From an optimization exercise on the open Yosys and OpenROAD flow, aimed at small area and a short achievable clock period; shortcuts taken in it are not production practice. At most, simulation tests tie the RTL to the original design; equivalence was not proved. Not every run is shown, and edits may drop behaviour that the tests do not exercise. Function not checked in runs 2 to 7: the RTL went through the layout flow alone. Power figures rest on the tool's default switching activity, not on a simulated workload.

Run 1, PDN straps and rails:
Bar = 50 um. Pins as bars on the die edge. Tap cells in gray.
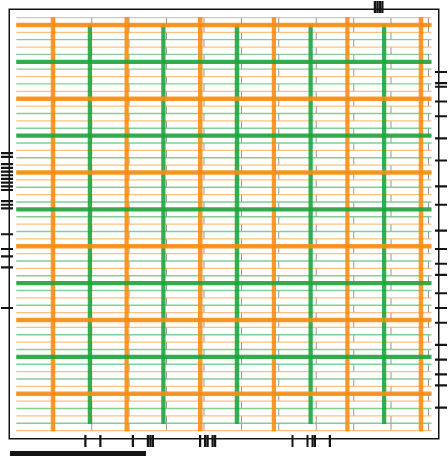
Run 1, cell classes on the final placement:
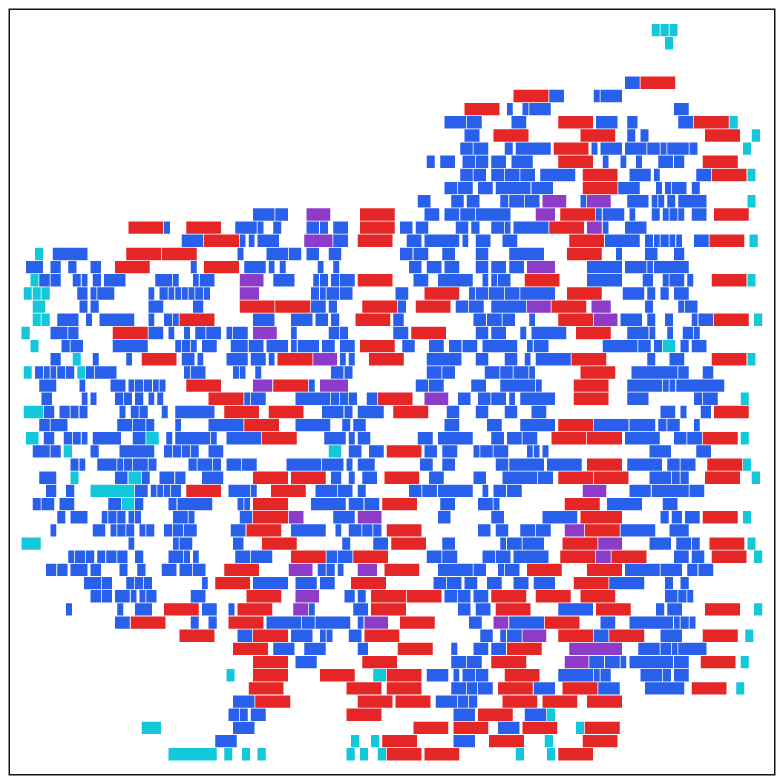
Run 1, clock distribution:
Bar = 50 um.
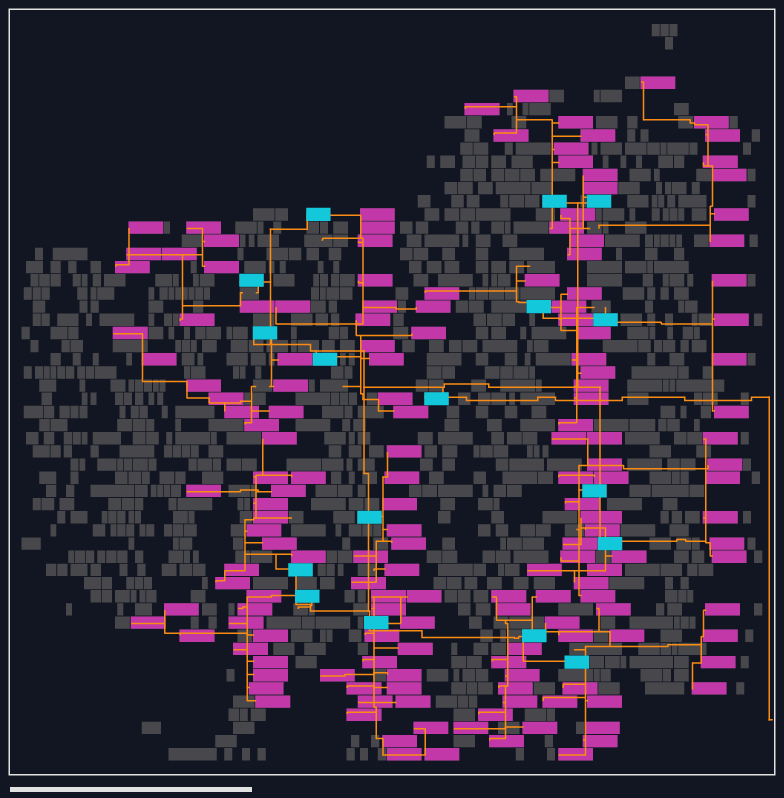
**design/flow/config.mk**
```make
export PLATFORM = sky130hd
export DESIGN_NAME = datapathB_behavioral
export DESIGN_NICKNAME = datapathB_behavioral
export VERILOG_FILES = /design/flow/design.v
export SDC_FILE = /design/flow/constraint.sdc
export NUM_CORES = 4
export LEC_CHECK = 0
export CAP_MARGIN = 20
export CORE_MARGIN = 2
export CORE_UTILIZATION = 40
export CTS_BUF_LIST = sky130_fd_sc_hd__clkbuf_8
export CTS_CLUSTER_SIZE = 40
export SETUP_SLACK_MARGIN = 3.3
export SLEW_MARGIN = 20
```
**design/flow/constraint.sdc**
```tcl
create_clock -name core_clock -period 6.0 [get_ports {CLK}]
set_input_delay 1.2000 -clock core_clock [delete_from_list [all_inputs] [get_ports {CLK}]]
set_output_delay 1.2000 -clock core_clock [all_outputs]
set_load 0.01 [all_outputs]
```
**design/flow/design.v**
```verilog
module datapathB_behavioral
  #(parameter WLx = 8, parameter WLc = 8)
  ( input signed [WLx-1:0] x,
    input signed [WLc-1:0] a, b, c,
    input CLK,
    output signed [(WLx+WLc+WLc)+1:0] outR
  );
  reg [11:0] ex2; reg [7:0] x1, c1, c2; reg [8:0] w1;
  reg [15:0] yA1, yB1, y2;
  reg [22:0] zA3, zB3, z4; reg [8:0] w3;
  wire [11:0] ex0 = {x[7], ((x[7] & ~x[6] & ~x[5]) | (~x[7] & x[6] & x[5])), (x[6] ^ x[5]), x[5], ((x[5] & ~x[4] & ~x[3]) | (~x[5] & x[4] & x[3])), (x[4] ^ x[3]), x[3], ((x[3] & ~x[2] & ~x[1]) | (~x[3] & x[2] & x[1])), (x[2] ^ x[1]), x[1], (x[1] & ~x[0]), x[0]};
  wire [11:0] ex1 = {x1[7], ((x1[7] & ~x1[6] & ~x1[5]) | (~x1[7] & x1[6] & x1[5])), (x1[6] ^ x1[5]), x1[5], ((x1[5] & ~x1[4] & ~x1[3]) | (~x1[5] & x1[4] & x1[3])), (x1[4] ^ x1[3]), x1[3], ((x1[3] & ~x1[2] & ~x1[1]) | (~x1[3] & x1[2] & x1[1])), (x1[2] ^ x1[1]), x1[1], (x1[1] & ~x1[0]), x1[0]};
  wire n_1;
  wire n_2;
  wire n_3;
  wire n_4;
  wire n_5;
  wire n_6;
  wire n_7;
  wire n_8;
  wire n_9;
  wire n_10;
  wire n_11;
  wire n_12;
  wire n_13;
  wire n_14;
  wire n_15;
  wire n_16;
  wire n_17;
  wire n_18;
  wire n_19;
  wire n_20;
  wire n_21;
  wire n_22;
  wire n_23;
  wire n_24;
  wire n_25;
  wire n_26;
  wire n_27;
  wire n_28;
  wire n_29;
  wire n_30;
  wire n_31;
  wire n_32;
  wire n_33;
  wire n_34;
  wire n_35;
  wire n_36;
  wire n_37;
  wire n_38;
  wire n_39;
  wire n_40;
  wire n_41;
  wire n_42;
  wire n_43;
  wire n_44;
  wire n_45;
  wire n_46;
  wire n_47;
  wire n_48;
  wire n_49;
  wire n_50;
  wire n_51;
  wire n_52;
  wire n_53;
  wire n_54;
  wire n_55;
  wire n_56;
  wire n_57;
  wire n_58;
  wire n_59;
  wire n_60;
  wire n_61;
  wire n_62;
  wire n_63;
  wire n_64;
  wire n_65;
  wire n_66;
  wire n_67;
  wire n_68;
  wire n_69;
  wire n_70;
  wire n_71;
  wire n_72;
  wire n_73;
  wire n_74;
  wire n_75;
  wire n_76;
  wire n_77;
  wire n_78;
  wire n_79;
  wire n_80;
  wire n_81;
  wire n_82;
  wire n_83;
  wire n_84;
  wire n_85;
  wire n_86;
  wire n_87;
  wire n_88;
  wire n_89;
  wire n_90;
  wire n_91;
  wire n_92;
  wire n_93;
  wire n_94;
  wire n_95;
  wire n_96;
  wire n_97;
  wire n_98;
  wire n_99;
  wire n_100;
  wire n_101;
  wire n_102;
  wire n_103;
  wire n_104;
  wire n_105;
  wire n_106;
  wire n_107;
  wire n_108;
  wire n_109;
  wire n_110;
  wire n_111;
  wire n_112;
  wire n_113;
  wire n_114;
  wire n_115;
  wire n_116;
  wire n_117;
  wire n_118;
  wire n_119;
  wire n_120;
  wire n_121;
  wire n_122;
  wire n_123;
  wire n_124;
  wire n_125;
  wire n_126;
  wire n_127;
  wire n_128;
  wire n_129;
  wire n_130;
  wire n_131;
  wire n_132;
  wire n_133;
  wire n_134;
  wire n_135;
  wire n_136;
  wire n_137;
  wire n_138;
  wire n_139;
  wire n_140;
  wire n_141;
  wire n_142;
  wire n_143;
  wire n_144;
  wire n_145;
  wire n_146;
  wire n_147;
  wire n_148;
  wire n_149;
  wire n_150;
  wire n_151;
  wire n_152;
  wire n_153;
  wire n_154;
  wire n_155;
  wire n_156;
  wire n_157;
  wire n_158;
  wire n_159;
  wire n_160;
  wire n_161;
  wire n_162;
  wire n_163;
  wire n_164;
  wire n_165;
  wire n_166;
  wire n_167;
  wire n_168;
  wire n_169;
  wire n_170;
  wire n_171;
  wire n_172;
  wire n_173;
  wire n_174;
  wire n_175;
  wire n_176;
  wire n_177;
  wire n_178;
  wire n_179;
  wire n_180;
  wire n_181;
  wire n_182;
  wire n_183;
  wire n_184;
  wire n_185;
  wire n_186;
  wire n_187;
  wire n_188;
  wire n_189;
  wire n_190;
  wire n_191;
  wire n_192;
  assign n_1 = ((a[0] & ex0[0]) ^ ex0[2]);
  assign n_2 = (((a[1] & ex0[0]) | (a[0] & ex0[1])) ^ ex0[2]);
  assign n_3 = (((a[2] & ex0[0]) | (a[1] & ex0[1])) ^ ex0[2]);
  assign n_4 = (((a[3] & ex0[0]) | (a[2] & ex0[1])) ^ ex0[2]);
  assign n_5 = (((a[4] & ex0[0]) | (a[3] & ex0[1])) ^ ex0[2]);
  assign n_6 = (((a[5] & ex0[0]) | (a[4] & ex0[1])) ^ ex0[2]);
  assign n_7 = (((a[6] & ex0[0]) | (a[5] & ex0[1])) ^ ex0[2]);
  assign n_8 = (((a[7] & ex0[0]) | (a[6] & ex0[1])) ^ ex0[2]);
  assign n_9 = ~((((a[7] & ex0[0]) | (a[7] & ex0[1])) ^ ex0[2]));
  assign n_10 = ((a[0] & ex0[3]) ^ ex0[5]);
  assign n_11 = (((a[1] & ex0[3]) | (a[0] & ex0[4])) ^ ex0[5]);
  assign n_12 = (((a[2] & ex0[3]) | (a[1] & ex0[4])) ^ ex0[5]);
  assign n_13 = (((a[3] & ex0[3]) | (a[2] & ex0[4])) ^ ex0[5]);
  assign n_14 = (((a[4] & ex0[3]) | (a[3] & ex0[4])) ^ ex0[5]);
  assign n_15 = (((a[5] & ex0[3]) | (a[4] & ex0[4])) ^ ex0[5]);
  assign n_16 = (((a[6] & ex0[3]) | (a[5] & ex0[4])) ^ ex0[5]);
  assign n_17 = (((a[7] & ex0[3]) | (a[6] & ex0[4])) ^ ex0[5]);
  assign n_18 = ~((((a[7] & ex0[3]) | (a[7] & ex0[4])) ^ ex0[5]));
  assign n_19 = ((a[0] & ex0[6]) ^ ex0[8]);
  assign n_20 = (((a[1] & ex0[6]) | (a[0] & ex0[7])) ^ ex0[8]);
  assign n_21 = (((a[2] & ex0[6]) | (a[1] & ex0[7])) ^ ex0[8]);
  assign n_22 = (((a[3] & ex0[6]) | (a[2] & ex0[7])) ^ ex0[8]);
  assign n_23 = (((a[4] & ex0[6]) | (a[3] & ex0[7])) ^ ex0[8]);
  assign n_24 = (((a[5] & ex0[6]) | (a[4] & ex0[7])) ^ ex0[8]);
  assign n_25 = (((a[6] & ex0[6]) | (a[5] & ex0[7])) ^ ex0[8]);
  assign n_26 = (((a[7] & ex0[6]) | (a[6] & ex0[7])) ^ ex0[8]);
  assign n_27 = ~((((a[7] & ex0[6]) | (a[7] & ex0[7])) ^ ex0[8]));
  assign n_28 = ((a[0] & ex0[9]) ^ ex0[11]);
  assign n_29 = (((a[1] & ex0[9]) | (a[0] & ex0[10])) ^ ex0[11]);
  assign n_30 = (((a[2] & ex0[9]) | (a[1] & ex0[10])) ^ ex0[11]);
  assign n_31 = (((a[3] & ex0[9]) | (a[2] & ex0[10])) ^ ex0[11]);
  assign n_32 = (((a[4] & ex0[9]) | (a[3] & ex0[10])) ^ ex0[11]);
  assign n_33 = (((a[5] & ex0[9]) | (a[4] & ex0[10])) ^ ex0[11]);
  assign n_34 = (((a[6] & ex0[9]) | (a[5] & ex0[10])) ^ ex0[11]);
  assign n_35 = (((a[7] & ex0[9]) | (a[6] & ex0[10])) ^ ex0[11]);
  assign n_36 = ~((((a[7] & ex0[9]) | (a[7] & ex0[10])) ^ ex0[11]));
  assign n_37 = n_7 ^ n_14;
  assign n_38 = n_7 & n_14;
  assign n_39 = n_8 ^ n_15 ^ n_22;
  assign n_40 = (n_8 & n_15) | (n_8 & n_22) | (n_15 & n_22);
  assign n_41 = n_9 ^ n_16 ^ n_23;
  assign n_42 = (n_9 & n_16) | (n_9 & n_23) | (n_16 & n_23);
  assign n_43 = n_17 ^ n_24;
  assign n_44 = n_17 & n_24;
  assign n_45 = n_18 ^ n_25;
  assign n_46 = n_18 & n_25;
  assign n_47 = n_5 ^ n_12;
  assign n_48 = n_5 & n_12;
  assign n_49 = n_6 ^ n_13 ^ n_20;
  assign n_50 = (n_6 & n_13) | (n_6 & n_20) | (n_13 & n_20);
  assign n_51 = n_21 ^ n_28 ^ n_37;
  assign n_52 = (n_21 & n_28) | (n_21 & n_37) | (n_28 & n_37);
  assign n_53 = n_29 ^ n_39 ^ n_38;
  assign n_54 = (n_29 & n_39) | (n_29 & n_38) | (n_39 & n_38);
  assign n_55 = n_30 ^ n_41 ^ n_40;
  assign n_56 = (n_30 & n_41) | (n_30 & n_40) | (n_41 & n_40);
  assign n_57 = n_31 ^ n_43 ^ n_42;
  assign n_58 = (n_31 & n_43) | (n_31 & n_42) | (n_43 & n_42);
  assign n_59 = n_32 ^ n_45 ^ n_44;
  assign n_60 = (n_32 & n_45) | (n_32 & n_44) | (n_45 & n_44);
  assign n_61 = n_26 ^ n_33 ^ n_46;
  assign n_62 = (n_26 & n_33) | (n_26 & n_46) | (n_33 & n_46);
  assign n_63 = n_27 ^ n_34;
  assign n_64 = n_27 & n_34;
  assign n_65 = ((y2[0] & ex2[0]) ^ ex2[2]);
  assign n_66 = (((y2[1] & ex2[0]) | (y2[0] & ex2[1])) ^ ex2[2]);
  assign n_67 = (((y2[2] & ex2[0]) | (y2[1] & ex2[1])) ^ ex2[2]);
  assign n_68 = (((y2[3] & ex2[0]) | (y2[2] & ex2[1])) ^ ex2[2]);
  assign n_69 = (((y2[4] & ex2[0]) | (y2[3] & ex2[1])) ^ ex2[2]);
  assign n_70 = (((y2[5] & ex2[0]) | (y2[4] & ex2[1])) ^ ex2[2]);
  assign n_71 = (((y2[6] & ex2[0]) | (y2[5] & ex2[1])) ^ ex2[2]);
  assign n_72 = (((y2[7] & ex2[0]) | (y2[6] & ex2[1])) ^ ex2[2]);
  assign n_73 = (((y2[8] & ex2[0]) | (y2[7] & ex2[1])) ^ ex2[2]);
  assign n_74 = (((y2[9] & ex2[0]) | (y2[8] & ex2[1])) ^ ex2[2]);
  assign n_75 = (((y2[10] & ex2[0]) | (y2[9] & ex2[1])) ^ ex2[2]);
  assign n_76 = (((y2[11] & ex2[0]) | (y2[10] & ex2[1])) ^ ex2[2]);
  assign n_77 = (((y2[12] & ex2[0]) | (y2[11] & ex2[1])) ^ ex2[2]);
  assign n_78 = (((y2[13] & ex2[0]) | (y2[12] & ex2[1])) ^ ex2[2]);
  assign n_79 = (((y2[14] & ex2[0]) | (y2[13] & ex2[1])) ^ ex2[2]);
  assign n_80 = (((y2[15] & ex2[0]) | (y2[14] & ex2[1])) ^ ex2[2]);
  assign n_81 = ~((((y2[15] & ex2[0]) | (y2[15] & ex2[1])) ^ ex2[2]));
  assign n_82 = ((y2[0] & ex2[3]) ^ ex2[5]);
  assign n_83 = (((y2[1] & ex2[3]) | (y2[0] & ex2[4])) ^ ex2[5]);
  assign n_84 = (((y2[2] & ex2[3]) | (y2[1] & ex2[4])) ^ ex2[5]);
  assign n_85 = (((y2[3] & ex2[3]) | (y2[2] & ex2[4])) ^ ex2[5]);
  assign n_86 = (((y2[4] & ex2[3]) | (y2[3] & ex2[4])) ^ ex2[5]);
  assign n_87 = (((y2[5] & ex2[3]) | (y2[4] & ex2[4])) ^ ex2[5]);
  assign n_88 = (((y2[6] & ex2[3]) | (y2[5] & ex2[4])) ^ ex2[5]);
  assign n_89 = (((y2[7] & ex2[3]) | (y2[6] & ex2[4])) ^ ex2[5]);
  assign n_90 = (((y2[8] & ex2[3]) | (y2[7] & ex2[4])) ^ ex2[5]);
  assign n_91 = (((y2[9] & ex2[3]) | (y2[8] & ex2[4])) ^ ex2[5]);
  assign n_92 = (((y2[10] & ex2[3]) | (y2[9] & ex2[4])) ^ ex2[5]);
  assign n_93 = (((y2[11] & ex2[3]) | (y2[10] & ex2[4])) ^ ex2[5]);
  assign n_94 = (((y2[12] & ex2[3]) | (y2[11] & ex2[4])) ^ ex2[5]);
  assign n_95 = (((y2[13] & ex2[3]) | (y2[12] & ex2[4])) ^ ex2[5]);
  assign n_96 = (((y2[14] & ex2[3]) | (y2[13] & ex2[4])) ^ ex2[5]);
  assign n_97 = (((y2[15] & ex2[3]) | (y2[14] & ex2[4])) ^ ex2[5]);
  assign n_98 = ~((((y2[15] & ex2[3]) | (y2[15] & ex2[4])) ^ ex2[5]));
  assign n_99 = ((y2[0] & ex2[6]) ^ ex2[8]);
  assign n_100 = (((y2[1] & ex2[6]) | (y2[0] & ex2[7])) ^ ex2[8]);
  assign n_101 = (((y2[2] & ex2[6]) | (y2[1] & ex2[7])) ^ ex2[8]);
  assign n_102 = (((y2[3] & ex2[6]) | (y2[2] & ex2[7])) ^ ex2[8]);
  assign n_103 = (((y2[4] & ex2[6]) | (y2[3] & ex2[7])) ^ ex2[8]);
  assign n_104 = (((y2[5] & ex2[6]) | (y2[4] & ex2[7])) ^ ex2[8]);
  assign n_105 = (((y2[6] & ex2[6]) | (y2[5] & ex2[7])) ^ ex2[8]);
  assign n_106 = (((y2[7] & ex2[6]) | (y2[6] & ex2[7])) ^ ex2[8]);
  assign n_107 = (((y2[8] & ex2[6]) | (y2[7] & ex2[7])) ^ ex2[8]);
  assign n_108 = (((y2[9] & ex2[6]) | (y2[8] & ex2[7])) ^ ex2[8]);
  assign n_109 = (((y2[10] & ex2[6]) | (y2[9] & ex2[7])) ^ ex2[8]);
  assign n_110 = (((y2[11] & ex2[6]) | (y2[10] & ex2[7])) ^ ex2[8]);
  assign n_111 = (((y2[12] & ex2[6]) | (y2[11] & ex2[7])) ^ ex2[8]);
  assign n_112 = (((y2[13] & ex2[6]) | (y2[12] & ex2[7])) ^ ex2[8]);
  assign n_113 = (((y2[14] & ex2[6]) | (y2[13] & ex2[7])) ^ ex2[8]);
  assign n_114 = (((y2[15] & ex2[6]) | (y2[14] & ex2[7])) ^ ex2[8]);
  assign n_115 = ~((((y2[15] & ex2[6]) | (y2[15] & ex2[7])) ^ ex2[8]));
  assign n_116 = ((y2[0] & ex2[9]) ^ ex2[11]);
  assign n_117 = (((y2[1] & ex2[9]) | (y2[0] & ex2[10])) ^ ex2[11]);
  assign n_118 = (((y2[2] & ex2[9]) | (y2[1] & ex2[10])) ^ ex2[11]);
  assign n_119 = (((y2[3] & ex2[9]) | (y2[2] & ex2[10])) ^ ex2[11]);
  assign n_120 = (((y2[4] & ex2[9]) | (y2[3] & ex2[10])) ^ ex2[11]);
  assign n_121 = (((y2[5] & ex2[9]) | (y2[4] & ex2[10])) ^ ex2[11]);
  assign n_122 = (((y2[6] & ex2[9]) | (y2[5] & ex2[10])) ^ ex2[11]);
  assign n_123 = (((y2[7] & ex2[9]) | (y2[6] & ex2[10])) ^ ex2[11]);
  assign n_124 = (((y2[8] & ex2[9]) | (y2[7] & ex2[10])) ^ ex2[11]);
  assign n_125 = (((y2[9] & ex2[9]) | (y2[8] & ex2[10])) ^ ex2[11]);
  assign n_126 = (((y2[10] & ex2[9]) | (y2[9] & ex2[10])) ^ ex2[11]);
  assign n_127 = (((y2[11] & ex2[9]) | (y2[10] & ex2[10])) ^ ex2[11]);
  assign n_128 = (((y2[12] & ex2[9]) | (y2[11] & ex2[10])) ^ ex2[11]);
  assign n_129 = (((y2[13] & ex2[9]) | (y2[12] & ex2[10])) ^ ex2[11]);
  assign n_130 = (((y2[14] & ex2[9]) | (y2[13] & ex2[10])) ^ ex2[11]);
  assign n_131 = (((y2[15] & ex2[9]) | (y2[14] & ex2[10])) ^ ex2[11]);
  assign n_132 = ~((((y2[15] & ex2[9]) | (y2[15] & ex2[10])) ^ ex2[11]));
  assign n_133 = n_71 ^ n_86;
  assign n_134 = n_71 & n_86;
  assign n_135 = n_72 ^ n_87 ^ n_102;
  assign n_136 = (n_72 & n_87) | (n_72 & n_102) | (n_87 & n_102);
  assign n_137 = n_73 ^ n_88 ^ n_103;
  assign n_138 = (n_73 & n_88) | (n_73 & n_103) | (n_88 & n_103);
  assign n_139 = n_74 ^ n_89 ^ n_104;
  assign n_140 = (n_74 & n_89) | (n_74 & n_104) | (n_89 & n_104);
  assign n_141 = n_75 ^ n_90 ^ n_105;
  assign n_142 = (n_75 & n_90) | (n_75 & n_105) | (n_90 & n_105);
  assign n_143 = n_76 ^ n_91 ^ n_106;
  assign n_144 = (n_76 & n_91) | (n_76 & n_106) | (n_91 & n_106);
  assign n_145 = n_77 ^ n_92 ^ n_107;
  assign n_146 = (n_77 & n_92) | (n_77 & n_107) | (n_92 & n_107);
  assign n_147 = n_78 ^ n_93 ^ n_108;
  assign n_148 = (n_78 & n_93) | (n_78 & n_108) | (n_93 & n_108);
  assign n_149 = n_79 ^ n_94 ^ n_109;
  assign n_150 = (n_79 & n_94) | (n_79 & n_109) | (n_94 & n_109);
  assign n_151 = n_80 ^ n_95 ^ n_110;
  assign n_152 = (n_80 & n_95) | (n_80 & n_110) | (n_95 & n_110);
  assign n_153 = n_81 ^ n_96 ^ n_111;
  assign n_154 = (n_81 & n_96) | (n_81 & n_111) | (n_96 & n_111);
  assign n_155 = n_97 ^ n_112;
  assign n_156 = n_97 & n_112;
  assign n_157 = n_98 ^ n_113;
  assign n_158 = n_98 & n_113;
  assign n_159 = n_69 ^ n_84;
  assign n_160 = n_69 & n_84;
  assign n_161 = n_70 ^ n_85 ^ n_100;
  assign n_162 = (n_70 & n_85) | (n_70 & n_100) | (n_85 & n_100);
  assign n_163 = n_101 ^ n_116 ^ n_133;
  assign n_164 = (n_101 & n_116) | (n_101 & n_133) | (n_116 & n_133);
  assign n_165 = n_117 ^ n_135 ^ n_134;
  assign n_166 = (n_117 & n_135) | (n_117 & n_134) | (n_135 & n_134);
  assign n_167 = n_118 ^ n_137 ^ n_136;
  assign n_168 = (n_118 & n_137) | (n_118 & n_136) | (n_137 & n_136);
  assign n_169 = n_119 ^ n_139 ^ n_138;
  assign n_170 = (n_119 & n_139) | (n_119 & n_138) | (n_139 & n_138);
  assign n_171 = n_120 ^ n_141 ^ n_140;
  assign n_172 = (n_120 & n_141) | (n_120 & n_140) | (n_141 & n_140);
  assign n_173 = n_121 ^ n_143 ^ n_142;
  assign n_174 = (n_121 & n_143) | (n_121 & n_142) | (n_143 & n_142);
  assign n_175 = n_122 ^ n_145 ^ n_144;
  assign n_176 = (n_122 & n_145) | (n_122 & n_144) | (n_145 & n_144);
  assign n_177 = n_123 ^ n_147 ^ n_146;
  assign n_178 = (n_123 & n_147) | (n_123 & n_146) | (n_147 & n_146);
  assign n_179 = n_124 ^ n_149 ^ n_148;
  assign n_180 = (n_124 & n_149) | (n_124 & n_148) | (n_149 & n_148);
  assign n_181 = n_125 ^ n_151 ^ n_150;
  assign n_182 = (n_125 & n_151) | (n_125 & n_150) | (n_151 & n_150);
  assign n_183 = n_126 ^ n_153 ^ n_152;
  assign n_184 = (n_126 & n_153) | (n_126 & n_152) | (n_153 & n_152);
  assign n_185 = n_127 ^ n_155 ^ n_154;
  assign n_186 = (n_127 & n_155) | (n_127 & n_154) | (n_155 & n_154);
  assign n_187 = n_128 ^ n_157 ^ n_156;
  assign n_188 = (n_128 & n_157) | (n_128 & n_156) | (n_157 & n_156);
  assign n_189 = n_114 ^ n_129 ^ n_158;
  assign n_190 = (n_114 & n_129) | (n_114 & n_158) | (n_129 & n_158);
  assign n_191 = n_115 ^ n_130;
  assign n_192 = n_115 & n_130;
  wire [15:0] yA = {1'b0, n_36, n_35, n_63, n_61, n_59, n_57, n_55, n_53, n_51, n_49, n_19, n_4, n_3, n_2, n_1};
  wire [15:0] yB = {1'b0, 1'b0, n_64, n_62, n_60, n_58, n_56, n_54, n_52, n_50, n_48, n_47, n_11, n_10, 1'b0, 1'b0};
  wire [22:0] zA = {n_132, n_131, n_191, n_189, n_187, n_185, n_183, n_181, n_179, n_177, n_175, n_173, n_171, n_169, n_167, n_165, n_163, n_161, n_99, n_68, n_67, n_66, n_65};
  wire [22:0] zB = {1'b0, n_192, n_190, n_188, n_186, n_184, n_182, n_180, n_178, n_176, n_174, n_172, n_170, n_168, n_166, n_164, n_162, n_160, n_159, n_83, n_82, 1'b0, 1'b0};
  wire [8:0] w0 = {b[7], b} + {2'b00, {ex0[11], 1'b0, ex0[8], 1'b0, ex0[5], 1'b0, ex0[2]}};
  wire [8:0] w2 = {c2[7], c2} + {2'b00, {ex2[11], 1'b0, ex2[8], 1'b0, ex2[5], 1'b0, ex2[2]}};
  wire [15:0] W1 = {{7{w1[8]}}, w1} + 16'd43776;
  wire [22:0] W2 = {{14{w3[8]}}, w3} + 23'd2818048;
  wire [15:0] s1s = yA1 ^ yB1 ^ W1;
  wire [15:0] s1c = (yA1 & yB1) | (yA1 & W1) | (yB1 & W1);
  wire [22:0] s3s = zA3 ^ zB3 ^ W2;
  wire [22:0] s3c = (zA3 & zB3) | (zA3 & W2) | (zB3 & W2);
  always @(posedge CLK) begin
    x1 <= x; w1 <= w0; c1 <= c; yA1 <= yA; yB1 <= yB;
    ex2 <= ex1; c2 <= c1; y2 <= s1s + {s1c[14:0], 1'b0};
    zA3 <= zA; zB3 <= zB; w3 <= w2;
    z4 <= s3s + {s3c[21:0], 1'b0};
  end
  assign outR = {{3{z4[22]}}, z4};
endmodule
```
**design/flow/flow/run.sh**
```bash
#!/bin/bash
# Standard ORFS layout (standard.sh), except that every port gets a buf_2 as its port
# buffer instead of the delay buffer that buffer_ports picks by default.
set -euo pipefail
export BUFFER_PORTS_ARGS="-buffer_cell sky130_fd_sc_hd__buf_2"
bash standard.sh > standard_flow.log 2>&1
```
**design/flow/standard.sh**
```bash
#!/bin/bash
# synth_recipe.tcl (not shown) runs the flow's synth.tcl, then flattens the netlist and writes it again
# the make line also repeats each setting of config.mk as NAME=value (left out here)
make -C /OpenROAD-flow-scripts/flow DESIGN_CONFIG=/design/flow/config.mk WORK_HOME=/design/flow/orfs CLKGATE_MAP_FILE= SYNTH_SCRIPT=/design/flow/synth_recipe.tcl "${@:-finish}"
```
==> results_dict.tcl, run 1 <==
set metrics [dict create \
    status "timing/DRC/antenna clean" \
    clkbuf_count 17 \
    cts.sinks 163 \
    placed_area_um2 9803 \
    seq_cells 163 \
    stdcell_count 1308 \
    start_util_pct 40.57 \
    wire_per_inst_um 13.85 \
    cts_resized 14 \
    dp_slack_ps 2285 \
    multi_input_area_share_pct 54.50 \
    dpl.cell_count 1270 \
    fp-row-count 56 \
    post_cts_buffers 0 \
    holdPathEnd "c2[1]" \
    synth_top_family_by_area "adder cells" \
    synth_compound_area_share_pct 17.08 \
    hpwl_um 13210 \
    cts_htree_levels 4 \
    antenna_found_initial 0 \
    grt_setup_unrepaired "true" \
    synth.area.top_cells "dfxtp_1 34%, fa_1 12%, ha_1 9.1%" \
    skew_ps 13.88 \
    rr_endpoint "z4[21]" \
    ant_nets 0 \
    powerClk_uw 811 \
    synth_fa_ha_area_share_pct 22.55 \
    postRouteWirelength_um 18120 \
    end_kind "flip-flop" \
    final_hold_viol_count 0 \
    synth-edff-count 0 \
    path_cells "buf_6, xor2_2, and2_4, a22oi_1, o21ai_1, fa_1, inv_1, fa_2" \
    top_power_group "combinational cells" \
    vias_per_cell 4.948 \
    max_freq_ghz 0.3795 \
    critical_path_required_ps 6410 \
    synthToLayoutAreaGrowth_pct 10.51 \
    worstMarginPinSlew_ps 1095 \
    grt_pass1_vias 6145 \
    buffer_area_share_pct 3.887 \
    dr.pass1.iters 5 \
    post-route-util_pct 44.84 \
    routabilityCongestion 0.8206 \
    holdWs_ps 335.3 \
    crit_start "x[4]" \
    syn_inst 966 \
    slew_violations 0 \
    p_seq_uw 1780 \
]
-- 'PDN straps and rails' (at the start) --
[VSS] orange
[VDD] green
met1 rails: 57
met5 straps: 11
met4 straps: 11
core area: 23330 um^2
Die Width: 157.8 um
VDD IR-drop max: 267.0 uV
Die H: 157.8 um

-- 'cell classes on the final placement' (at the start) --
[other buffers and delay cells] cyan | cells: 65 | share of their area: 4.0%
[clock drivers and dummy loads] purple | cells: 32 | share of their area: 4.2%
[all other logic] blue | cells: 729 | share of their area: 59%
[flops] red | cells: 163 | share of their area: 32%

-- 'clock distribution' (at the start) --
[flip-flops] magenta | count: 163
[clock wires] orange | length: 1790 um
[cells driving clock nets] cyan | count: 17
flops lie: spread over the die

[run 1: metal layers]
metal	track usage, %	share of wire, %
met3	2.820	3.9
met2	24.62	46
met5	0	0
met4	5.758	1.7
met1	20.01	48
[run 1: worst max-delay path, delay by kind of cell]
| kind | cells | cell delay (ps) |
|---|---|---|
| adder cells (fa/ha/maj) | 2 | 1020 |
| XOR/XNOR | 1 | 190 |
| AO/OA/AOI/OAI | 2 | 270 |
| buffers and inverters | 2 | 200 |
| AND/OR/NAND/NOR | 1 | 150 |
[run 1: layout by cell type (no fill, tap or decap), types with 9 or more instances in the layout]
master    netlist  routed
o22ai_1         9       9
nor2_1         28      28
a21oi_1        59      55
o21ai_0        38      33
maj3_1         11      10
fa_1           58      56
xnor2_1        70      70
nand3_1        19      19
a21o_1         12      12
a31oi_1        13      12
nor2b_1        15      15
a22oi_1        62      62
inv_1          69      68
ha_1           69      66
buf_2           5      52
clkbuf_8        0      17
nand2_1        63      63
xor2_1         57      56
dfxtp_1       163     162
[run 1: registers in the layout, summed over array words and instances, names as in the netlist]
register,cells
z4,23
zA3,23
zB3,20
y2,16
yA1,15
ex2,12
yB1,12
w1,9
w3,9
c1,8
c2,8
x1,8
## Run 2: what changed since run 1
--- a/design/flow/design.v
+++ b/design/flow/design.v
@@ -398,8 +398,8 @@
   wire [15:0] yB = {1'b0, 1'b0, n_64, n_62, n_60, n_58, n_56, n_54, n_52, n_50, n_48, n_47, n_11, n_10, 1'b0, 1'b0};
   wire [22:0] zA = {n_132, n_131, n_191, n_189, n_187, n_185, n_183, n_181, n_179, n_177, n_175, n_173, n_171, n_169, n_167, n_165, n_163, n_161, n_99, n_68, n_67, n_66, n_65};
   wire [22:0] zB = {1'b0, n_192, n_190, n_188, n_186, n_184, n_182, n_180, n_178, n_176, n_174, n_172, n_170, n_168, n_166, n_164, n_162, n_160, n_159, n_83, n_82, 1'b0, 1'b0};
-  wire [8:0] w0 = {b[7], b} + {2'b00, {ex0[11], 1'b0, ex0[8], 1'b0, ex0[5], 1'b0, ex0[2]}};
-  wire [8:0] w2 = {c2[7], c2} + {2'b00, {ex2[11], 1'b0, ex2[8], 1'b0, ex2[5], 1'b0, ex2[2]}};
+  wire signed [8:0] w0 = $signed({b[7], b}) + $signed({2'b00, {ex0[11], 1'b0, ex0[8], 1'b0, ex0[5], 1'b0, ex0[2]}});
+  wire signed [8:0] w2 = $signed({c2[7], c2}) + $signed({2'b00, {ex2[11], 1'b0, ex2[8], 1'b0, ex2[5], 1'b0, ex2[2]}});
   wire [15:0] W1 = {{7{w1[8]}}, w1} + 16'd43776;
   wire [22:0] W2 = {{14{w3[8]}}, w3} + 23'd2818048;
   wire [15:0] s1s = yA1 ^ yB1 ^ W1;
Run 2, wiring by layer:
Bar = 50 um. Two of the layers only.
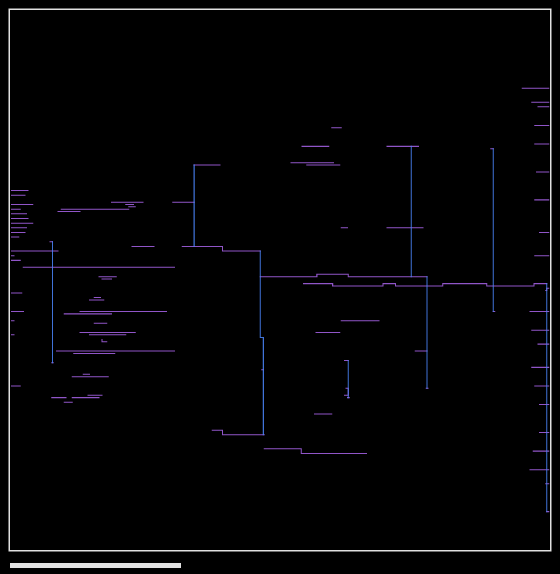
[met4] blue | wire length: 310 um
[met3] purple | wire length: 701 um
Wirelength per Cell: 13.85 um
final WL: 18120 um
via count: 6472

Run 2, full-chip view from the flow's report step:
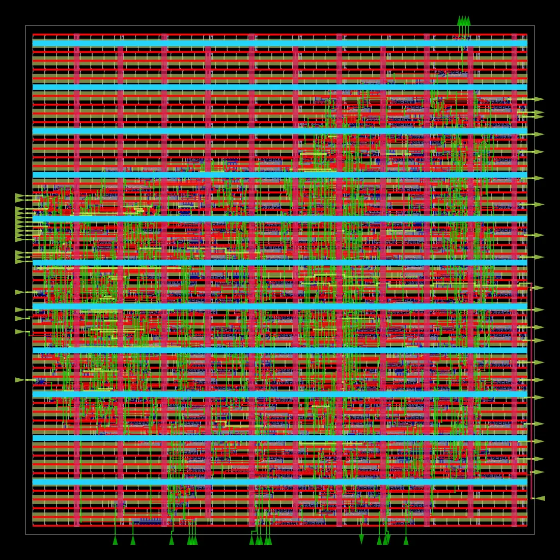
die area: 24910 um^2
design area: 10460 um^2

==> results_dict.tcl, run 2 <==
set metrics [dict create \
    grt_pass1_wl_um 29950 \
    top_layer "met4" \
    nFillCells 2218 \
    grt_pass1_vias 6145 \
    slew_violations 0 \
    max_freq_ghz 0.3795 \
    route.met3.wl_um 701 \
    antenna_found_initial 0 \
    dpl.cell_count 1270 \
    synth.area.top_cells "dfxtp_1 34%, fa_1 12%, ha_1 9.1%" \
    dp_slack_ps 2285 \
    postLayoutSetupSlackWorst_ps 3365 \
    final_common_cell "dfxtp_1" \
    die_x_um 157.8 \
    final.period_utilization_pct 43.92 \
    syn_inst 966 \
    vias_per_cell 4.948 \
    synthToLayoutAreaGrowth_pct 10.51 \
    ant_nets 0 \
    placed_area_um2 9803 \
    path_clk_slew_ps 100 \
    vdd.ir_drop.worst_uv 267.0 \
    stdcell_count 1308 \
    synth-edff-count 0 \
    status "timing/DRC/antenna clean" \
    cts.sinks 163 \
    met1Wirelength_um 8697 \
    start_util_pct 40.57 \
    cts_resized 14 \
    powerClk_uw 811 \
    routabilityCongestion 0.8206 \
    seqPwrFrac_pct 28.7 \
    largestRegisters "z4 (23), zA3 (23), zB3 (20)" \
    die_h_um 157.8 \
    arrival_ps 3040 \
    cts_htree_levels 4 \
    crit_start "x[4]" \
    core-area_um2 23330 \
    holdWs_ps 335.3 \
    critical_path_required_ps 6410 \
    skew_ps 13.88 \
    yosysMostFrequentCell "dfxtp_1" \
    top_power_group "combinational cells" \
    grt_setup_unrepaired "true" \
    worstMarginPinSlew_ps 1095 \
    final_cell_mix "162 x dfxtp_1, 70 x xnor2_1, 68 x inv_1" \
    wl_met2_um 8413 \
    post_cts_buffers 0 \
    fp-row-count 56 \
    synth.yosys.seq_area_share_pct 34.47 \
    dr.pass1.iters 5 \
    hpwl_um 13210 \
    post-route-util_pct 44.84 \
    final_hold_viol_count 0 \
    end_kind "flip-flop" \
    p_seq_uw 1780 \
    cts_made_buffers 17 \
]
run 2: layout make-up:
cell class	count	area, um^2	share of cell area [%]
clock buffers	17	234.0	2.237
flip-flops and latches	163	3267	31.23
multi-input cells	660	5702	54.50
inverters	69	262.8	2.512
clock inverters	15	190.2	1.818
repair buffers	65	406.6	3.887
well taps	319	399.1	3.815
run 2: worst paths after layout:
path / end / slack (ps) / cells past startpoint
worst max register to register: z4[21] / 3400 / 9
worst min register to register: c2[1] / 340 / 0
worst min-delay path: c2[1] / 340 / 0
worst max-delay path: yA1[8] / 3360 / 8
run 2: logic make-up after synthesis:
kind of cell	count (synthesis)	synth area share (%)
AOI/OAI and AO/OA	243	17.08
DFF	163	34.47
and+or+nand+nor	150	7.296
buffers and inverters	143	6.648
adders and majority gates	138	22.55
xor gates and xnor gates	127	11.75
muxes	2	0.2115
run 2: per-layer routing:
layer / up-vias / GRT usage [%]
met1: 3008 / 20.01
li1: 3311 / -
met5: - / 0
met2: 132 / 24.62
met4: 0 / 5.758
met3: 21 / 2.820
run 2: worst max-delay path, stage by stage:
cell     delay [ps]
buf_6           150
xor2_2          190
and2_4          150
a22oi_1         150
o21ai_1         120
fa_1            520
inv_1            50
fa_2            500
## Run 3: what changed since run 2
--- a/design/flow/config.mk
+++ b/design/flow/config.mk
@@ -10,5 +10,5 @@
 export CORE_UTILIZATION = 40
 export CTS_BUF_LIST = sky130_fd_sc_hd__clkbuf_8
 export CTS_CLUSTER_SIZE = 40
-export SETUP_SLACK_MARGIN = 3.3
+export SETUP_SLACK_MARGIN = 3.7
 export SLEW_MARGIN = 20
Run 3, full-chip view from the flow's report step:
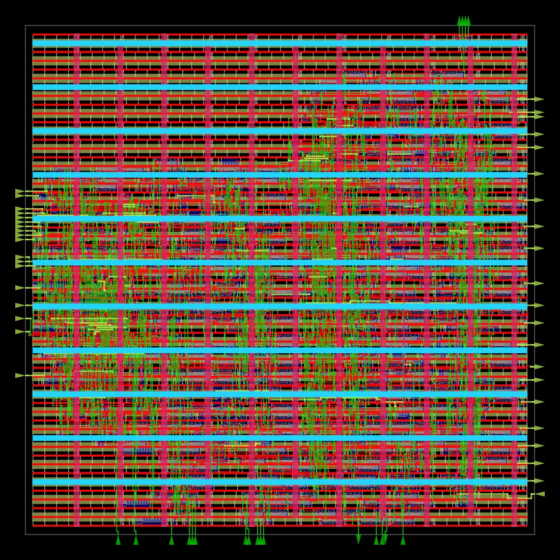
final non-filler cell total: 1334
final core occ: 47.92%
final WL: 19000 um
design area: 11180 um^2

Run 3, PDN straps and rails:
Bar = 50 um. Pins as bars on the die edge. Tap cells in gray.
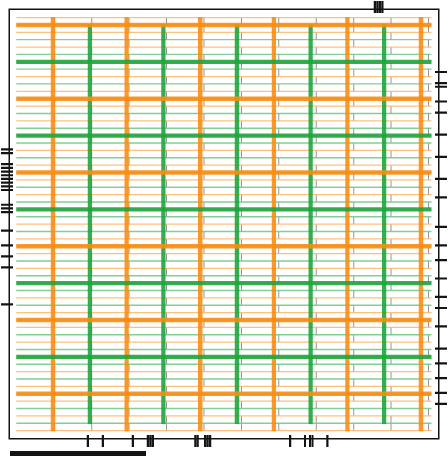
[VDD] green
[VSS] orange
met4 straps: 11
rows: 56

==> results_dict.tcl, run 3 <==
set metrics [dict create \
    max_freq_ghz 0.3763 \
    placed_area_um2 9894 \
    grt_setup_unrepaired "true" \
    grtUsageMet2_pct 26.81 \
    status "timing/DRC/antenna clean" \
    cts_htree_levels 4 \
    largestRegisters "z4 (23), zA3 (23), zB3 (20)" \
    start_util_pct 40.57 \
    dpl.cell_count 1269 \
    routabilityCongestion 0.8152 \
    synthSimpleGateAreaFrac_pct 7.296 \
    route.met3.wl_um 637 \
    end_kind "flip-flop" \
    vdd.ir_drop.worst_uv 260.4 \
    final_hold_viol_count 0 \
    busiest_layer "met2" \
    die_x_um 157.8 \
    slowest_stage "fa_2" \
    synth_compound_area_share_pct 17.08 \
    path_clk_slew_ps 100 \
    synthToLayoutAreaGrowth_pct 18.12 \
    critPathBufInv 3 \
    dp_slack_ps 2265 \
    final_common_cell "dfxtp_1" \
    wl_met2_um 9202 \
    register_area_um2 3284 \
    top_layer "met4" \
    use_met1_pct 20.33 \
    die_h_um 157.8 \
    final_cell_mix "148 x dfxtp_1, 69 x xnor2_1, 63 x inv_1" \
    dr.pass1.iters 6 \
    synth-edff-count 0 \
    seqPwrFrac_pct 26.4 \
    worstMarginPinSlew_ps 1025 \
    cpPeakStageDelay_ps 550 \
    slew_violations 0 \
    use_met3_pct 2.382 \
    final.period_utilization_pct 44.29 \
    met1Wirelength_um 8956 \
    grt_pass1_wl_um 31240 \
    synth.yosys.seq_area_share_pct 34.47 \
    die_area_um2 24910 \
    hpwl_um 13250 \
    postLayoutSetupSlackWorst_ps 3343 \
    core-area_um2 23330 \
    fp-row-count 56 \
    path_cells "buf_16, buf_4, nand2_1, nand2_1, a21oi_1, o21ai_1, fa_2, inv_2, fa_2" \
    vias_per_cell 5.029 \
    cts_resized 95 \
    arrival_ps 3060 \
    cts_made_buffers 17 \
    synth_xor_xnor_area_share_pct 11.75 \
]
Run 3, clock distribution:
Bar = 50 um.
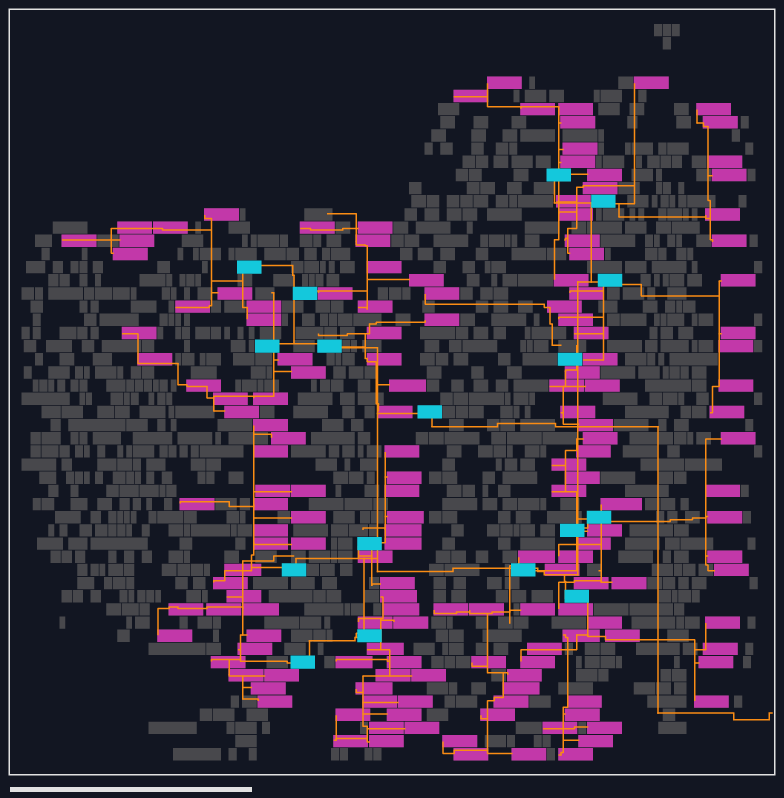
[flip-flops] magenta | count: 163
[cells driving clock nets] cyan | count: 17
[clock wires] orange | length: 1820 um
flops lie: spread over the die
routed clock nets: 18
Clk power: 768 uW
clk_skew: 14.51 ps
clock latency (worst-skew pair): 450 ps

Run 3, wiring by layer:
Bar = 50 um. Two of the layers only.
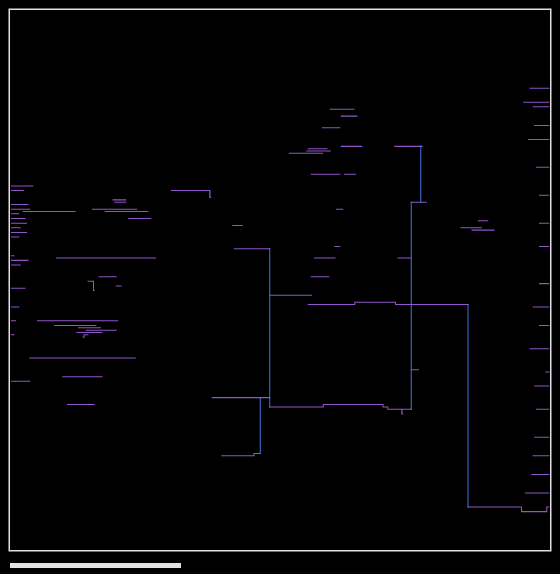
[met4] blue | wire length: 199 um
[met3] purple | wire length: 637 um
via count: 6709
Wirelength per Cell: 14.24 um
Global Route Usage Sum: 15.63%

run 3: changes by cell type in the layout (fill, tap and decap cells not counted), sizes merged:
cell,change
clkinv,-2
clkinvlp,+3
bufbuf,+3
buf,+26
clkbuf,-3
bufinv,-1
run 3: path summary, 6_finish.rpt:
check        cells after the start  start  slack (ps)  endpoint
max                              9   x[3]        3340    yA1[8]
max reg2reg                      9  w3[2]        3450    z4[21]
min reg2reg                      0  c1[1]         340     c2[1]
min                              0  c1[1]         340     c2[1]
run 3: power by group through the flow:
stage | combinational (uW) | sequential (uW) | clock [uW]
6_report | 4220 | 1790 | 768
5_1_grt | 4750 | 1830 | 849
4_1_cts | 3940 | 1780 | 796
3_5_place_dp | 3580 | 1810 | 0
3_3_place_gp | 3530 | 1810 | 0
2_1_floorplan | 3120 | 1690 | 0
run 3: cell type report:
type | instances | area share, %
Clock inverter | 15 | 1.443
Sequential cell | 163 | 29.37
Tap cell | 319 | 3.569
Clock buffer | 17 | 2.092
Timing Repair Buffer | 91 | 6.770
Multi-Input combinational cell | 660 | 54.34
Inverter | 69 | 2.417
## Run 4: what changed since run 3
--- a/design/flow/design.v
+++ b/design/flow/design.v
@@ -5,11 +5,10 @@
     input CLK,
     output signed [(WLx+WLc+WLc)+1:0] outR
   );
-  reg [11:0] ex2; reg [7:0] x1, c1, c2; reg [8:0] w1;
+  reg [11:0] ex1, ex2; reg [7:0] c1, c2; reg [8:0] w1;
   reg [15:0] yA1, yB1, y2;
   reg [22:0] zA3, zB3, z4; reg [8:0] w3;
   wire [11:0] ex0 = {x[7], ((x[7] & ~x[6] & ~x[5]) | (~x[7] & x[6] & x[5])), (x[6] ^ x[5]), x[5], ((x[5] & ~x[4] & ~x[3]) | (~x[5] & x[4] & x[3])), (x[4] ^ x[3]), x[3], ((x[3] & ~x[2] & ~x[1]) | (~x[3] & x[2] & x[1])), (x[2] ^ x[1]), x[1], (x[1] & ~x[0]), x[0]};
-  wire [11:0] ex1 = {x1[7], ((x1[7] & ~x1[6] & ~x1[5]) | (~x1[7] & x1[6] & x1[5])), (x1[6] ^ x1[5]), x1[5], ((x1[5] & ~x1[4] & ~x1[3]) | (~x1[5] & x1[4] & x1[3])), (x1[4] ^ x1[3]), x1[3], ((x1[3] & ~x1[2] & ~x1[1]) | (~x1[3] & x1[2] & x1[1])), (x1[2] ^ x1[1]), x1[1], (x1[1] & ~x1[0]), x1[0]};
   wire n_1;
   wire n_2;
   wire n_3;
@@ -407,7 +406,7 @@
   wire [22:0] s3s = zA3 ^ zB3 ^ W2;
   wire [22:0] s3c = (zA3 & zB3) | (zA3 & W2) | (zB3 & W2);
   always @(posedge CLK) begin
-    x1 <= x; w1 <= w0; c1 <= c; yA1 <= yA; yB1 <= yB;
+    ex1 <= ex0; w1 <= w0; c1 <= c; yA1 <= yA; yB1 <= yB;
     ex2 <= ex1; c2 <= c1; y2 <= s1s + {s1c[14:0], 1'b0};
     zA3 <= zA; zB3 <= zB; w3 <= w2;
     z4 <= s3s + {s3c[21:0], 1'b0};
--- a/design/flow/config.mk
+++ b/design/flow/config.mk
@@ -10,5 +10,5 @@
 export CORE_UTILIZATION = 40
 export CTS_BUF_LIST = sky130_fd_sc_hd__clkbuf_8
 export CTS_CLUSTER_SIZE = 40
-export SETUP_SLACK_MARGIN = 3.7
+export SETUP_SLACK_MARGIN = 3.0
 export SLEW_MARGIN = 20
Run 4, wiring by layer:
Bar = 50 um. Two of the layers only.
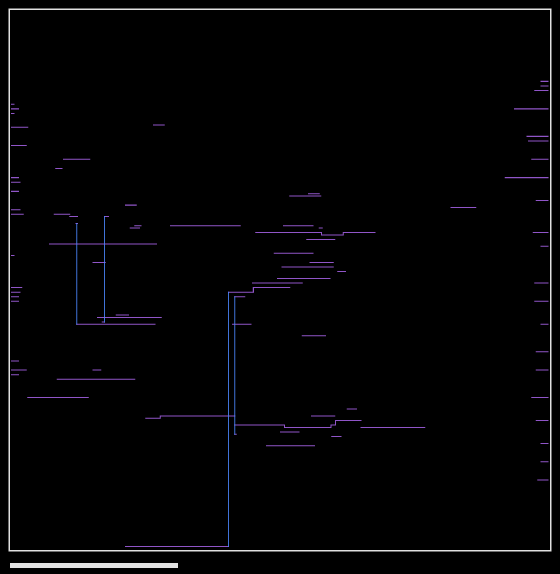
[met4] blue | wire length: 178 um
[met3] purple | wire length: 633 um
via count: 6716
final WL: 18210 um
Wirelength per Cell: 13.44 um
Global Route Usage Sum: 14.90%

Run 4, full-chip view from the flow's report step:
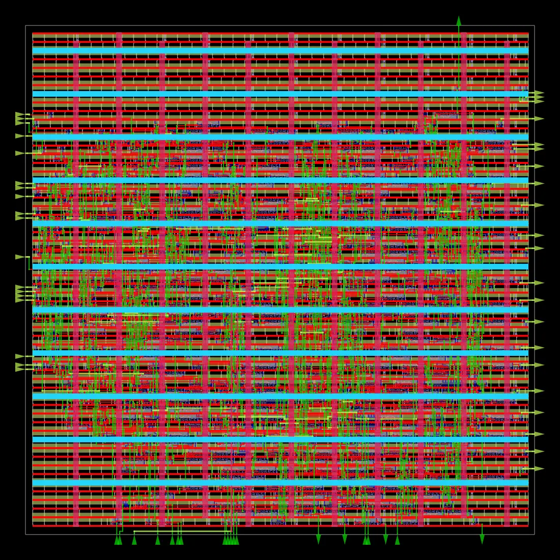
Die Width: 160.2 um
Die H: 160.2 um
# IOs: 59

==> results_dict.tcl, run 4 <==
set metrics [dict create \
    hpwl_um 13330 \
    holdWs_ps 330.9 \
    clkLatencyLatePin_ps 450 \
    top_power_group "combinational cells" \
    vias_per_cell 4.956 \
    arrival_ps 3170 \
    wl_met2_um 8352 \
    path_clk_slew_ps 90 \
    cts_made_buffers 17 \
    max_freq_ghz 0.3533 \
    yosysMostFrequentCell "dfxtp_1" \
    skew_ps 16.36 \
    synthSimpleGateAreaFrac_pct 8.842 \
    route.met3.wl_um 633 \
    synth_top_family_by_area "adder cells" \
    busiest_layer "met2" \
    cts.sinks 167 \
    final_hold_viol_count 0 \
    critPathBufInv 3 \
    status "timing/DRC/antenna clean" \
    pg_comb_uw 3430 \
    largestRegisters "z4 (23), zA3 (23), zB3 (20)" \
    synth.area.top_cells "dfxtp_1 34%, fa_1 12%, ha_1 8.8%" \
    synth.yosys.seq_area_share_pct 34.24 \
    routabilityCongestion 0.7832 \
    ant_nets 0 \
    worstMarginPinSlew_ps 1111 \
    antenna_found_initial 0 \
]
Run 4, cell classes on the final placement:
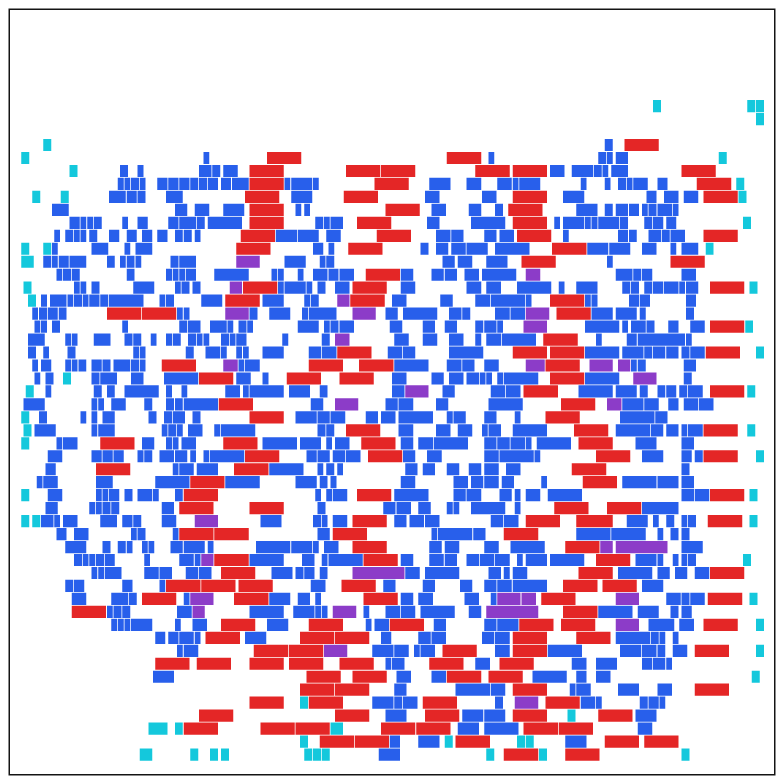
[all other logic] blue | cells: 773 | share of their area: 60%
[clock drivers and dummy loads] purple | cells: 32 | share of their area: 4.2%
[other buffers and delay cells] cyan | cells: 59 | share of their area: 3.0%
[flops] red | cells: 167 | share of their area: 33%
final core occ: 43.61%
FP Rows: 57
core area: 24180 um^2
design area: 10540 um^2

Run 4, PDN straps and rails:
Bar = 50 um. Pins as bars on the die edge. Tap cells in gray.
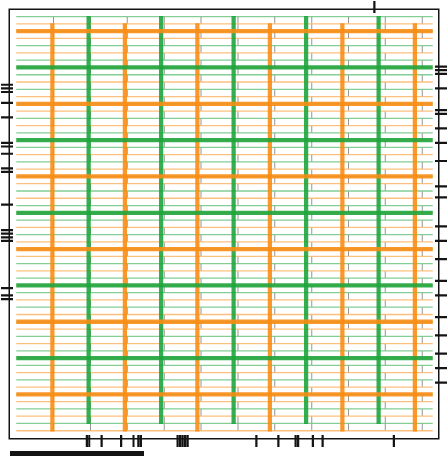
[VSS] orange
[VDD] green
signal pins: 59
met1 rails: 58
VDD IR-drop max: 240.3 uV

==> run 4: final timing paths <==
kind / from / to / slack [ps] / cells past startpoint
worst min-delay path: ex1[10] / ex2[10] / 330 / 0
worst max-delay path: x[1] / yA1[7] / 3170 / 7
worst min register to register: ex1[10] / ex2[10] / 330 / 0
worst max register to register: zA3[2] / z4[15] / 3190 / 9
==> run 4: per-stage QoR <==
stage	setup slack [ps]	std cells	area (um^2)
final	3170	1355	10540
after global routing	3049	1355	10540
after CTS	3043	1355	10540
after detailed placement	2361	1323	10110
after global placement	2400	1323	10110
after floorplan	3004	1026	9827
==> run 4: cell type report <==
cell class                 instances  area [um^2]
multi-input combinational        713         5836
fill                            2353        13630
tap                              324        405.4
clock buffer                      17        234.0
inverter                          60        225.2
clock inverter                    15        190.2
sequential                       167         3344
timing repair buffer              59        309.0
==> run 4: what timing repair did <==
| action | CTS | global route |
|---|---|---|
| setup buffers | 0 | 0 |
| setup endpoints to repair | 4 | 3 |
| endpoints found under the hold margin | 0 | 0 |
| resized for setup | 3 | 2 |
## Run 5: what changed since run 4
==> design/flow/run.sh (new file) <==
#!/bin/bash
# synth_recipe.tcl (not shown) runs the flow's synth.tcl, then flattens the netlist and writes it again
# the make line also repeats each setting of config.mk as NAME=value (left out here)
make -C /OpenROAD-flow-scripts/flow DESIGN_CONFIG=/design/flow/config.mk WORK_HOME=/design/flow/orfs CLKGATE_MAP_FILE= SYNTH_SCRIPT=/design/flow/synth_recipe.tcl finish
removed: design/flow/flow/run.sh
removed: design/flow/standard.sh
Run 5, wiring by layer:
Bar = 50 um. Two of the layers only.
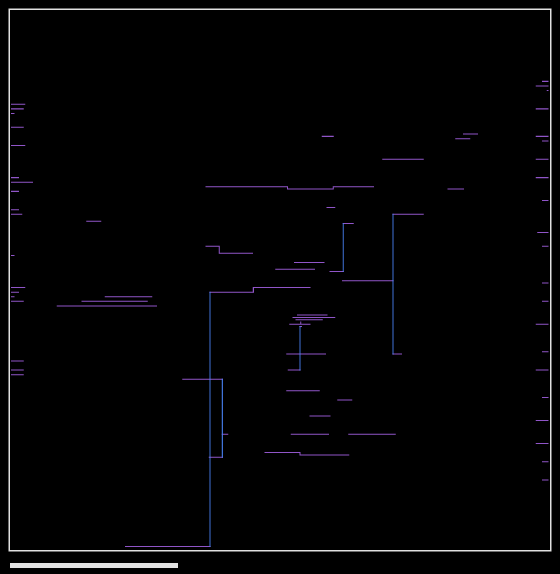
[met3] purple | wire length: 514 um
[met4] blue | wire length: 167 um
Global Route Usage Sum: 14.42%
via count: 6661
Wirelength per Cell: 13.12 um
final WL: 17810 um

Run 5, clock distribution:
Bar = 50 um.
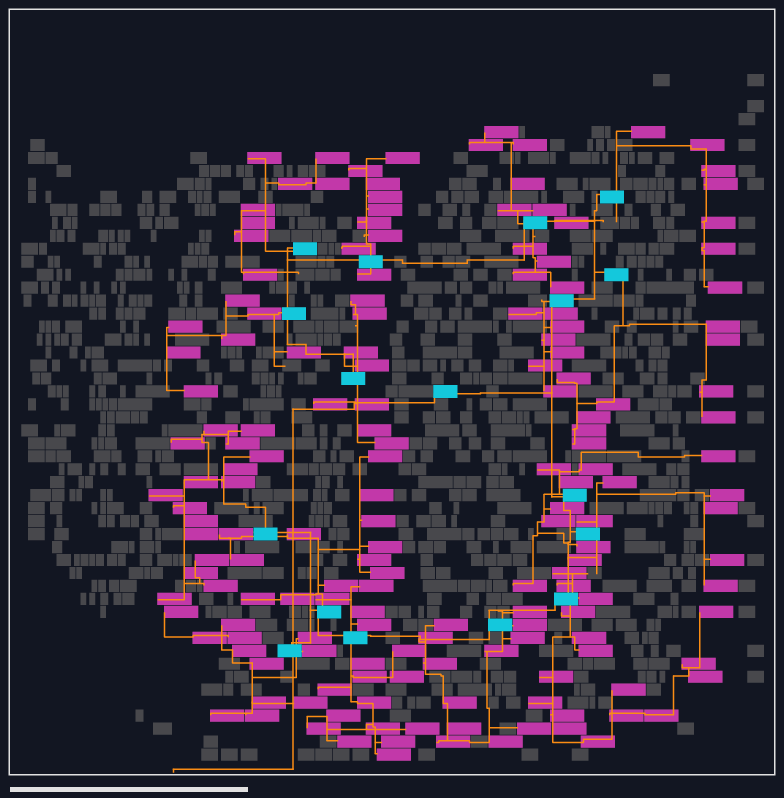
[clock wires] orange | length: 1840 um
[flip-flops] magenta | count: 167
[cells driving clock nets] cyan | count: 17
routed clock nets: 18

==> results_dict.tcl, run 5 <==
set metrics [dict create \
    use_met1_pct 19.75 \
    top_power_group "combinational cells" \
    dpl.cell_count 1325 \
    min_path_cells 0 \
    cts_htree_levels 4 \
    final.period_utilization_pct 49.11 \
    path_clk_slew_ps 90 \
    start_util_pct 40.39 \
    switching_power_uw 2590 \
    busiest_layer "met2" \
    ant_nets 0 \
    core-area_um2 24180 \
    postLayoutSetupSlackWorst_ps 3053 \
    r2r_cells 9 \
    post_cts_buffers 0 \
    use_met3_pct 2.883 \
    yosysMostFrequentCell "dfxtp_1" \
    antenna_found_initial 0 \
    grtUsageMet2_pct 23.14 \
    yosysTopAreaCell "dfxtp_1" \
    worstMarginPinSlew_ps 1083 \
    grt_setup_unrepaired "true" \
    synth.area.top_cells "dfxtp_1 34%, fa_1 12%, ha_1 8.8%" \
    final_hold_viol_count 0 \
    synth.yosys.seq_area_share_pct 34.24 \
    cts_made_buffers 17 \
    arrival_ps 3280 \
    critical_path_required_ps 6330 \
    p_seq_uw 1810 \
    placed_area_um2 10400 \
    slew_violations 0 \
    hpwl_um 13170 \
    synth-edff-count 0 \
    final_common_cell "dfxtp_1" \
    status "timing/DRC/antenna clean" \
    io_pins 59 \
    skew_ps 18.02 \
    ff2ff_setup_slack_ps 3220 \
    dr.pass1.iters 7 \
    wl_met2_um 8230 \
    fp-row-count 57 \
    die_h_um 160.2 \
    max_freq_ghz 0.3393 \
    top_layer "met4" \
    pg_comb_uw 3530 \
    clkLatencyLatePin_ps 460 \
    cts.sinks 167 \
    routabilityCongestion 0.7954 \
    powerClk_uw 741 \
    syn_inst 1026 \
    vdd.ir_drop.worst_uv 249.6 \
    final_cell_mix "166 x dfxtp_1, 85 x nand2_1, 69 x ha_1" \
    synthToLayoutAreaGrowth_pct 10.01 \
    met1Wirelength_um 8897 \
    seqPwrFrac_pct 29.7 \
    vias_per_cell 4.909 \
    route.met3.wl_um 514 \
    holdWs_ps 329.1 \
    die_x_um 160.2 \
]
Run 5, cell classes on the final placement:
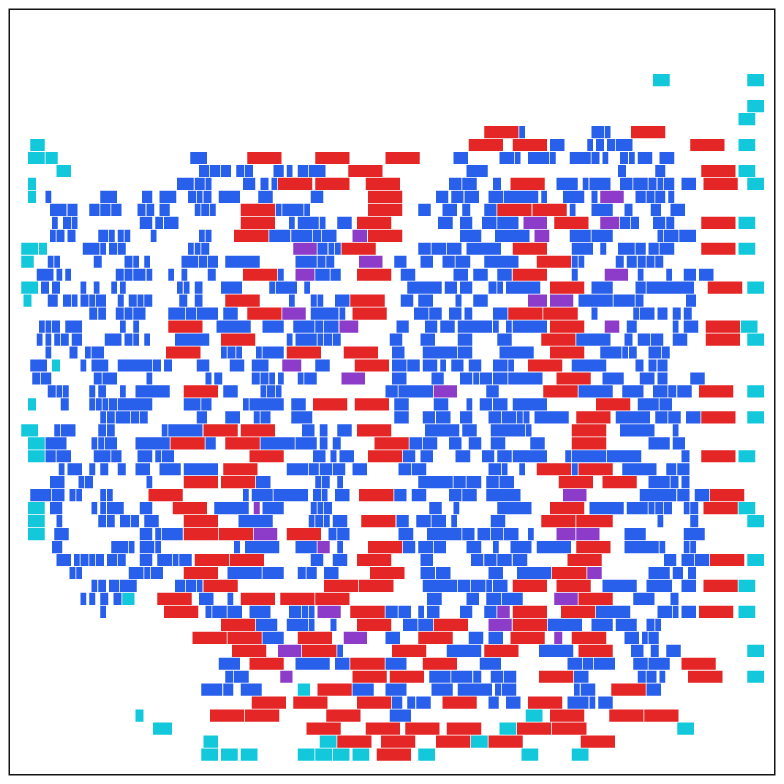
[other buffers and delay cells] cyan | cells: 61 | share of their area: 5.4%
[all other logic] blue | cells: 773 | share of their area: 59%
[flops] red | cells: 167 | share of their area: 32%
[clock drivers and dummy loads] purple | cells: 32 | share of their area: 3.6%
design area: 10740 um^2
final core occ: 44.43%

Run 5, full-chip view from the flow's report step:
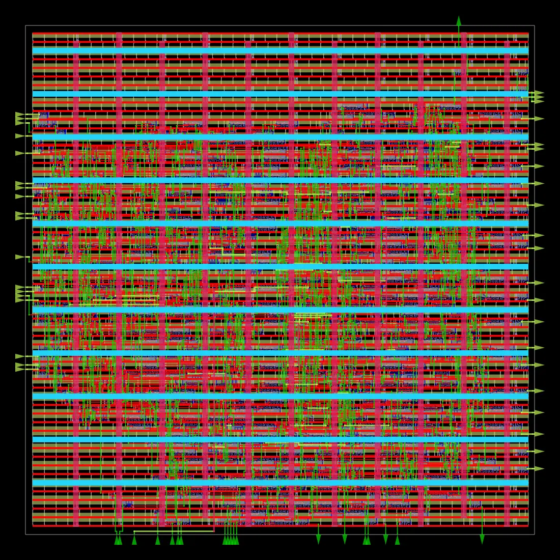
die area: 25680 um^2
final non-filler cell total: 1357

-- run 5: cell counts after synthesis --
Identical to the previous run, type by type.
-- run 5: worst paths after layout --
path	start	to
worst max-delay path	a[6]	yA1[8]
worst min-delay path	c1[0]	c2[0]
worst max register to register	zA3[2]	z4[15]
worst min register to register	c1[0]	c2[0]
-- run 5: cell type report --
type                       instances  area, um^2
inverter                          60       225.2
multi-input combinational        713        5836
sequential                       167        3344
clock inverter                    15       133.9
fill                            2328       13440
tap                              324       405.4
clock buffer                      17       234.0
timing repair buffer              61       563.0
-- run 5: worst max-delay path: stages --
cell and delay, ps:
dlygate4sd2_1 610, nand2_1 160, o211ai_1 180, o21ai_0 130, o21ai_2 90, fa_1 420, inv_1 80, fa_1 410
-- run 5: cell families (layout without fill, tap and decap cells) --
logic type,count (synthesis),after routing,share of synthesized area [%]
AOI/OAI and AO/OA,255,255,17.15
xor gates and xnor gates,121,121,10.85
adders and majority gates,145,145,22.58
buffers and inverters,146,153,6.035
DFF,167,167,34.24
muxes,3,3,0.3075
and+or+nand+nor,189,189,8.842
-- run 5: repair_timing --
action | CTS | global route
endpoints found under the setup margin | 18 | 9
resized for setup | 20 | 16
gates cloned | 0 | 0
## Run 6: what changed since run 5
--- a/design/flow/design.v
+++ b/design/flow/design.v
@@ -5,10 +5,12 @@
     input CLK,
     output signed [(WLx+WLc+WLc)+1:0] outR
   );
-  reg [11:0] ex1, ex2; reg [7:0] c1, c2; reg [8:0] w1;
+  reg [7:0] x1, c1, c2; reg [8:0] w1;
+  reg [11:0] ex2;
   reg [15:0] yA1, yB1, y2;
-  reg [22:0] zA3, zB3, z4; reg [8:0] w3;
+  reg [5:0] zlo3; reg [16:0] zA3, zB3; reg cyk3, clo3; reg [2:0] wh3; reg [22:0] z4;
   wire [11:0] ex0 = {x[7], ((x[7] & ~x[6] & ~x[5]) | (~x[7] & x[6] & x[5])), (x[6] ^ x[5]), x[5], ((x[5] & ~x[4] & ~x[3]) | (~x[5] & x[4] & x[3])), (x[4] ^ x[3]), x[3], ((x[3] & ~x[2] & ~x[1]) | (~x[3] & x[2] & x[1])), (x[2] ^ x[1]), x[1], (x[1] & ~x[0]), x[0]};
+  wire [11:0] ex1 = {x1[7], ((x1[7] & ~x1[6] & ~x1[5]) | (~x1[7] & x1[6] & x1[5])), (x1[6] ^ x1[5]), x1[5], ((x1[5] & ~x1[4] & ~x1[3]) | (~x1[5] & x1[4] & x1[3])), (x1[4] ^ x1[3]), x1[3], ((x1[3] & ~x1[2] & ~x1[1]) | (~x1[3] & x1[2] & x1[1])), (x1[2] ^ x1[1]), x1[1], (x1[1] & ~x1[0]), x1[0]};
   wire n_1;
   wire n_2;
   wire n_3;
@@ -397,19 +399,25 @@
   wire [15:0] yB = {1'b0, 1'b0, n_64, n_62, n_60, n_58, n_56, n_54, n_52, n_50, n_48, n_47, n_11, n_10, 1'b0, 1'b0};
   wire [22:0] zA = {n_132, n_131, n_191, n_189, n_187, n_185, n_183, n_181, n_179, n_177, n_175, n_173, n_171, n_169, n_167, n_165, n_163, n_161, n_99, n_68, n_67, n_66, n_65};
   wire [22:0] zB = {1'b0, n_192, n_190, n_188, n_186, n_184, n_182, n_180, n_178, n_176, n_174, n_172, n_170, n_168, n_166, n_164, n_162, n_160, n_159, n_83, n_82, 1'b0, 1'b0};
-  wire signed [8:0] w0 = $signed({b[7], b}) + $signed({2'b00, {ex0[11], 1'b0, ex0[8], 1'b0, ex0[5], 1'b0, ex0[2]}});
-  wire signed [8:0] w2 = $signed({c2[7], c2}) + $signed({2'b00, {ex2[11], 1'b0, ex2[8], 1'b0, ex2[5], 1'b0, ex2[2]}});
+  wire [8:0] w0 = {b[7], b} + {2'b00, {ex0[11], 1'b0, ex0[8], 1'b0, ex0[5], 1'b0, ex0[2]}};
+  wire [8:0] w2 = {c2[7], c2} + {2'b00, {ex2[11], 1'b0, ex2[8], 1'b0, ex2[5], 1'b0, ex2[2]}};
   wire [15:0] W1 = {{7{w1[8]}}, w1} + 16'd43776;
-  wire [22:0] W2 = {{14{w3[8]}}, w3} + 23'd2818048;
   wire [15:0] s1s = yA1 ^ yB1 ^ W1;
   wire [15:0] s1c = (yA1 & yB1) | (yA1 & W1) | (yB1 & W1);
-  wire [22:0] s3s = zA3 ^ zB3 ^ W2;
-  wire [22:0] s3c = (zA3 & zB3) | (zA3 & W2) | (zB3 & W2);
+  wire [5:0] Wl = w2[5:0];
+  wire [5:0] ls = zA[5:0] ^ zB[5:0] ^ Wl;
+  wire [5:0] lc = (zA[5:0] & zB[5:0]) | (zA[5:0] & Wl) | (zB[5:0] & Wl);
+  wire [6:0] lo = ls + {lc[4:0], 1'b0};
+  wire [22:0] W2f = {{14{wh3[2]}}, wh3, 6'd0} + 23'd2818048;
+  wire [16:0] Wh = W2f[22:6];
+  wire [16:0] hs = zA3 ^ zB3 ^ Wh;
+  wire [16:0] hc = (zA3 & zB3) | (zA3 & Wh) | (zB3 & Wh);
+  wire [17:0] hsum = {hs, 1'b1} + {hc[15:0], cyk3, clo3};
   always @(posedge CLK) begin
-    ex1 <= ex0; w1 <= w0; c1 <= c; yA1 <= yA; yB1 <= yB;
+    x1 <= x; w1 <= w0; c1 <= c; yA1 <= yA; yB1 <= yB;
     ex2 <= ex1; c2 <= c1; y2 <= s1s + {s1c[14:0], 1'b0};
-    zA3 <= zA; zB3 <= zB; w3 <= w2;
-    z4 <= s3s + {s3c[21:0], 1'b0};
+    zlo3 <= lo[5:0]; clo3 <= lo[6]; cyk3 <= lc[5]; wh3 <= w2[8:6]; zA3 <= zA[22:6]; zB3 <= zB[22:6];
+    z4 <= {hsum[17:1], zlo3};
   end
   assign outR = {{3{z4[22]}}, z4};
 endmodule
==> design/flow/flow/run.sh (new file) <==
#!/bin/bash
# Standard ORFS layout (standard.sh), except that every port gets a buf_2 as its port
# buffer instead of the delay buffer that buffer_ports picks by default.
set -euo pipefail
export BUFFER_PORTS_ARGS="-buffer_cell sky130_fd_sc_hd__buf_2"
bash standard.sh > standard_flow.log 2>&1
==> design/flow/standard.sh (new file) <==
#!/bin/bash
# synth_recipe.tcl (not shown) runs the flow's synth.tcl, then flattens the netlist and writes it again
# the make line also repeats each setting of config.mk as NAME=value (left out here)
make -C /OpenROAD-flow-scripts/flow DESIGN_CONFIG=/design/flow/config.mk WORK_HOME=/design/flow/orfs CLKGATE_MAP_FILE= SYNTH_SCRIPT=/design/flow/synth_recipe.tcl "${@:-finish}"
--- a/design/flow/config.mk
+++ b/design/flow/config.mk
@@ -10,5 +10,5 @@
 export CORE_UTILIZATION = 40
 export CTS_BUF_LIST = sky130_fd_sc_hd__clkbuf_8
 export CTS_CLUSTER_SIZE = 40
-export SETUP_SLACK_MARGIN = 3.0
+export SETUP_SLACK_MARGIN = 3.3
 export SLEW_MARGIN = 20
removed: design/flow/run.sh
==> results_dict.tcl, run 6 <==
set metrics [dict create \
    placed_area_um2 9829 \
    worstMarginPinSlew_ps 1028 \
    r2r-start "ex2[8]" \
    largest_reg_flops 23 \
    die_x_um 157.6 \
    final_hold_viol_count 0 \
    nFillCells 2259 \
    final_common_cell "dfxtp_1" \
    antenna_found_initial 0 \
    grt_pass1_wl_um 31040 \
    start_util_pct 40.44 \
    critPathBufInv 3 \
    route.met3.wl_um 695 \
    min_path_cells 0 \
    critical_path_required_ps 6340 \
    yosysTopAreaCell "dfxtp_1" \
    cts.sinks 155 \
    hold_start "zlo3[3]" \
    routabilityCongestion 0.8254 \
    end_kind "flip-flop" \
    core-area_um2 23330 \
    top_layer "met4" \
    synth_xor_xnor_area_share_pct 11.32 \
    use_met3_pct 2.874 \
    arrival_ps 2950 \
    grt_usage_pct 15.47 \
    max_freq_ghz 0.3829 \
    io_pins 59 \
    grt_setup_unrepaired "true" \
    path_clk_slew_ps 90 \
    ff2ff_setup_slack_ps 3400 \
    holdPathEnd "z4[3]" \
    status "timing/DRC/antenna clean" \
    crit_start "x[3]" \
    cts_htree_levels 4 \
    grtUsageMet2_pct 25.64 \
    final.period_utilization_pct 43.52 \
    rr_endpoint "clo3" \
    synthSimpleGateAreaFrac_pct 9.097 \
    path_cells "buf_16, clkinvlp_4, buf_4, or3_1, o21ai_0, a21oi_1, ha_2, fa_1" \
    busiest_layer "met2" \
    cpPeakStageDelay_ps 420 \
    crit_end "yA1[9]" \
    wire_per_inst_um 13.60 \
    cts_made_buffers 17 \
    hpwl_um 13560 \
    synth_compound_area_share_pct 17.21 \
    synth-edff-count 0 \
    grt_pass1_vias 6499 \
    synth_fa_ha_area_share_pct 22.84 \
    dp_slack_ps 2281 \
    synth.yosys.seq_area_share_pct 32.89 \
    synth_top_family_by_area "adder cells" \
    largest_register "z4" \
    synth.area.top_cells "dfxtp_1 33%, fa_1 13%, ha_1 9.1%" \
    design_area_um2 10450 \
]
==> run 6: layout make-up <==
cell class	count	area, um^2	share of cell area [%]
multi-input combinational	688	5774	55.27
sequential	155	3123	29.89
timing repair buffer	68	431.7	4.132
tap	319	399.1	3.820
inverter	82	311.5	2.982
clock buffer	17	234.0	2.240
clock inverter	15	173.9	1.665
==> run 6: timing repair <==
action	CTS	global route
resized for setup	17	19
gates cloned	0	1
hold endpoints to repair	0	0
buffers inserted	4	5
pin swaps	0	4
setup endpoints to repair	18	10
==> run 6: where the power goes <==
part / internal (uW) / total (uW) / switching, uW
Combinational: 1660 / 3570 / 1910
Sequential: 1450 / 1710 / 258
Clock: 352 / 782 / 430
Total: 3460 / 6060 / 2600
==> run 6: stage by stage <==
step | hold slack, ps | cells | util (%)
final | 331.8 | 1344 | 44.78
after global routing | 336.3 | 1344 | 44.78
after CTS | 334.8 | 1338 | 44.18
after detailed placement | 312.1 | 1302 | 42.13
after global placement | 310.6 | 1302 | 42.13
after floorplan | 309.6 | 997 | -
Run 6, clock distribution:
Bar = 50 um.
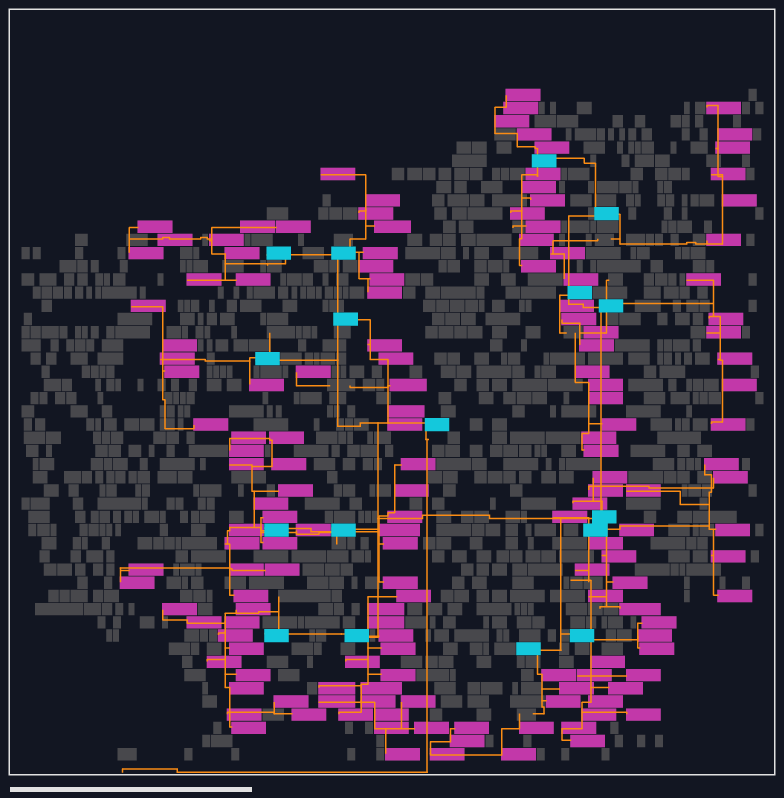
[cells driving clock nets] cyan | count: 17
[flip-flops] magenta | count: 155
[clock wires] orange | length: 1720 um
flops lie: spread over the die
routed clock nets: 18
Clk power: 782 uW
clk_skew: 11.43 ps
clock latency (worst-skew pair): 460 ps
Clock Power Share: 12.9%

Run 6, wiring by layer:
Bar = 50 um. Two of the layers only.
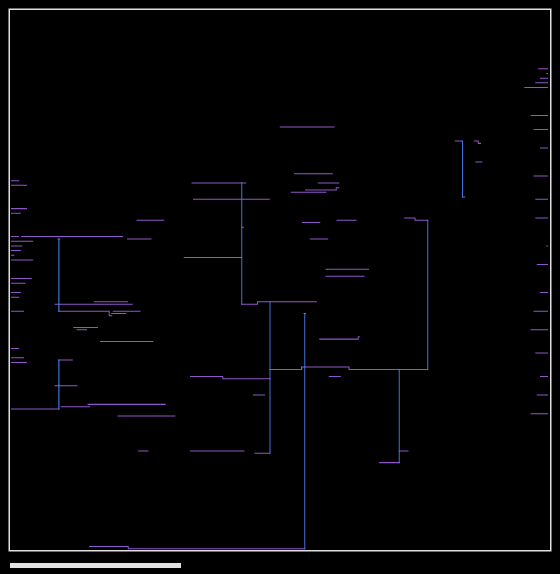
[met3] purple | wire length: 696 um
[met4] blue | wire length: 271 um

Run 6, PDN straps and rails:
Bar = 50 um. Pins as bars on the die edge. Tap cells in gray.
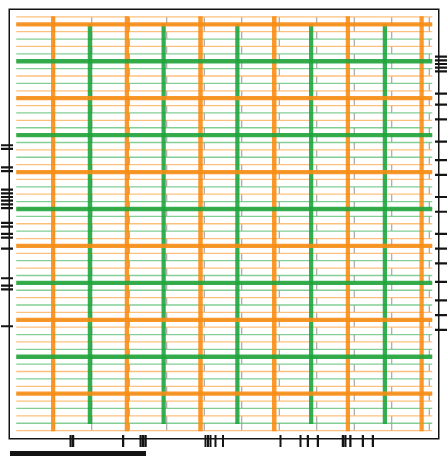
[VSS] orange
[VDD] green
met4 straps: 11
rows: 56
met5 straps: 11
signal pins: 59
VDD IR-drop max: 223.7 uV
Die H: 157.6 um

Run 6, full-chip view from the flow's report step:
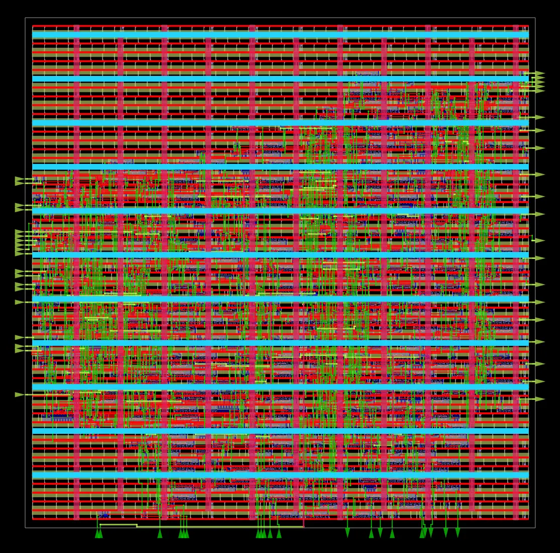
final core occ: 44.78%
FP Rows: 56
die area: 24830 um^2

Run 6, cell classes on the final placement:
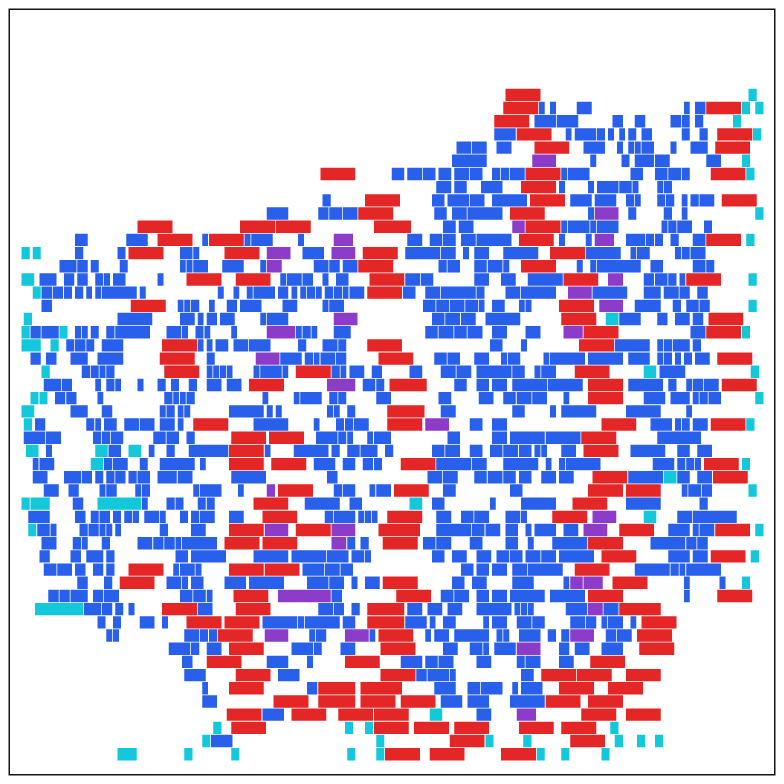

## Run 7: what changed since run 6
--- a/design/flow/config.mk
+++ b/design/flow/config.mk
@@ -5,6 +5,7 @@
 export SDC_FILE = /design/flow/constraint.sdc
 export NUM_CORES = 4
 export LEC_CHECK = 0
+export ABC_AREA = 1
 export CAP_MARGIN = 20
 export CORE_MARGIN = 2
 export CORE_UTILIZATION = 40
Run 7, cell classes on the final placement:
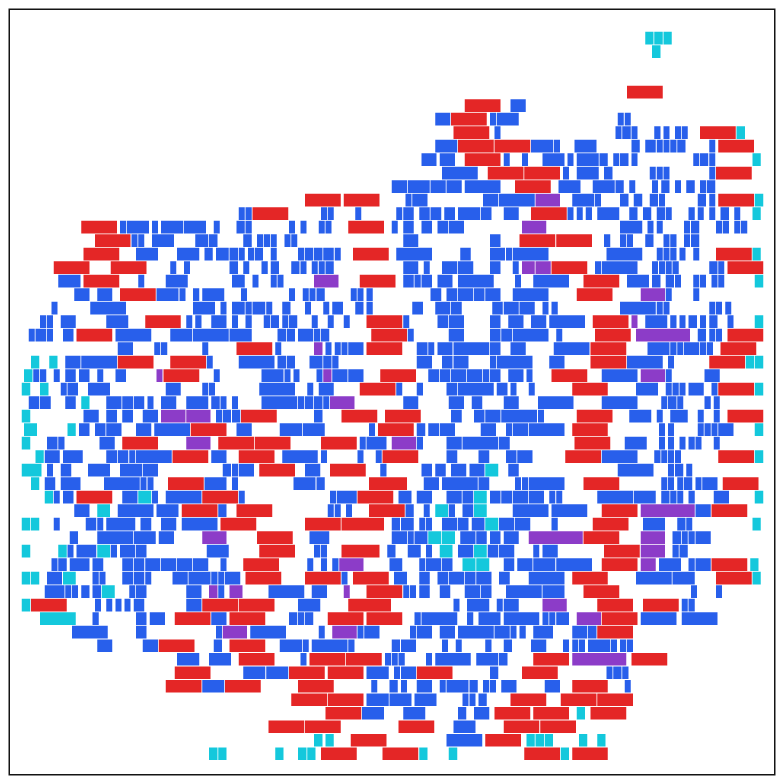
[other buffers and delay cells] cyan | cells: 74 | share of their area: 4.4%
[all other logic] blue | cells: 824 | share of their area: 60%
[flops] red | cells: 155 | share of their area: 32%
[clock drivers and dummy loads] purple | cells: 32 | share of their area: 4.3%

Run 7, full-chip view from the flow's report step:
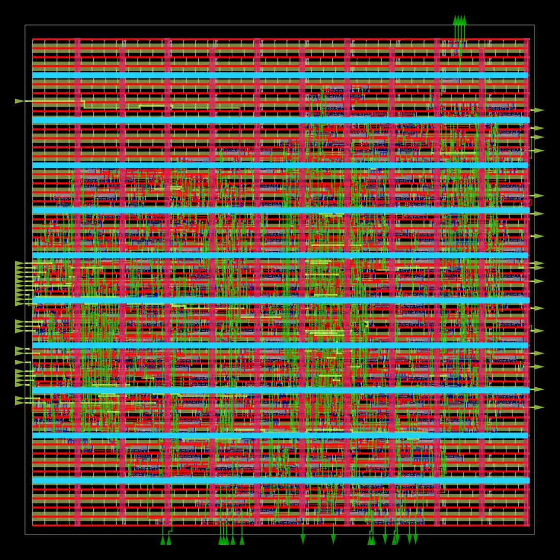
Die Width: 153.9 um
design area: 10180 um^2
die area: 23690 um^2
FP Rows: 54

Run 7, clock distribution:
Bar = 50 um.
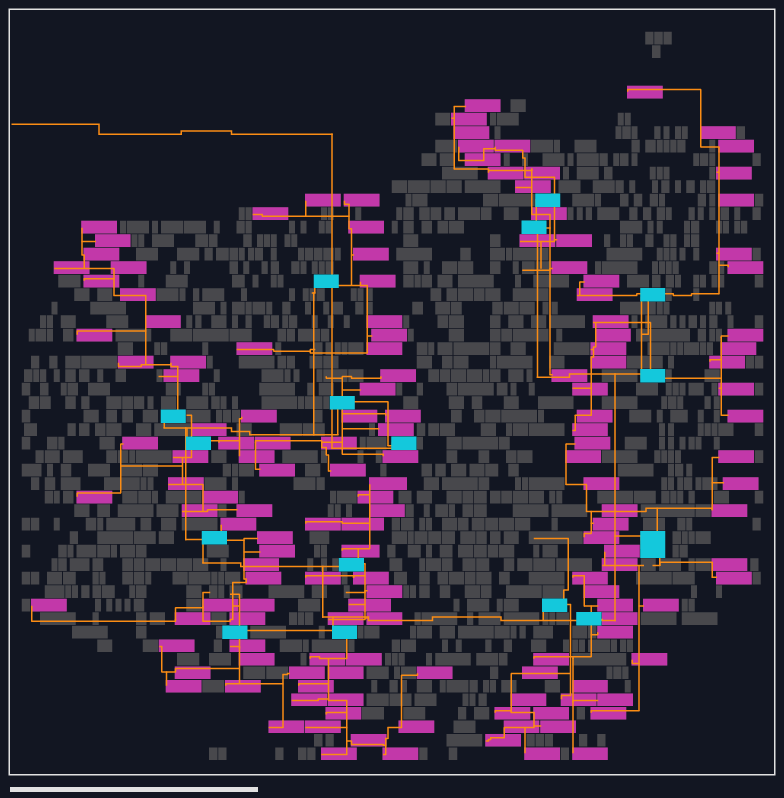
[flip-flops] magenta | count: 155
[cells driving clock nets] cyan | count: 17
[clock wires] orange | length: 1900 um
flops lie: spread over the die
clk_skew: 7.666 ps
Clk power: 838 uW
Clock Power Share: 13.7%

Run 7, wiring by layer:
Bar = 50 um. Two of the layers only.
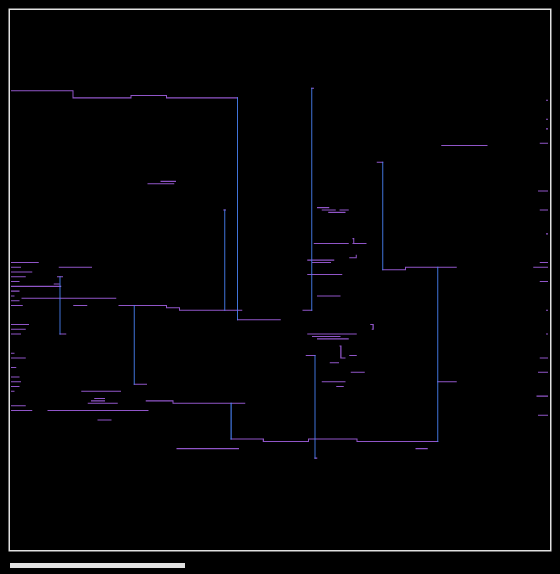
[met3] purple | wire length: 608 um
[met4] blue | wire length: 314 um
Wirelength per Cell: 12.70 um
Global Route Usage Sum: 15.08%

==> results_dict.tcl, run 7 <==
set metrics [dict create \
    status "timing/DRC/antenna clean" \
    use_met3_pct 3.326 \
    start_util_pct 40.93 \
    r2r_cells 12 \
    synth.area.top_cells "dfxtp_1 35%, fa_1 13%, xor2_1 12%" \
    busiest_layer "met2" \
    end_kind "flip-flop" \
    io_pins 59 \
    post-route-util_pct 46.36 \
    path_clk_slew_ps 80 \
    vias_per_cell 4.748 \
    nFillCells 2114 \
    final_hold_viol_count 0 \
    antenna_found_initial 0 \
    register_area_um2 3113 \
    dr.pass1.iters 4 \
    grtUsageMet2_pct 26.77 \
    final_cell_mix "162 x inv_1, 151 x dfxtp_1, 150 x nand2_1" \
    path_cells "buf_2, or2_4, nand2_4, nand2_4, o22ai_2, xor2_1, fa_1, inv_2, fa_1" \
    dp_slack_ps 2738 \
    max_freq_ghz 0.3757 \
    postLayoutSetupSlackWorst_ps 3338 \
    r2r-start "ex2[5]" \
    cpPeakStageDelay_ps 560 \
    post_cts_buffers 2 \
    synth-edff-count 0 \
    arrival_ps 3010 \
    cts_resized 5 \
]
## run 7: power by group
group	internal, uW	total, uW	switching (uW)
registers	1460	1600	142
clock network	459	838	379
logic	1440	3660	2210
total	3360	6090	2730
## run 7: routing by layer
metal	up-vias	routed length, um
met5	-	0
met4	0	313
met3	19	607
met2	137	8462
met1	2976	7954
li1	3349	-
## run 7: cells by family after synthesis
kind of cell,count (synthesis),share of synthesized area [%]
adder cells (fa/ha/maj),128,22.74
buffers and inverters,193,8.742
flip-flops,155,34.52
AO/OA/AOI/OAI,152,10.02
AND/OR/NAND/NOR,244,11.32
XOR/XNOR,126,12.28
multiplexers,3,0.3758
## run 7: layout make-up
cell class                 count  share of cell area, %
multi-input combinational    653                  50.93
clock buffer                  18                  2.434
clock inverter                14                  1.758
inverter                     171                  6.588
timing repair buffer          74                  4.265
tap                          280                  3.441
sequential                   155                  30.58
## run 7: worst min-delay path by stage
stage	to	startpoint	slack [ps]	depth (start not counted)
2_1_floorplan	c2[0]	c1[0]	310	0
3_5_place_dp	c2[3]	c1[3]	310	0
3_3_place_gp	z4[3]	zlo3[3]	310	0
6_report	c2[4]	c1[4]	330	0
4_1_cts	c2[4]	c1[4]	330	0
5_1_grt	c2[4]	c1[4]	330	0
## Run 8: what changed since run 7
--- a/design/flow/design.v
+++ b/design/flow/design.v
@@ -8,7 +8,7 @@
   reg [7:0] x1, c1, c2; reg [8:0] w1;
   reg [11:0] ex2;
   reg [15:0] yA1, yB1, y2;
-  reg [5:0] zlo3; reg [16:0] zA3, zB3; reg cyk3, clo3; reg [2:0] wh3; reg [22:0] z4;
+  reg [6:0] zlo3; reg [15:0] zA3, zB3; reg cyk3, clo3; reg [1:0] wh3; reg [22:0] z4;
   wire [11:0] ex0 = {x[7], ((x[7] & ~x[6] & ~x[5]) | (~x[7] & x[6] & x[5])), (x[6] ^ x[5]), x[5], ((x[5] & ~x[4] & ~x[3]) | (~x[5] & x[4] & x[3])), (x[4] ^ x[3]), x[3], ((x[3] & ~x[2] & ~x[1]) | (~x[3] & x[2] & x[1])), (x[2] ^ x[1]), x[1], (x[1] & ~x[0]), x[0]};
   wire [11:0] ex1 = {x1[7], ((x1[7] & ~x1[6] & ~x1[5]) | (~x1[7] & x1[6] & x1[5])), (x1[6] ^ x1[5]), x1[5], ((x1[5] & ~x1[4] & ~x1[3]) | (~x1[5] & x1[4] & x1[3])), (x1[4] ^ x1[3]), x1[3], ((x1[3] & ~x1[2] & ~x1[1]) | (~x1[3] & x1[2] & x1[1])), (x1[2] ^ x1[1]), x1[1], (x1[1] & ~x1[0]), x1[0]};
   wire n_1;
@@ -404,20 +404,20 @@
   wire [15:0] W1 = {{7{w1[8]}}, w1} + 16'd43776;
   wire [15:0] s1s = yA1 ^ yB1 ^ W1;
   wire [15:0] s1c = (yA1 & yB1) | (yA1 & W1) | (yB1 & W1);
-  wire [5:0] Wl = w2[5:0];
-  wire [5:0] ls = zA[5:0] ^ zB[5:0] ^ Wl;
-  wire [5:0] lc = (zA[5:0] & zB[5:0]) | (zA[5:0] & Wl) | (zB[5:0] & Wl);
-  wire [6:0] lo = ls + {lc[4:0], 1'b0};
-  wire [22:0] W2f = {{14{wh3[2]}}, wh3, 6'd0} + 23'd2818048;
-  wire [16:0] Wh = W2f[22:6];
-  wire [16:0] hs = zA3 ^ zB3 ^ Wh;
-  wire [16:0] hc = (zA3 & zB3) | (zA3 & Wh) | (zB3 & Wh);
-  wire [17:0] hsum = {hs, 1'b1} + {hc[15:0], cyk3, clo3};
+  wire [6:0] Wl = w2[6:0];
+  wire [6:0] ls = zA[6:0] ^ zB[6:0] ^ Wl;
+  wire [6:0] lc = (zA[6:0] & zB[6:0]) | (zA[6:0] & Wl) | (zB[6:0] & Wl);
+  wire [7:0] lo = ls + {lc[5:0], 1'b0};
+  wire [22:0] W2f = {{14{wh3[1]}}, wh3, 7'd0} + 23'd2818048;
+  wire [15:0] Wh = W2f[22:7];
+  wire [15:0] hs = zA3 ^ zB3 ^ Wh;
+  wire [15:0] hc = (zA3 & zB3) | (zA3 & Wh) | (zB3 & Wh);
+  wire [16:0] hsum = {hs, 1'b1} + {hc[14:0], cyk3, clo3};
   always @(posedge CLK) begin
     x1 <= x; w1 <= w0; c1 <= c; yA1 <= yA; yB1 <= yB;
     ex2 <= ex1; c2 <= c1; y2 <= s1s + {s1c[14:0], 1'b0};
-    zlo3 <= lo[5:0]; clo3 <= lo[6]; cyk3 <= lc[5]; wh3 <= w2[8:6]; zA3 <= zA[22:6]; zB3 <= zB[22:6];
-    z4 <= {hsum[17:1], zlo3};
+    zlo3 <= lo[6:0]; clo3 <= lo[7]; cyk3 <= lc[6]; wh3 <= w2[8:7]; zA3 <= zA[22:7]; zB3 <= zB[22:7];
+    z4 <= {hsum[16:1], zlo3};
   end
   assign outR = {{3{z4[22]}}, z4};
 endmodule
Run 8, clock distribution:
Bar = 50 um.
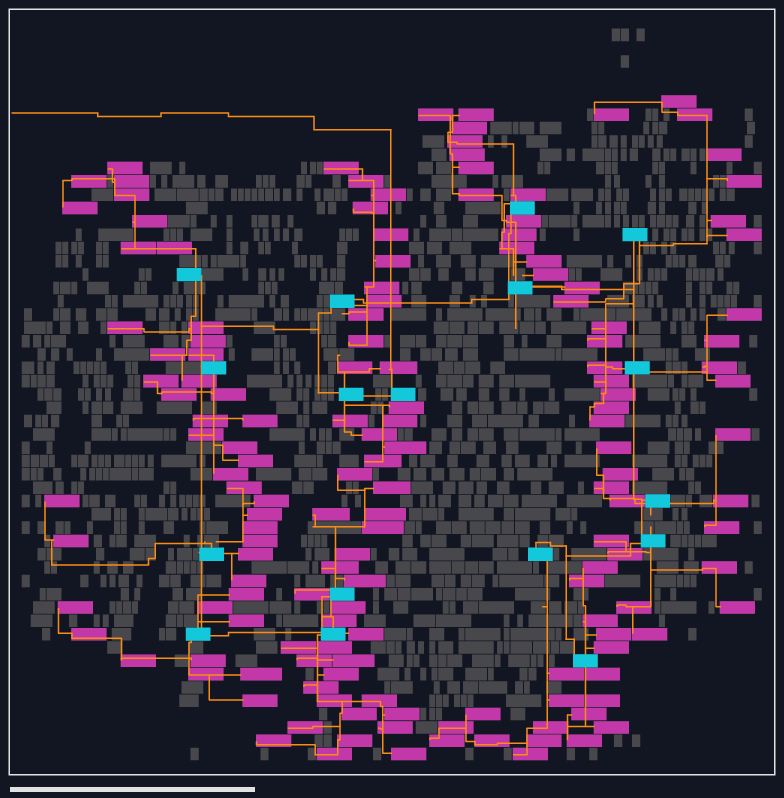
[flip-flops] magenta | count: 153
[clock wires] orange | length: 1810 um
[cells driving clock nets] cyan | count: 17
routed clock nets: 18
clk_skew: 11.22 ps
Clock Power Share: 12.4%
Clk power: 762 uW

Run 8, cell classes on the final placement:
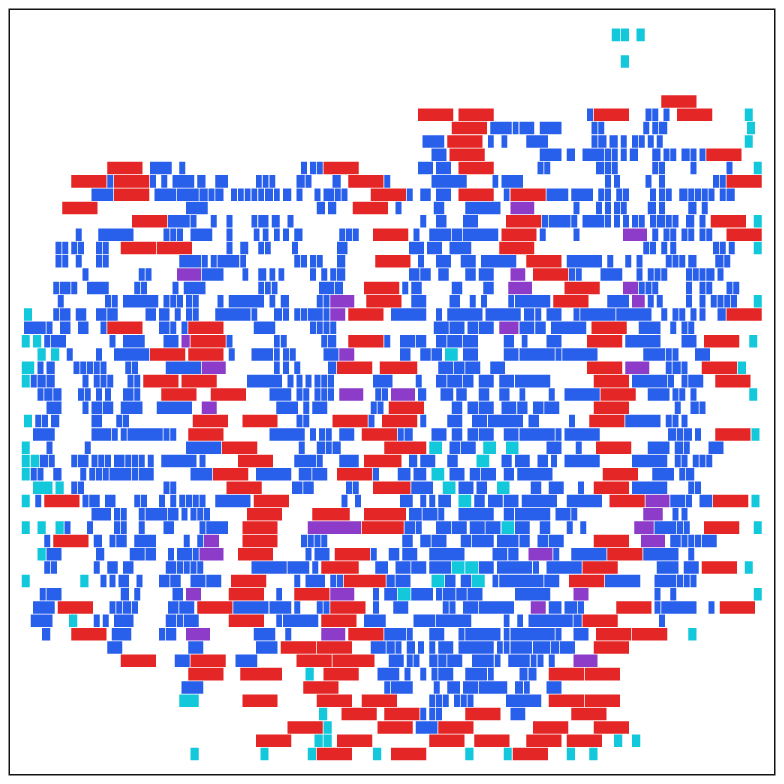
[flops] red | cells: 153 | share of their area: 31%
[all other logic] blue | cells: 945 | share of their area: 61%
[clock drivers and dummy loads] purple | cells: 32 | share of their area: 3.8%
[other buffers and delay cells] cyan | cells: 73 | share of their area: 4.1%
core area: 22640 um^2
FP Rows: 55

Run 8, PDN straps and rails:
Bar = 50 um. Pins as bars on the die edge. Tap cells in gray.
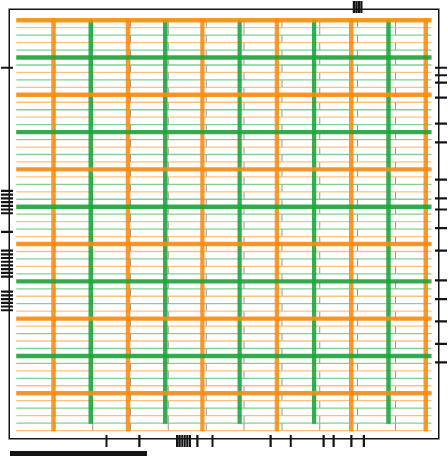
[VSS] orange
[VDD] green
tap cells: 285
met4 straps: 11
rows: 55
met1 rails: 56
signal pins: 59
Die Width: 156.0 um
VDD IR-drop max: 177.8 uV
Die H: 156.0 um

Run 8, full-chip view from the flow's report step:
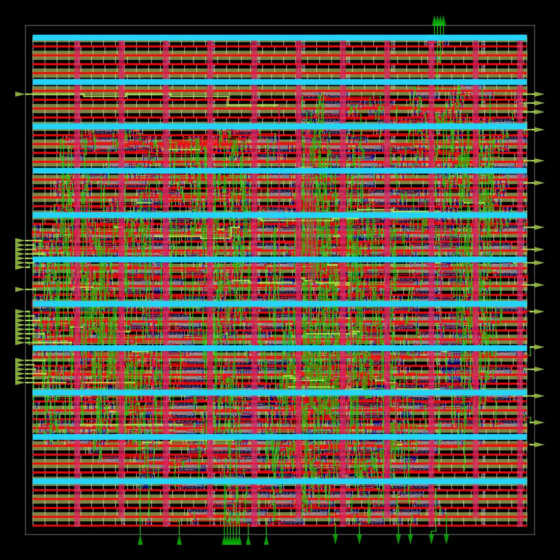
final core occ: 46.22%
die area: 24350 um^2
design area: 10470 um^2
final WL: 18330 um
final non-filler cell total: 1488

==> results_dict.tcl, run 8 <==
set metrics [dict create \
    busiest_layer "met2" \
    p_seq_uw 1570 \
    crit_end "zlo3[6]" \
    wl_met2_um 8976 \
    final.period_utilization_pct 45.03 \
    io_pins 59 \
    end_kind "flip-flop" \
    largest_reg_flops 23 \
    yosysTopAreaCell "dfxtp_1" \
    holdWs_ps 326.1 \
    critPathBufInv 3 \
    grt_pass1_wl_um 31250 \
    use_met3_pct 3.083 \
    syn_inst 1121 \
    yosysMostFrequentCell "nand2_1" \
    cts_made_buffers 17 \
    route.met3.wl_um 566 \
    status "timing/DRC/antenna clean" \
    cpPeakStageDelay_ps 550 \
    seq_cells 153 \
    synth.area.top_cells "dfxtp_1 33%, fa_1 13%, nand2_1 11%" \
    pwr-share-comb_pct 62.1 \
    placed_area_um2 9806 \
    max_freq_ghz 0.3701 \
    grtUsageMet2_pct 28.95 \
    grt_setup_unrepaired "true" \
    largest_cell_class "multi-input gates" \
    grt_pass1_vias 6869 \
    final_cell_mix "262 x nand2_1, 209 x inv_1, 142 x dfxtp_1" \
    seqPwrFrac_pct 25.5 \
    clkLatencyLatePin_ps 460 \
    critical_path_required_ps 6350 \
    holdPathEnd "z4[6]" \
    dp_slack_ps 2699 \
    path_clk_slew_ps 80 \
    min_path_cells 0 \
    postLayoutSetupSlackWorst_ps 3298 \
    use_met1_pct 18.69 \
    buffers 73 \
]
## run 8: cell count changes in the layout (fill, tap and decap cells not counted), sizes merged, moves of 3 or more
cell    before  now
nor2        39   34
o21ai       19    6
xnor2        5    9
a21oi       37   30
nand2      162  272
inv        168  226
bufinv       4    1
xor2       121   97
## run 8: through the flow
step | total power [uW] | std cells
after detailed placement | 5328 | 1441
after floorplan | 4506 | 1121
after global routing | 6940 | 1488
after global placement | 5273 | 1441
after CTS | 6184 | 1487
final | 6141 | 1488
## run 8: timing repair
action                     in CTS  in global routing
pin swaps                       1                 10
setup endpoints to repair       7                  9
cloned                          0                  0
resized for setup              19                 32
setup buffers                  14                  1
## run 8: cell families (layout without fill, tap and decap cells)
| family | after synthesis | count (layout) | share of synthesized area [%] |
|---|---|---|---|
| buffers and inverters | 251 | 333 | 10.85 |
| XOR/XNOR | 106 | 106 | 10.04 |
| multiplexers | 3 | 3 | 0.3653 |
| flip-flops | 153 | 153 | 33.13 |
| AO/OA/AOI/OAI | 128 | 128 | 8.214 |
| AND/OR/NAND/NOR | 352 | 352 | 15.29 |
| adder cells (fa/ha/maj) | 128 | 128 | 22.11 |
## Run 9: what changed since run 8
--- a/design/flow/config.mk
+++ b/design/flow/config.mk
@@ -5,7 +5,6 @@
 export SDC_FILE = /design/flow/constraint.sdc
 export NUM_CORES = 4
 export LEC_CHECK = 0
-export ABC_AREA = 1
 export CAP_MARGIN = 20
 export CORE_MARGIN = 2
 export CORE_UTILIZATION = 40
==> results_dict.tcl, run 9 <==
set metrics [dict create \
    largest_reg_flops 23 \
    max_freq_ghz 0.3809 \
    routabilityCongestion 0.8374 \
    design_area_um2 10280 \
    status "timing/DRC/antenna clean" \
    busiest_layer "met2" \
    r2r_cells 9 \
    placed_area_um2 9671 \
    vdd.ir_drop.worst_uv 219.9 \
    min_path_cells 0 \
    io_pins 59 \
    core-area_um2 22710 \
    clkLatencyLatePin_ps 450 \
    wl_met2_um 8310 \
    post_cts_buffers 4 \
    grt_usage_pct 15.43 \
    final.period_utilization_pct 43.76 \
    cp_top_family "adder cells" \
    worstMarginPinSlew_ps 635.3 \
    synth.yosys.seq_area_share_pct 32.97 \
    start_util_pct 40.90 \
    cp_num_cells 8 \
    skew_ps 11.75 \
    holdWs_ps 328.5 \
    grt_setup_unrepaired "true" \
    dr.pass1.iters 5 \
    final_common_cell "dfxtp_1" \
    dp_slack_ps 2378 \
    cts_resized 17 \
    synth.area.top_cells "dfxtp_1 33%, fa_1 13%, ha_1 9.3%" \
    grt_pass1_wl_um 30730 \
    route.met3.wl_um 702 \
    crit_start "x[3]" \
    slew_violations 0 \
    nFillCells 2195 \
    largestRegisters "z4 (23), y2 (16), zA3 (16)" \
    post-route-util_pct 45.27 \
    final_cell_mix "138 x dfxtp_1, 82 x inv_1, 69 x ha_1" \
    critical_path_required_ps 6400 \
    end_kind "flip-flop" \
    grtUsageMet2_pct 25.28 \
    fp-row-count 55 \
    wire_per_inst_um 13.74 \
    arrival_ps 3030 \
    cpPeakStageDelay_ps 510 \
    synthToLayoutAreaGrowth_pct 10.67 \
    path_cells "buf_16, xor2_2, and2_4, a22oi_1, o21ai_1, fa_1, inv_1, fa_2" \
    hpwl_um 13240 \
    top_layer "met4" \
    die_x_um 156.4 \
    met1Wirelength_um 8205 \
    yosysMostFrequentCell "dfxtp_1" \
]
## run 9: layout make-up
class | instances | area (um^2) | share of cell area (%)
clock inverters | 15 | 200.2 | 1.947
flip-flops and latches | 153 | 3102 | 30.17
well taps | 285 | 356.6 | 3.469
repair buffers | 66 | 400.4 | 3.895
inverters | 83 | 315.3 | 3.067
multi-input cells | 663 | 5672 | 55.17
clock buffers | 17 | 234.0 | 2.276
## run 9: power breakdown
part | internal (uW) | switching [uW] | leakage [uW]
clock | 453 | 383 | 0.000214
combinational | 1550 | 1860 | 0.00291
sequential | 1440 | 252 | 0.00129
## run 9: kinds of logic after synthesis
| logic type | share of synthesized area, % |
|---|---|
| buf+inv | 6.681 |
| flops | 32.97 |
| simple gates | 7.947 |
| fa+ha+maj | 23.20 |
| mux | 0.1078 |
| compound gates | 17.31 |
| xor+xnor | 11.79 |
## run 9: worst reg2reg max path, cell delays in order (launching register included)
cell and delay (ps):
dfxtp_4 410, a22oi_1 240, xor2_1 140, fa_1 540
inv_1 50, fa_1 470, ha_1 320, nor2b_1 140
o21ai_1 120, nand2b_1 60
Run 9, cell classes on the final placement:
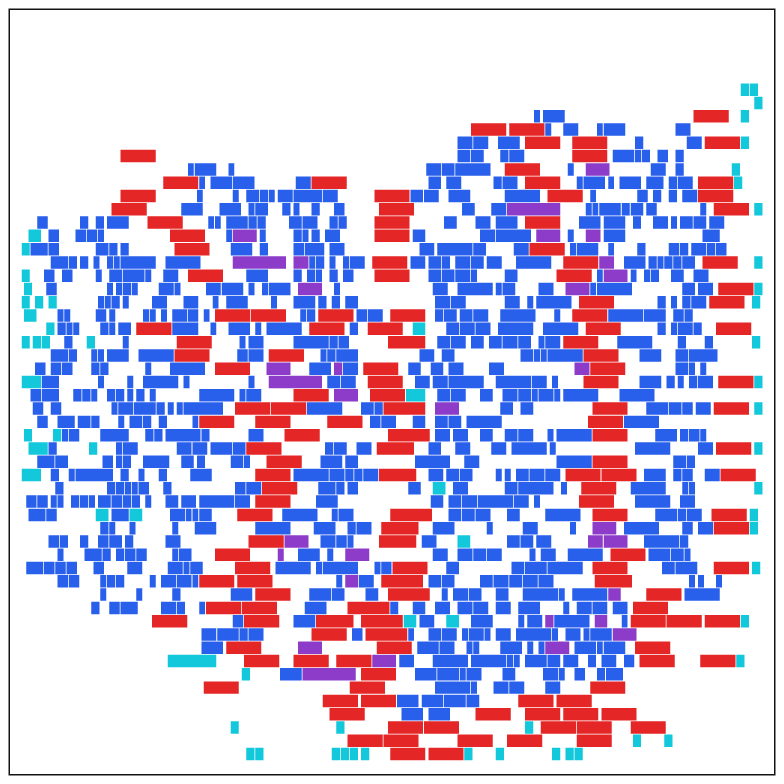
[clock drivers and dummy loads] purple | cells: 32 | share of their area: 4.4%
[flops] red | cells: 153 | share of their area: 31%
[other buffers and delay cells] cyan | cells: 66 | share of their area: 4.0%
[all other logic] blue | cells: 746 | share of their area: 60%

Run 9, full-chip view from the flow's report step:
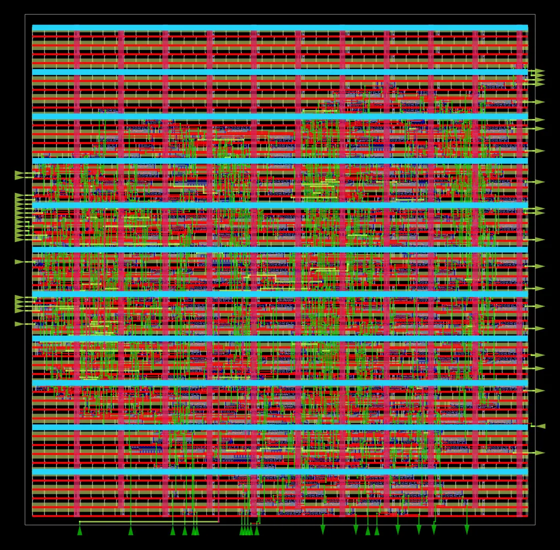
final non-filler cell total: 1282
Die H: 156.4 um
die area: 24460 um^2
final WL: 17610 um

Run 9, PDN straps and rails:
Bar = 50 um. Pins as bars on the die edge. Tap cells in gray.
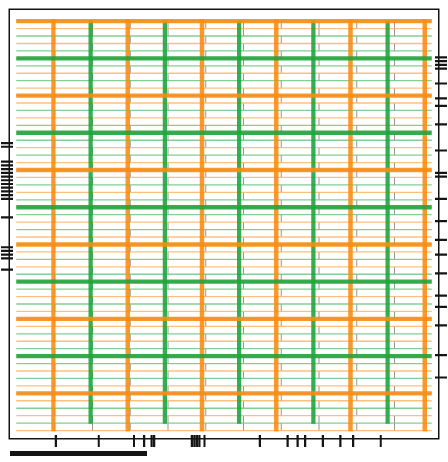
[VSS] orange
[VDD] green
tap cells: 285
met4 straps: 11

Run 9, wiring by layer:
Bar = 50 um. Two of the layers only.
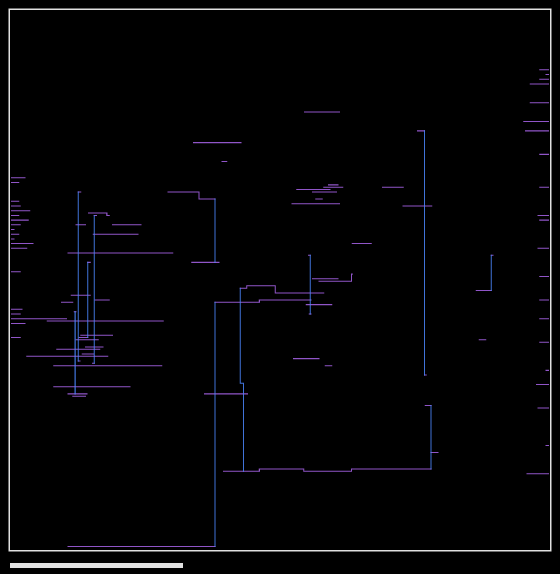
[met4] blue | wire length: 397 um
[met3] purple | wire length: 703 um

## Run 10: what changed since run 9
--- a/design/flow/config.mk
+++ b/design/flow/config.mk
@@ -7,8 +7,8 @@
 export LEC_CHECK = 0
 export CAP_MARGIN = 20
 export CORE_MARGIN = 2
-export CORE_UTILIZATION = 40
+export CORE_UTILIZATION = 55
 export CTS_BUF_LIST = sky130_fd_sc_hd__clkbuf_8
 export CTS_CLUSTER_SIZE = 40
-export SETUP_SLACK_MARGIN = 3.3
+export SETUP_SLACK_MARGIN = 3.45
 export SLEW_MARGIN = 20
Run 10, full-chip view from the flow's report step:
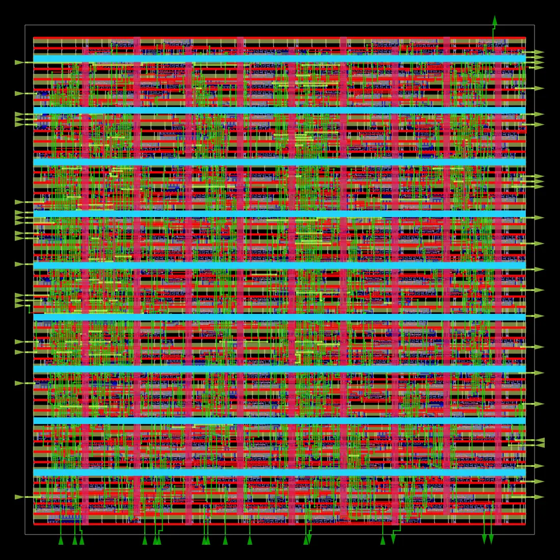
design area: 10550 um^2
final WL: 18330 um
final non-filler cell total: 1226
FP Rows: 47

Run 10, cell classes on the final placement:
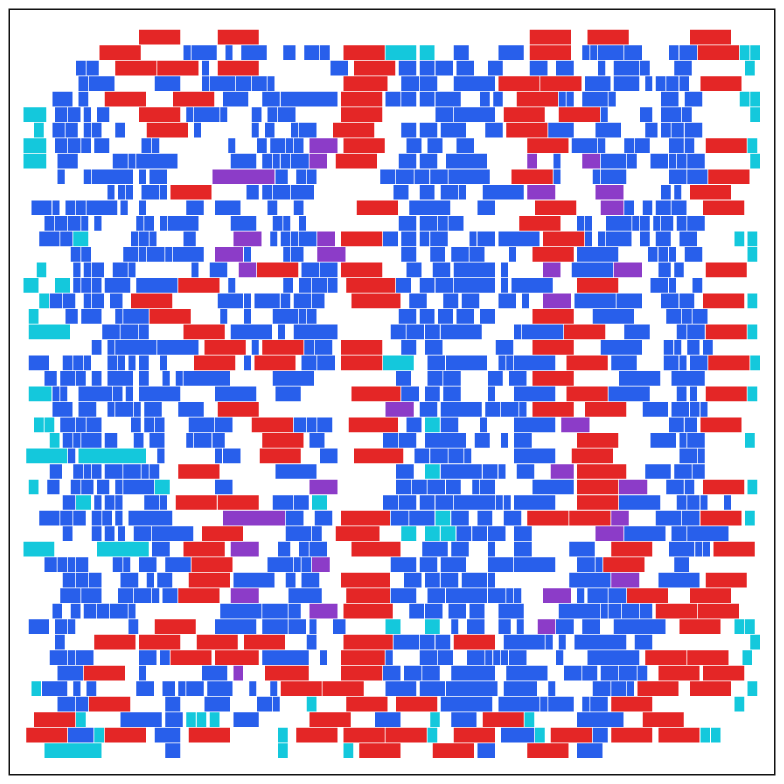
[clock drivers and dummy loads] purple | cells: 32 | share of their area: 4.0%
[all other logic] blue | cells: 746 | share of their area: 60%
[other buffers and delay cells] cyan | cells: 75 | share of their area: 5.5%
[flops] red | cells: 153 | share of their area: 30%

Run 10, clock distribution:
Bar = 50 um.
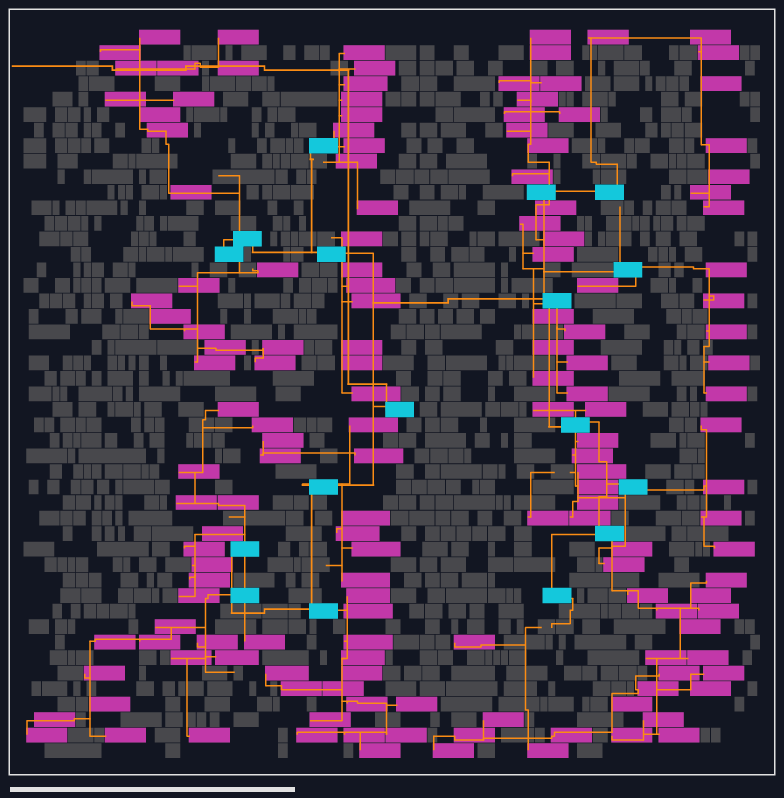
[cells driving clock nets] cyan | count: 17
[flip-flops] magenta | count: 153
[clock wires] orange | length: 1650 um
routed clock nets: 18
flops lie: spread over the die

Run 10, PDN straps and rails:
Bar = 50 um. Pins as bars on the die edge. Tap cells in gray.
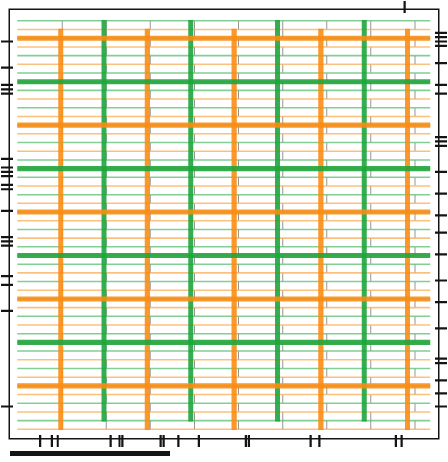
[VDD] green
[VSS] orange
rows: 47
met5 straps: 9
Die H: 134.0 um
core area: 16520 um^2
VDD IR-drop max: 275.2 uV

==> results_dict.tcl, run 10 <==
set metrics [dict create \
    status "timing/DRC/antenna clean" \
    route.met3.wl_um 620 \
    io_pins 59 \
    dpl.cell_count 1179 \
    clkLatencyLatePin_ps 440 \
    synthToLayoutAreaGrowth_pct 13.55 \
    synth.area.top_cells "dfxtp_1 33%, fa_1 13%, ha_1 9.3%" \
    synthSimpleGateAreaFrac_pct 7.947 \
    synth_top_family_by_area "adder cells" \
    postLayoutSetupSlackWorst_ps 3442 \
    top_power_group "combinational cells" \
    final_cell_mix "136 x dfxtp_1, 80 x inv_1, 63 x xor2_1" \
    seqPwrFrac_pct 27.8 \
    pwr-share-clk_pct 12.8 \
    wire_per_inst_um 14.95 \
    internal-power_uw 3488 \
    nFillCells 1386 \
    slew_violations 0 \
    grt_pass1_wl_um 30430 \
    hpwl_um 13680 \
    grtUsageMet2_pct 39.34 \
    final.period_utilization_pct 42.63 \
    largest_register "z4" \
    wl_met2_um 9726 \
    skew_ps 18.70 \
    dr.pass1.iters 5 \
    final_hold_viol_count 0 \
    cts_htree_levels 4 \
    use_met1_pct 24.07 \
    path_clk_slew_ps 80 \
    max_freq_ghz 0.3910 \
    min_path_cells 0 \
    yosysTopAreaCell "dfxtp_1" \
    synth.yosys.seq_area_share_pct 32.97 \
    cts_made_buffers 17 \
    use_met3_pct 3.023 \
    synth-edff-count 0 \
    arrival_ps 2940 \
    r2r_cells 11 \
    critical_path_required_ps 6380 \
    worstMarginPinSlew_ps 684.2 \
    holdWs_ps 331.9 \
    grt_setup_unrepaired "true" \
    met1Wirelength_um 7763 \
    synth_compound_area_share_pct 17.31 \
    pg_comb_uw 3620 \
    cts.sinks 153 \
    routabilityCongestion 0.9327 \
    die_x_um 134.0 \
    grt_usage_pct 20.85 \
    yosysMostFrequentCell "dfxtp_1" \
]
[run 10: critical path: stages]
cell     delay, ps
buf_16         120
xor2_2         170
and2_4         150
a22oi_2        120
o21ai_1        100
fa_1           500
inv_2           40
fa_2           520
[run 10: metrics by stage]
step | total power, uW | cell area (um^2)
global route | 6697 | 10550
global placement | 5065 | 9619
detailed placement | 5136 | 9619
floorplan | 4460 | 9500
CTS | 5991 | 10230
finish | 6090 | 10550
[run 10: cell type report]
class	instances	area (um^2)	area share, %
clock inverters	14	162.7	1.542
repair buffers	75	568.0	5.386
inverters	83	311.5	2.954
clock buffers	18	247.7	2.349
multi-input cells	663	5871	55.66
well taps	220	275.3	2.610
flip-flops and latches	153	3112	29.50
[run 10: timing repair]
action | in CTS | in global routing
endpoints found under the setup margin | 23 | 16
pin swaps | 2 | 11
setup buffers | 4 | 9
cloned | 1 | 1
resized for setup | 46 | 55
[run 10: final timing paths]
| check | start | end | slack, ps |
|---|---|---|---|
| hold / removal | zlo3[6] | z4[6] | 330 |
| setup / recovery | x[3] | yA1[7] | 3440 |
| setup reg to reg | ex2[5] | clo3 | 3470 |
| hold reg to reg | zlo3[6] | z4[6] | 330 |

[port drivers added, routing unchanged]
How much do the figures lean on ideal ports? The routed layouts below were timed once more, with nothing changed but the port constraints.
Step 1 assumes that a clkbuf_16 drives the clock port and a buf_2 every other input.
Step 2, shift: input delay + t, output delay - t, t = (earliest + latest rising clock arrival at the registers) / 2. This alone moves slack from input paths to output paths.
Three values: ideal ports, drivers, drivers and shift; two values: the first two.
run	shift t [ns]	setup WS [ns]	hold WS [ns]
run 1	0.491	3.365 / 3.293 / 2.801	0.335 / 0.335 / 0.335
run 2	0.491	3.365 / 3.293 / 2.801	0.335 / 0.335 / 0.335
run 3	0.489	3.343 / 3.292 / 2.803	0.335 / 0.335 / 0.335
run 4	0.485	3.170 / 3.186 / 2.701	0.331 / 0.331 / 0.331
run 5	0.484	3.053 / 3.070 / 2.585	0.329 / 0.329 / 0.329
run 6	0.494	3.389 / 3.283 / 2.789	0.332 / 0.332 / 0.332
run 7	0.495	3.338 / 3.337 / 2.842	0.327 / 0.327 / 0.327
run 8	0.494	3.298 / 3.298 / 2.897	0.326 / 0.326 / 0.326
run 9	0.483	3.375 / 3.333 / 2.850	0.328 / 0.328 / 0.328
run 10	0.469	3.442 / 3.370 / 2.901	0.332 / 0.332 / 0.332
After both steps setup and hold are still met in every run listed. The setup slack of run 6, which loses most, moves by -0.106 ns with the drivers and by -0.600 ns with both steps.
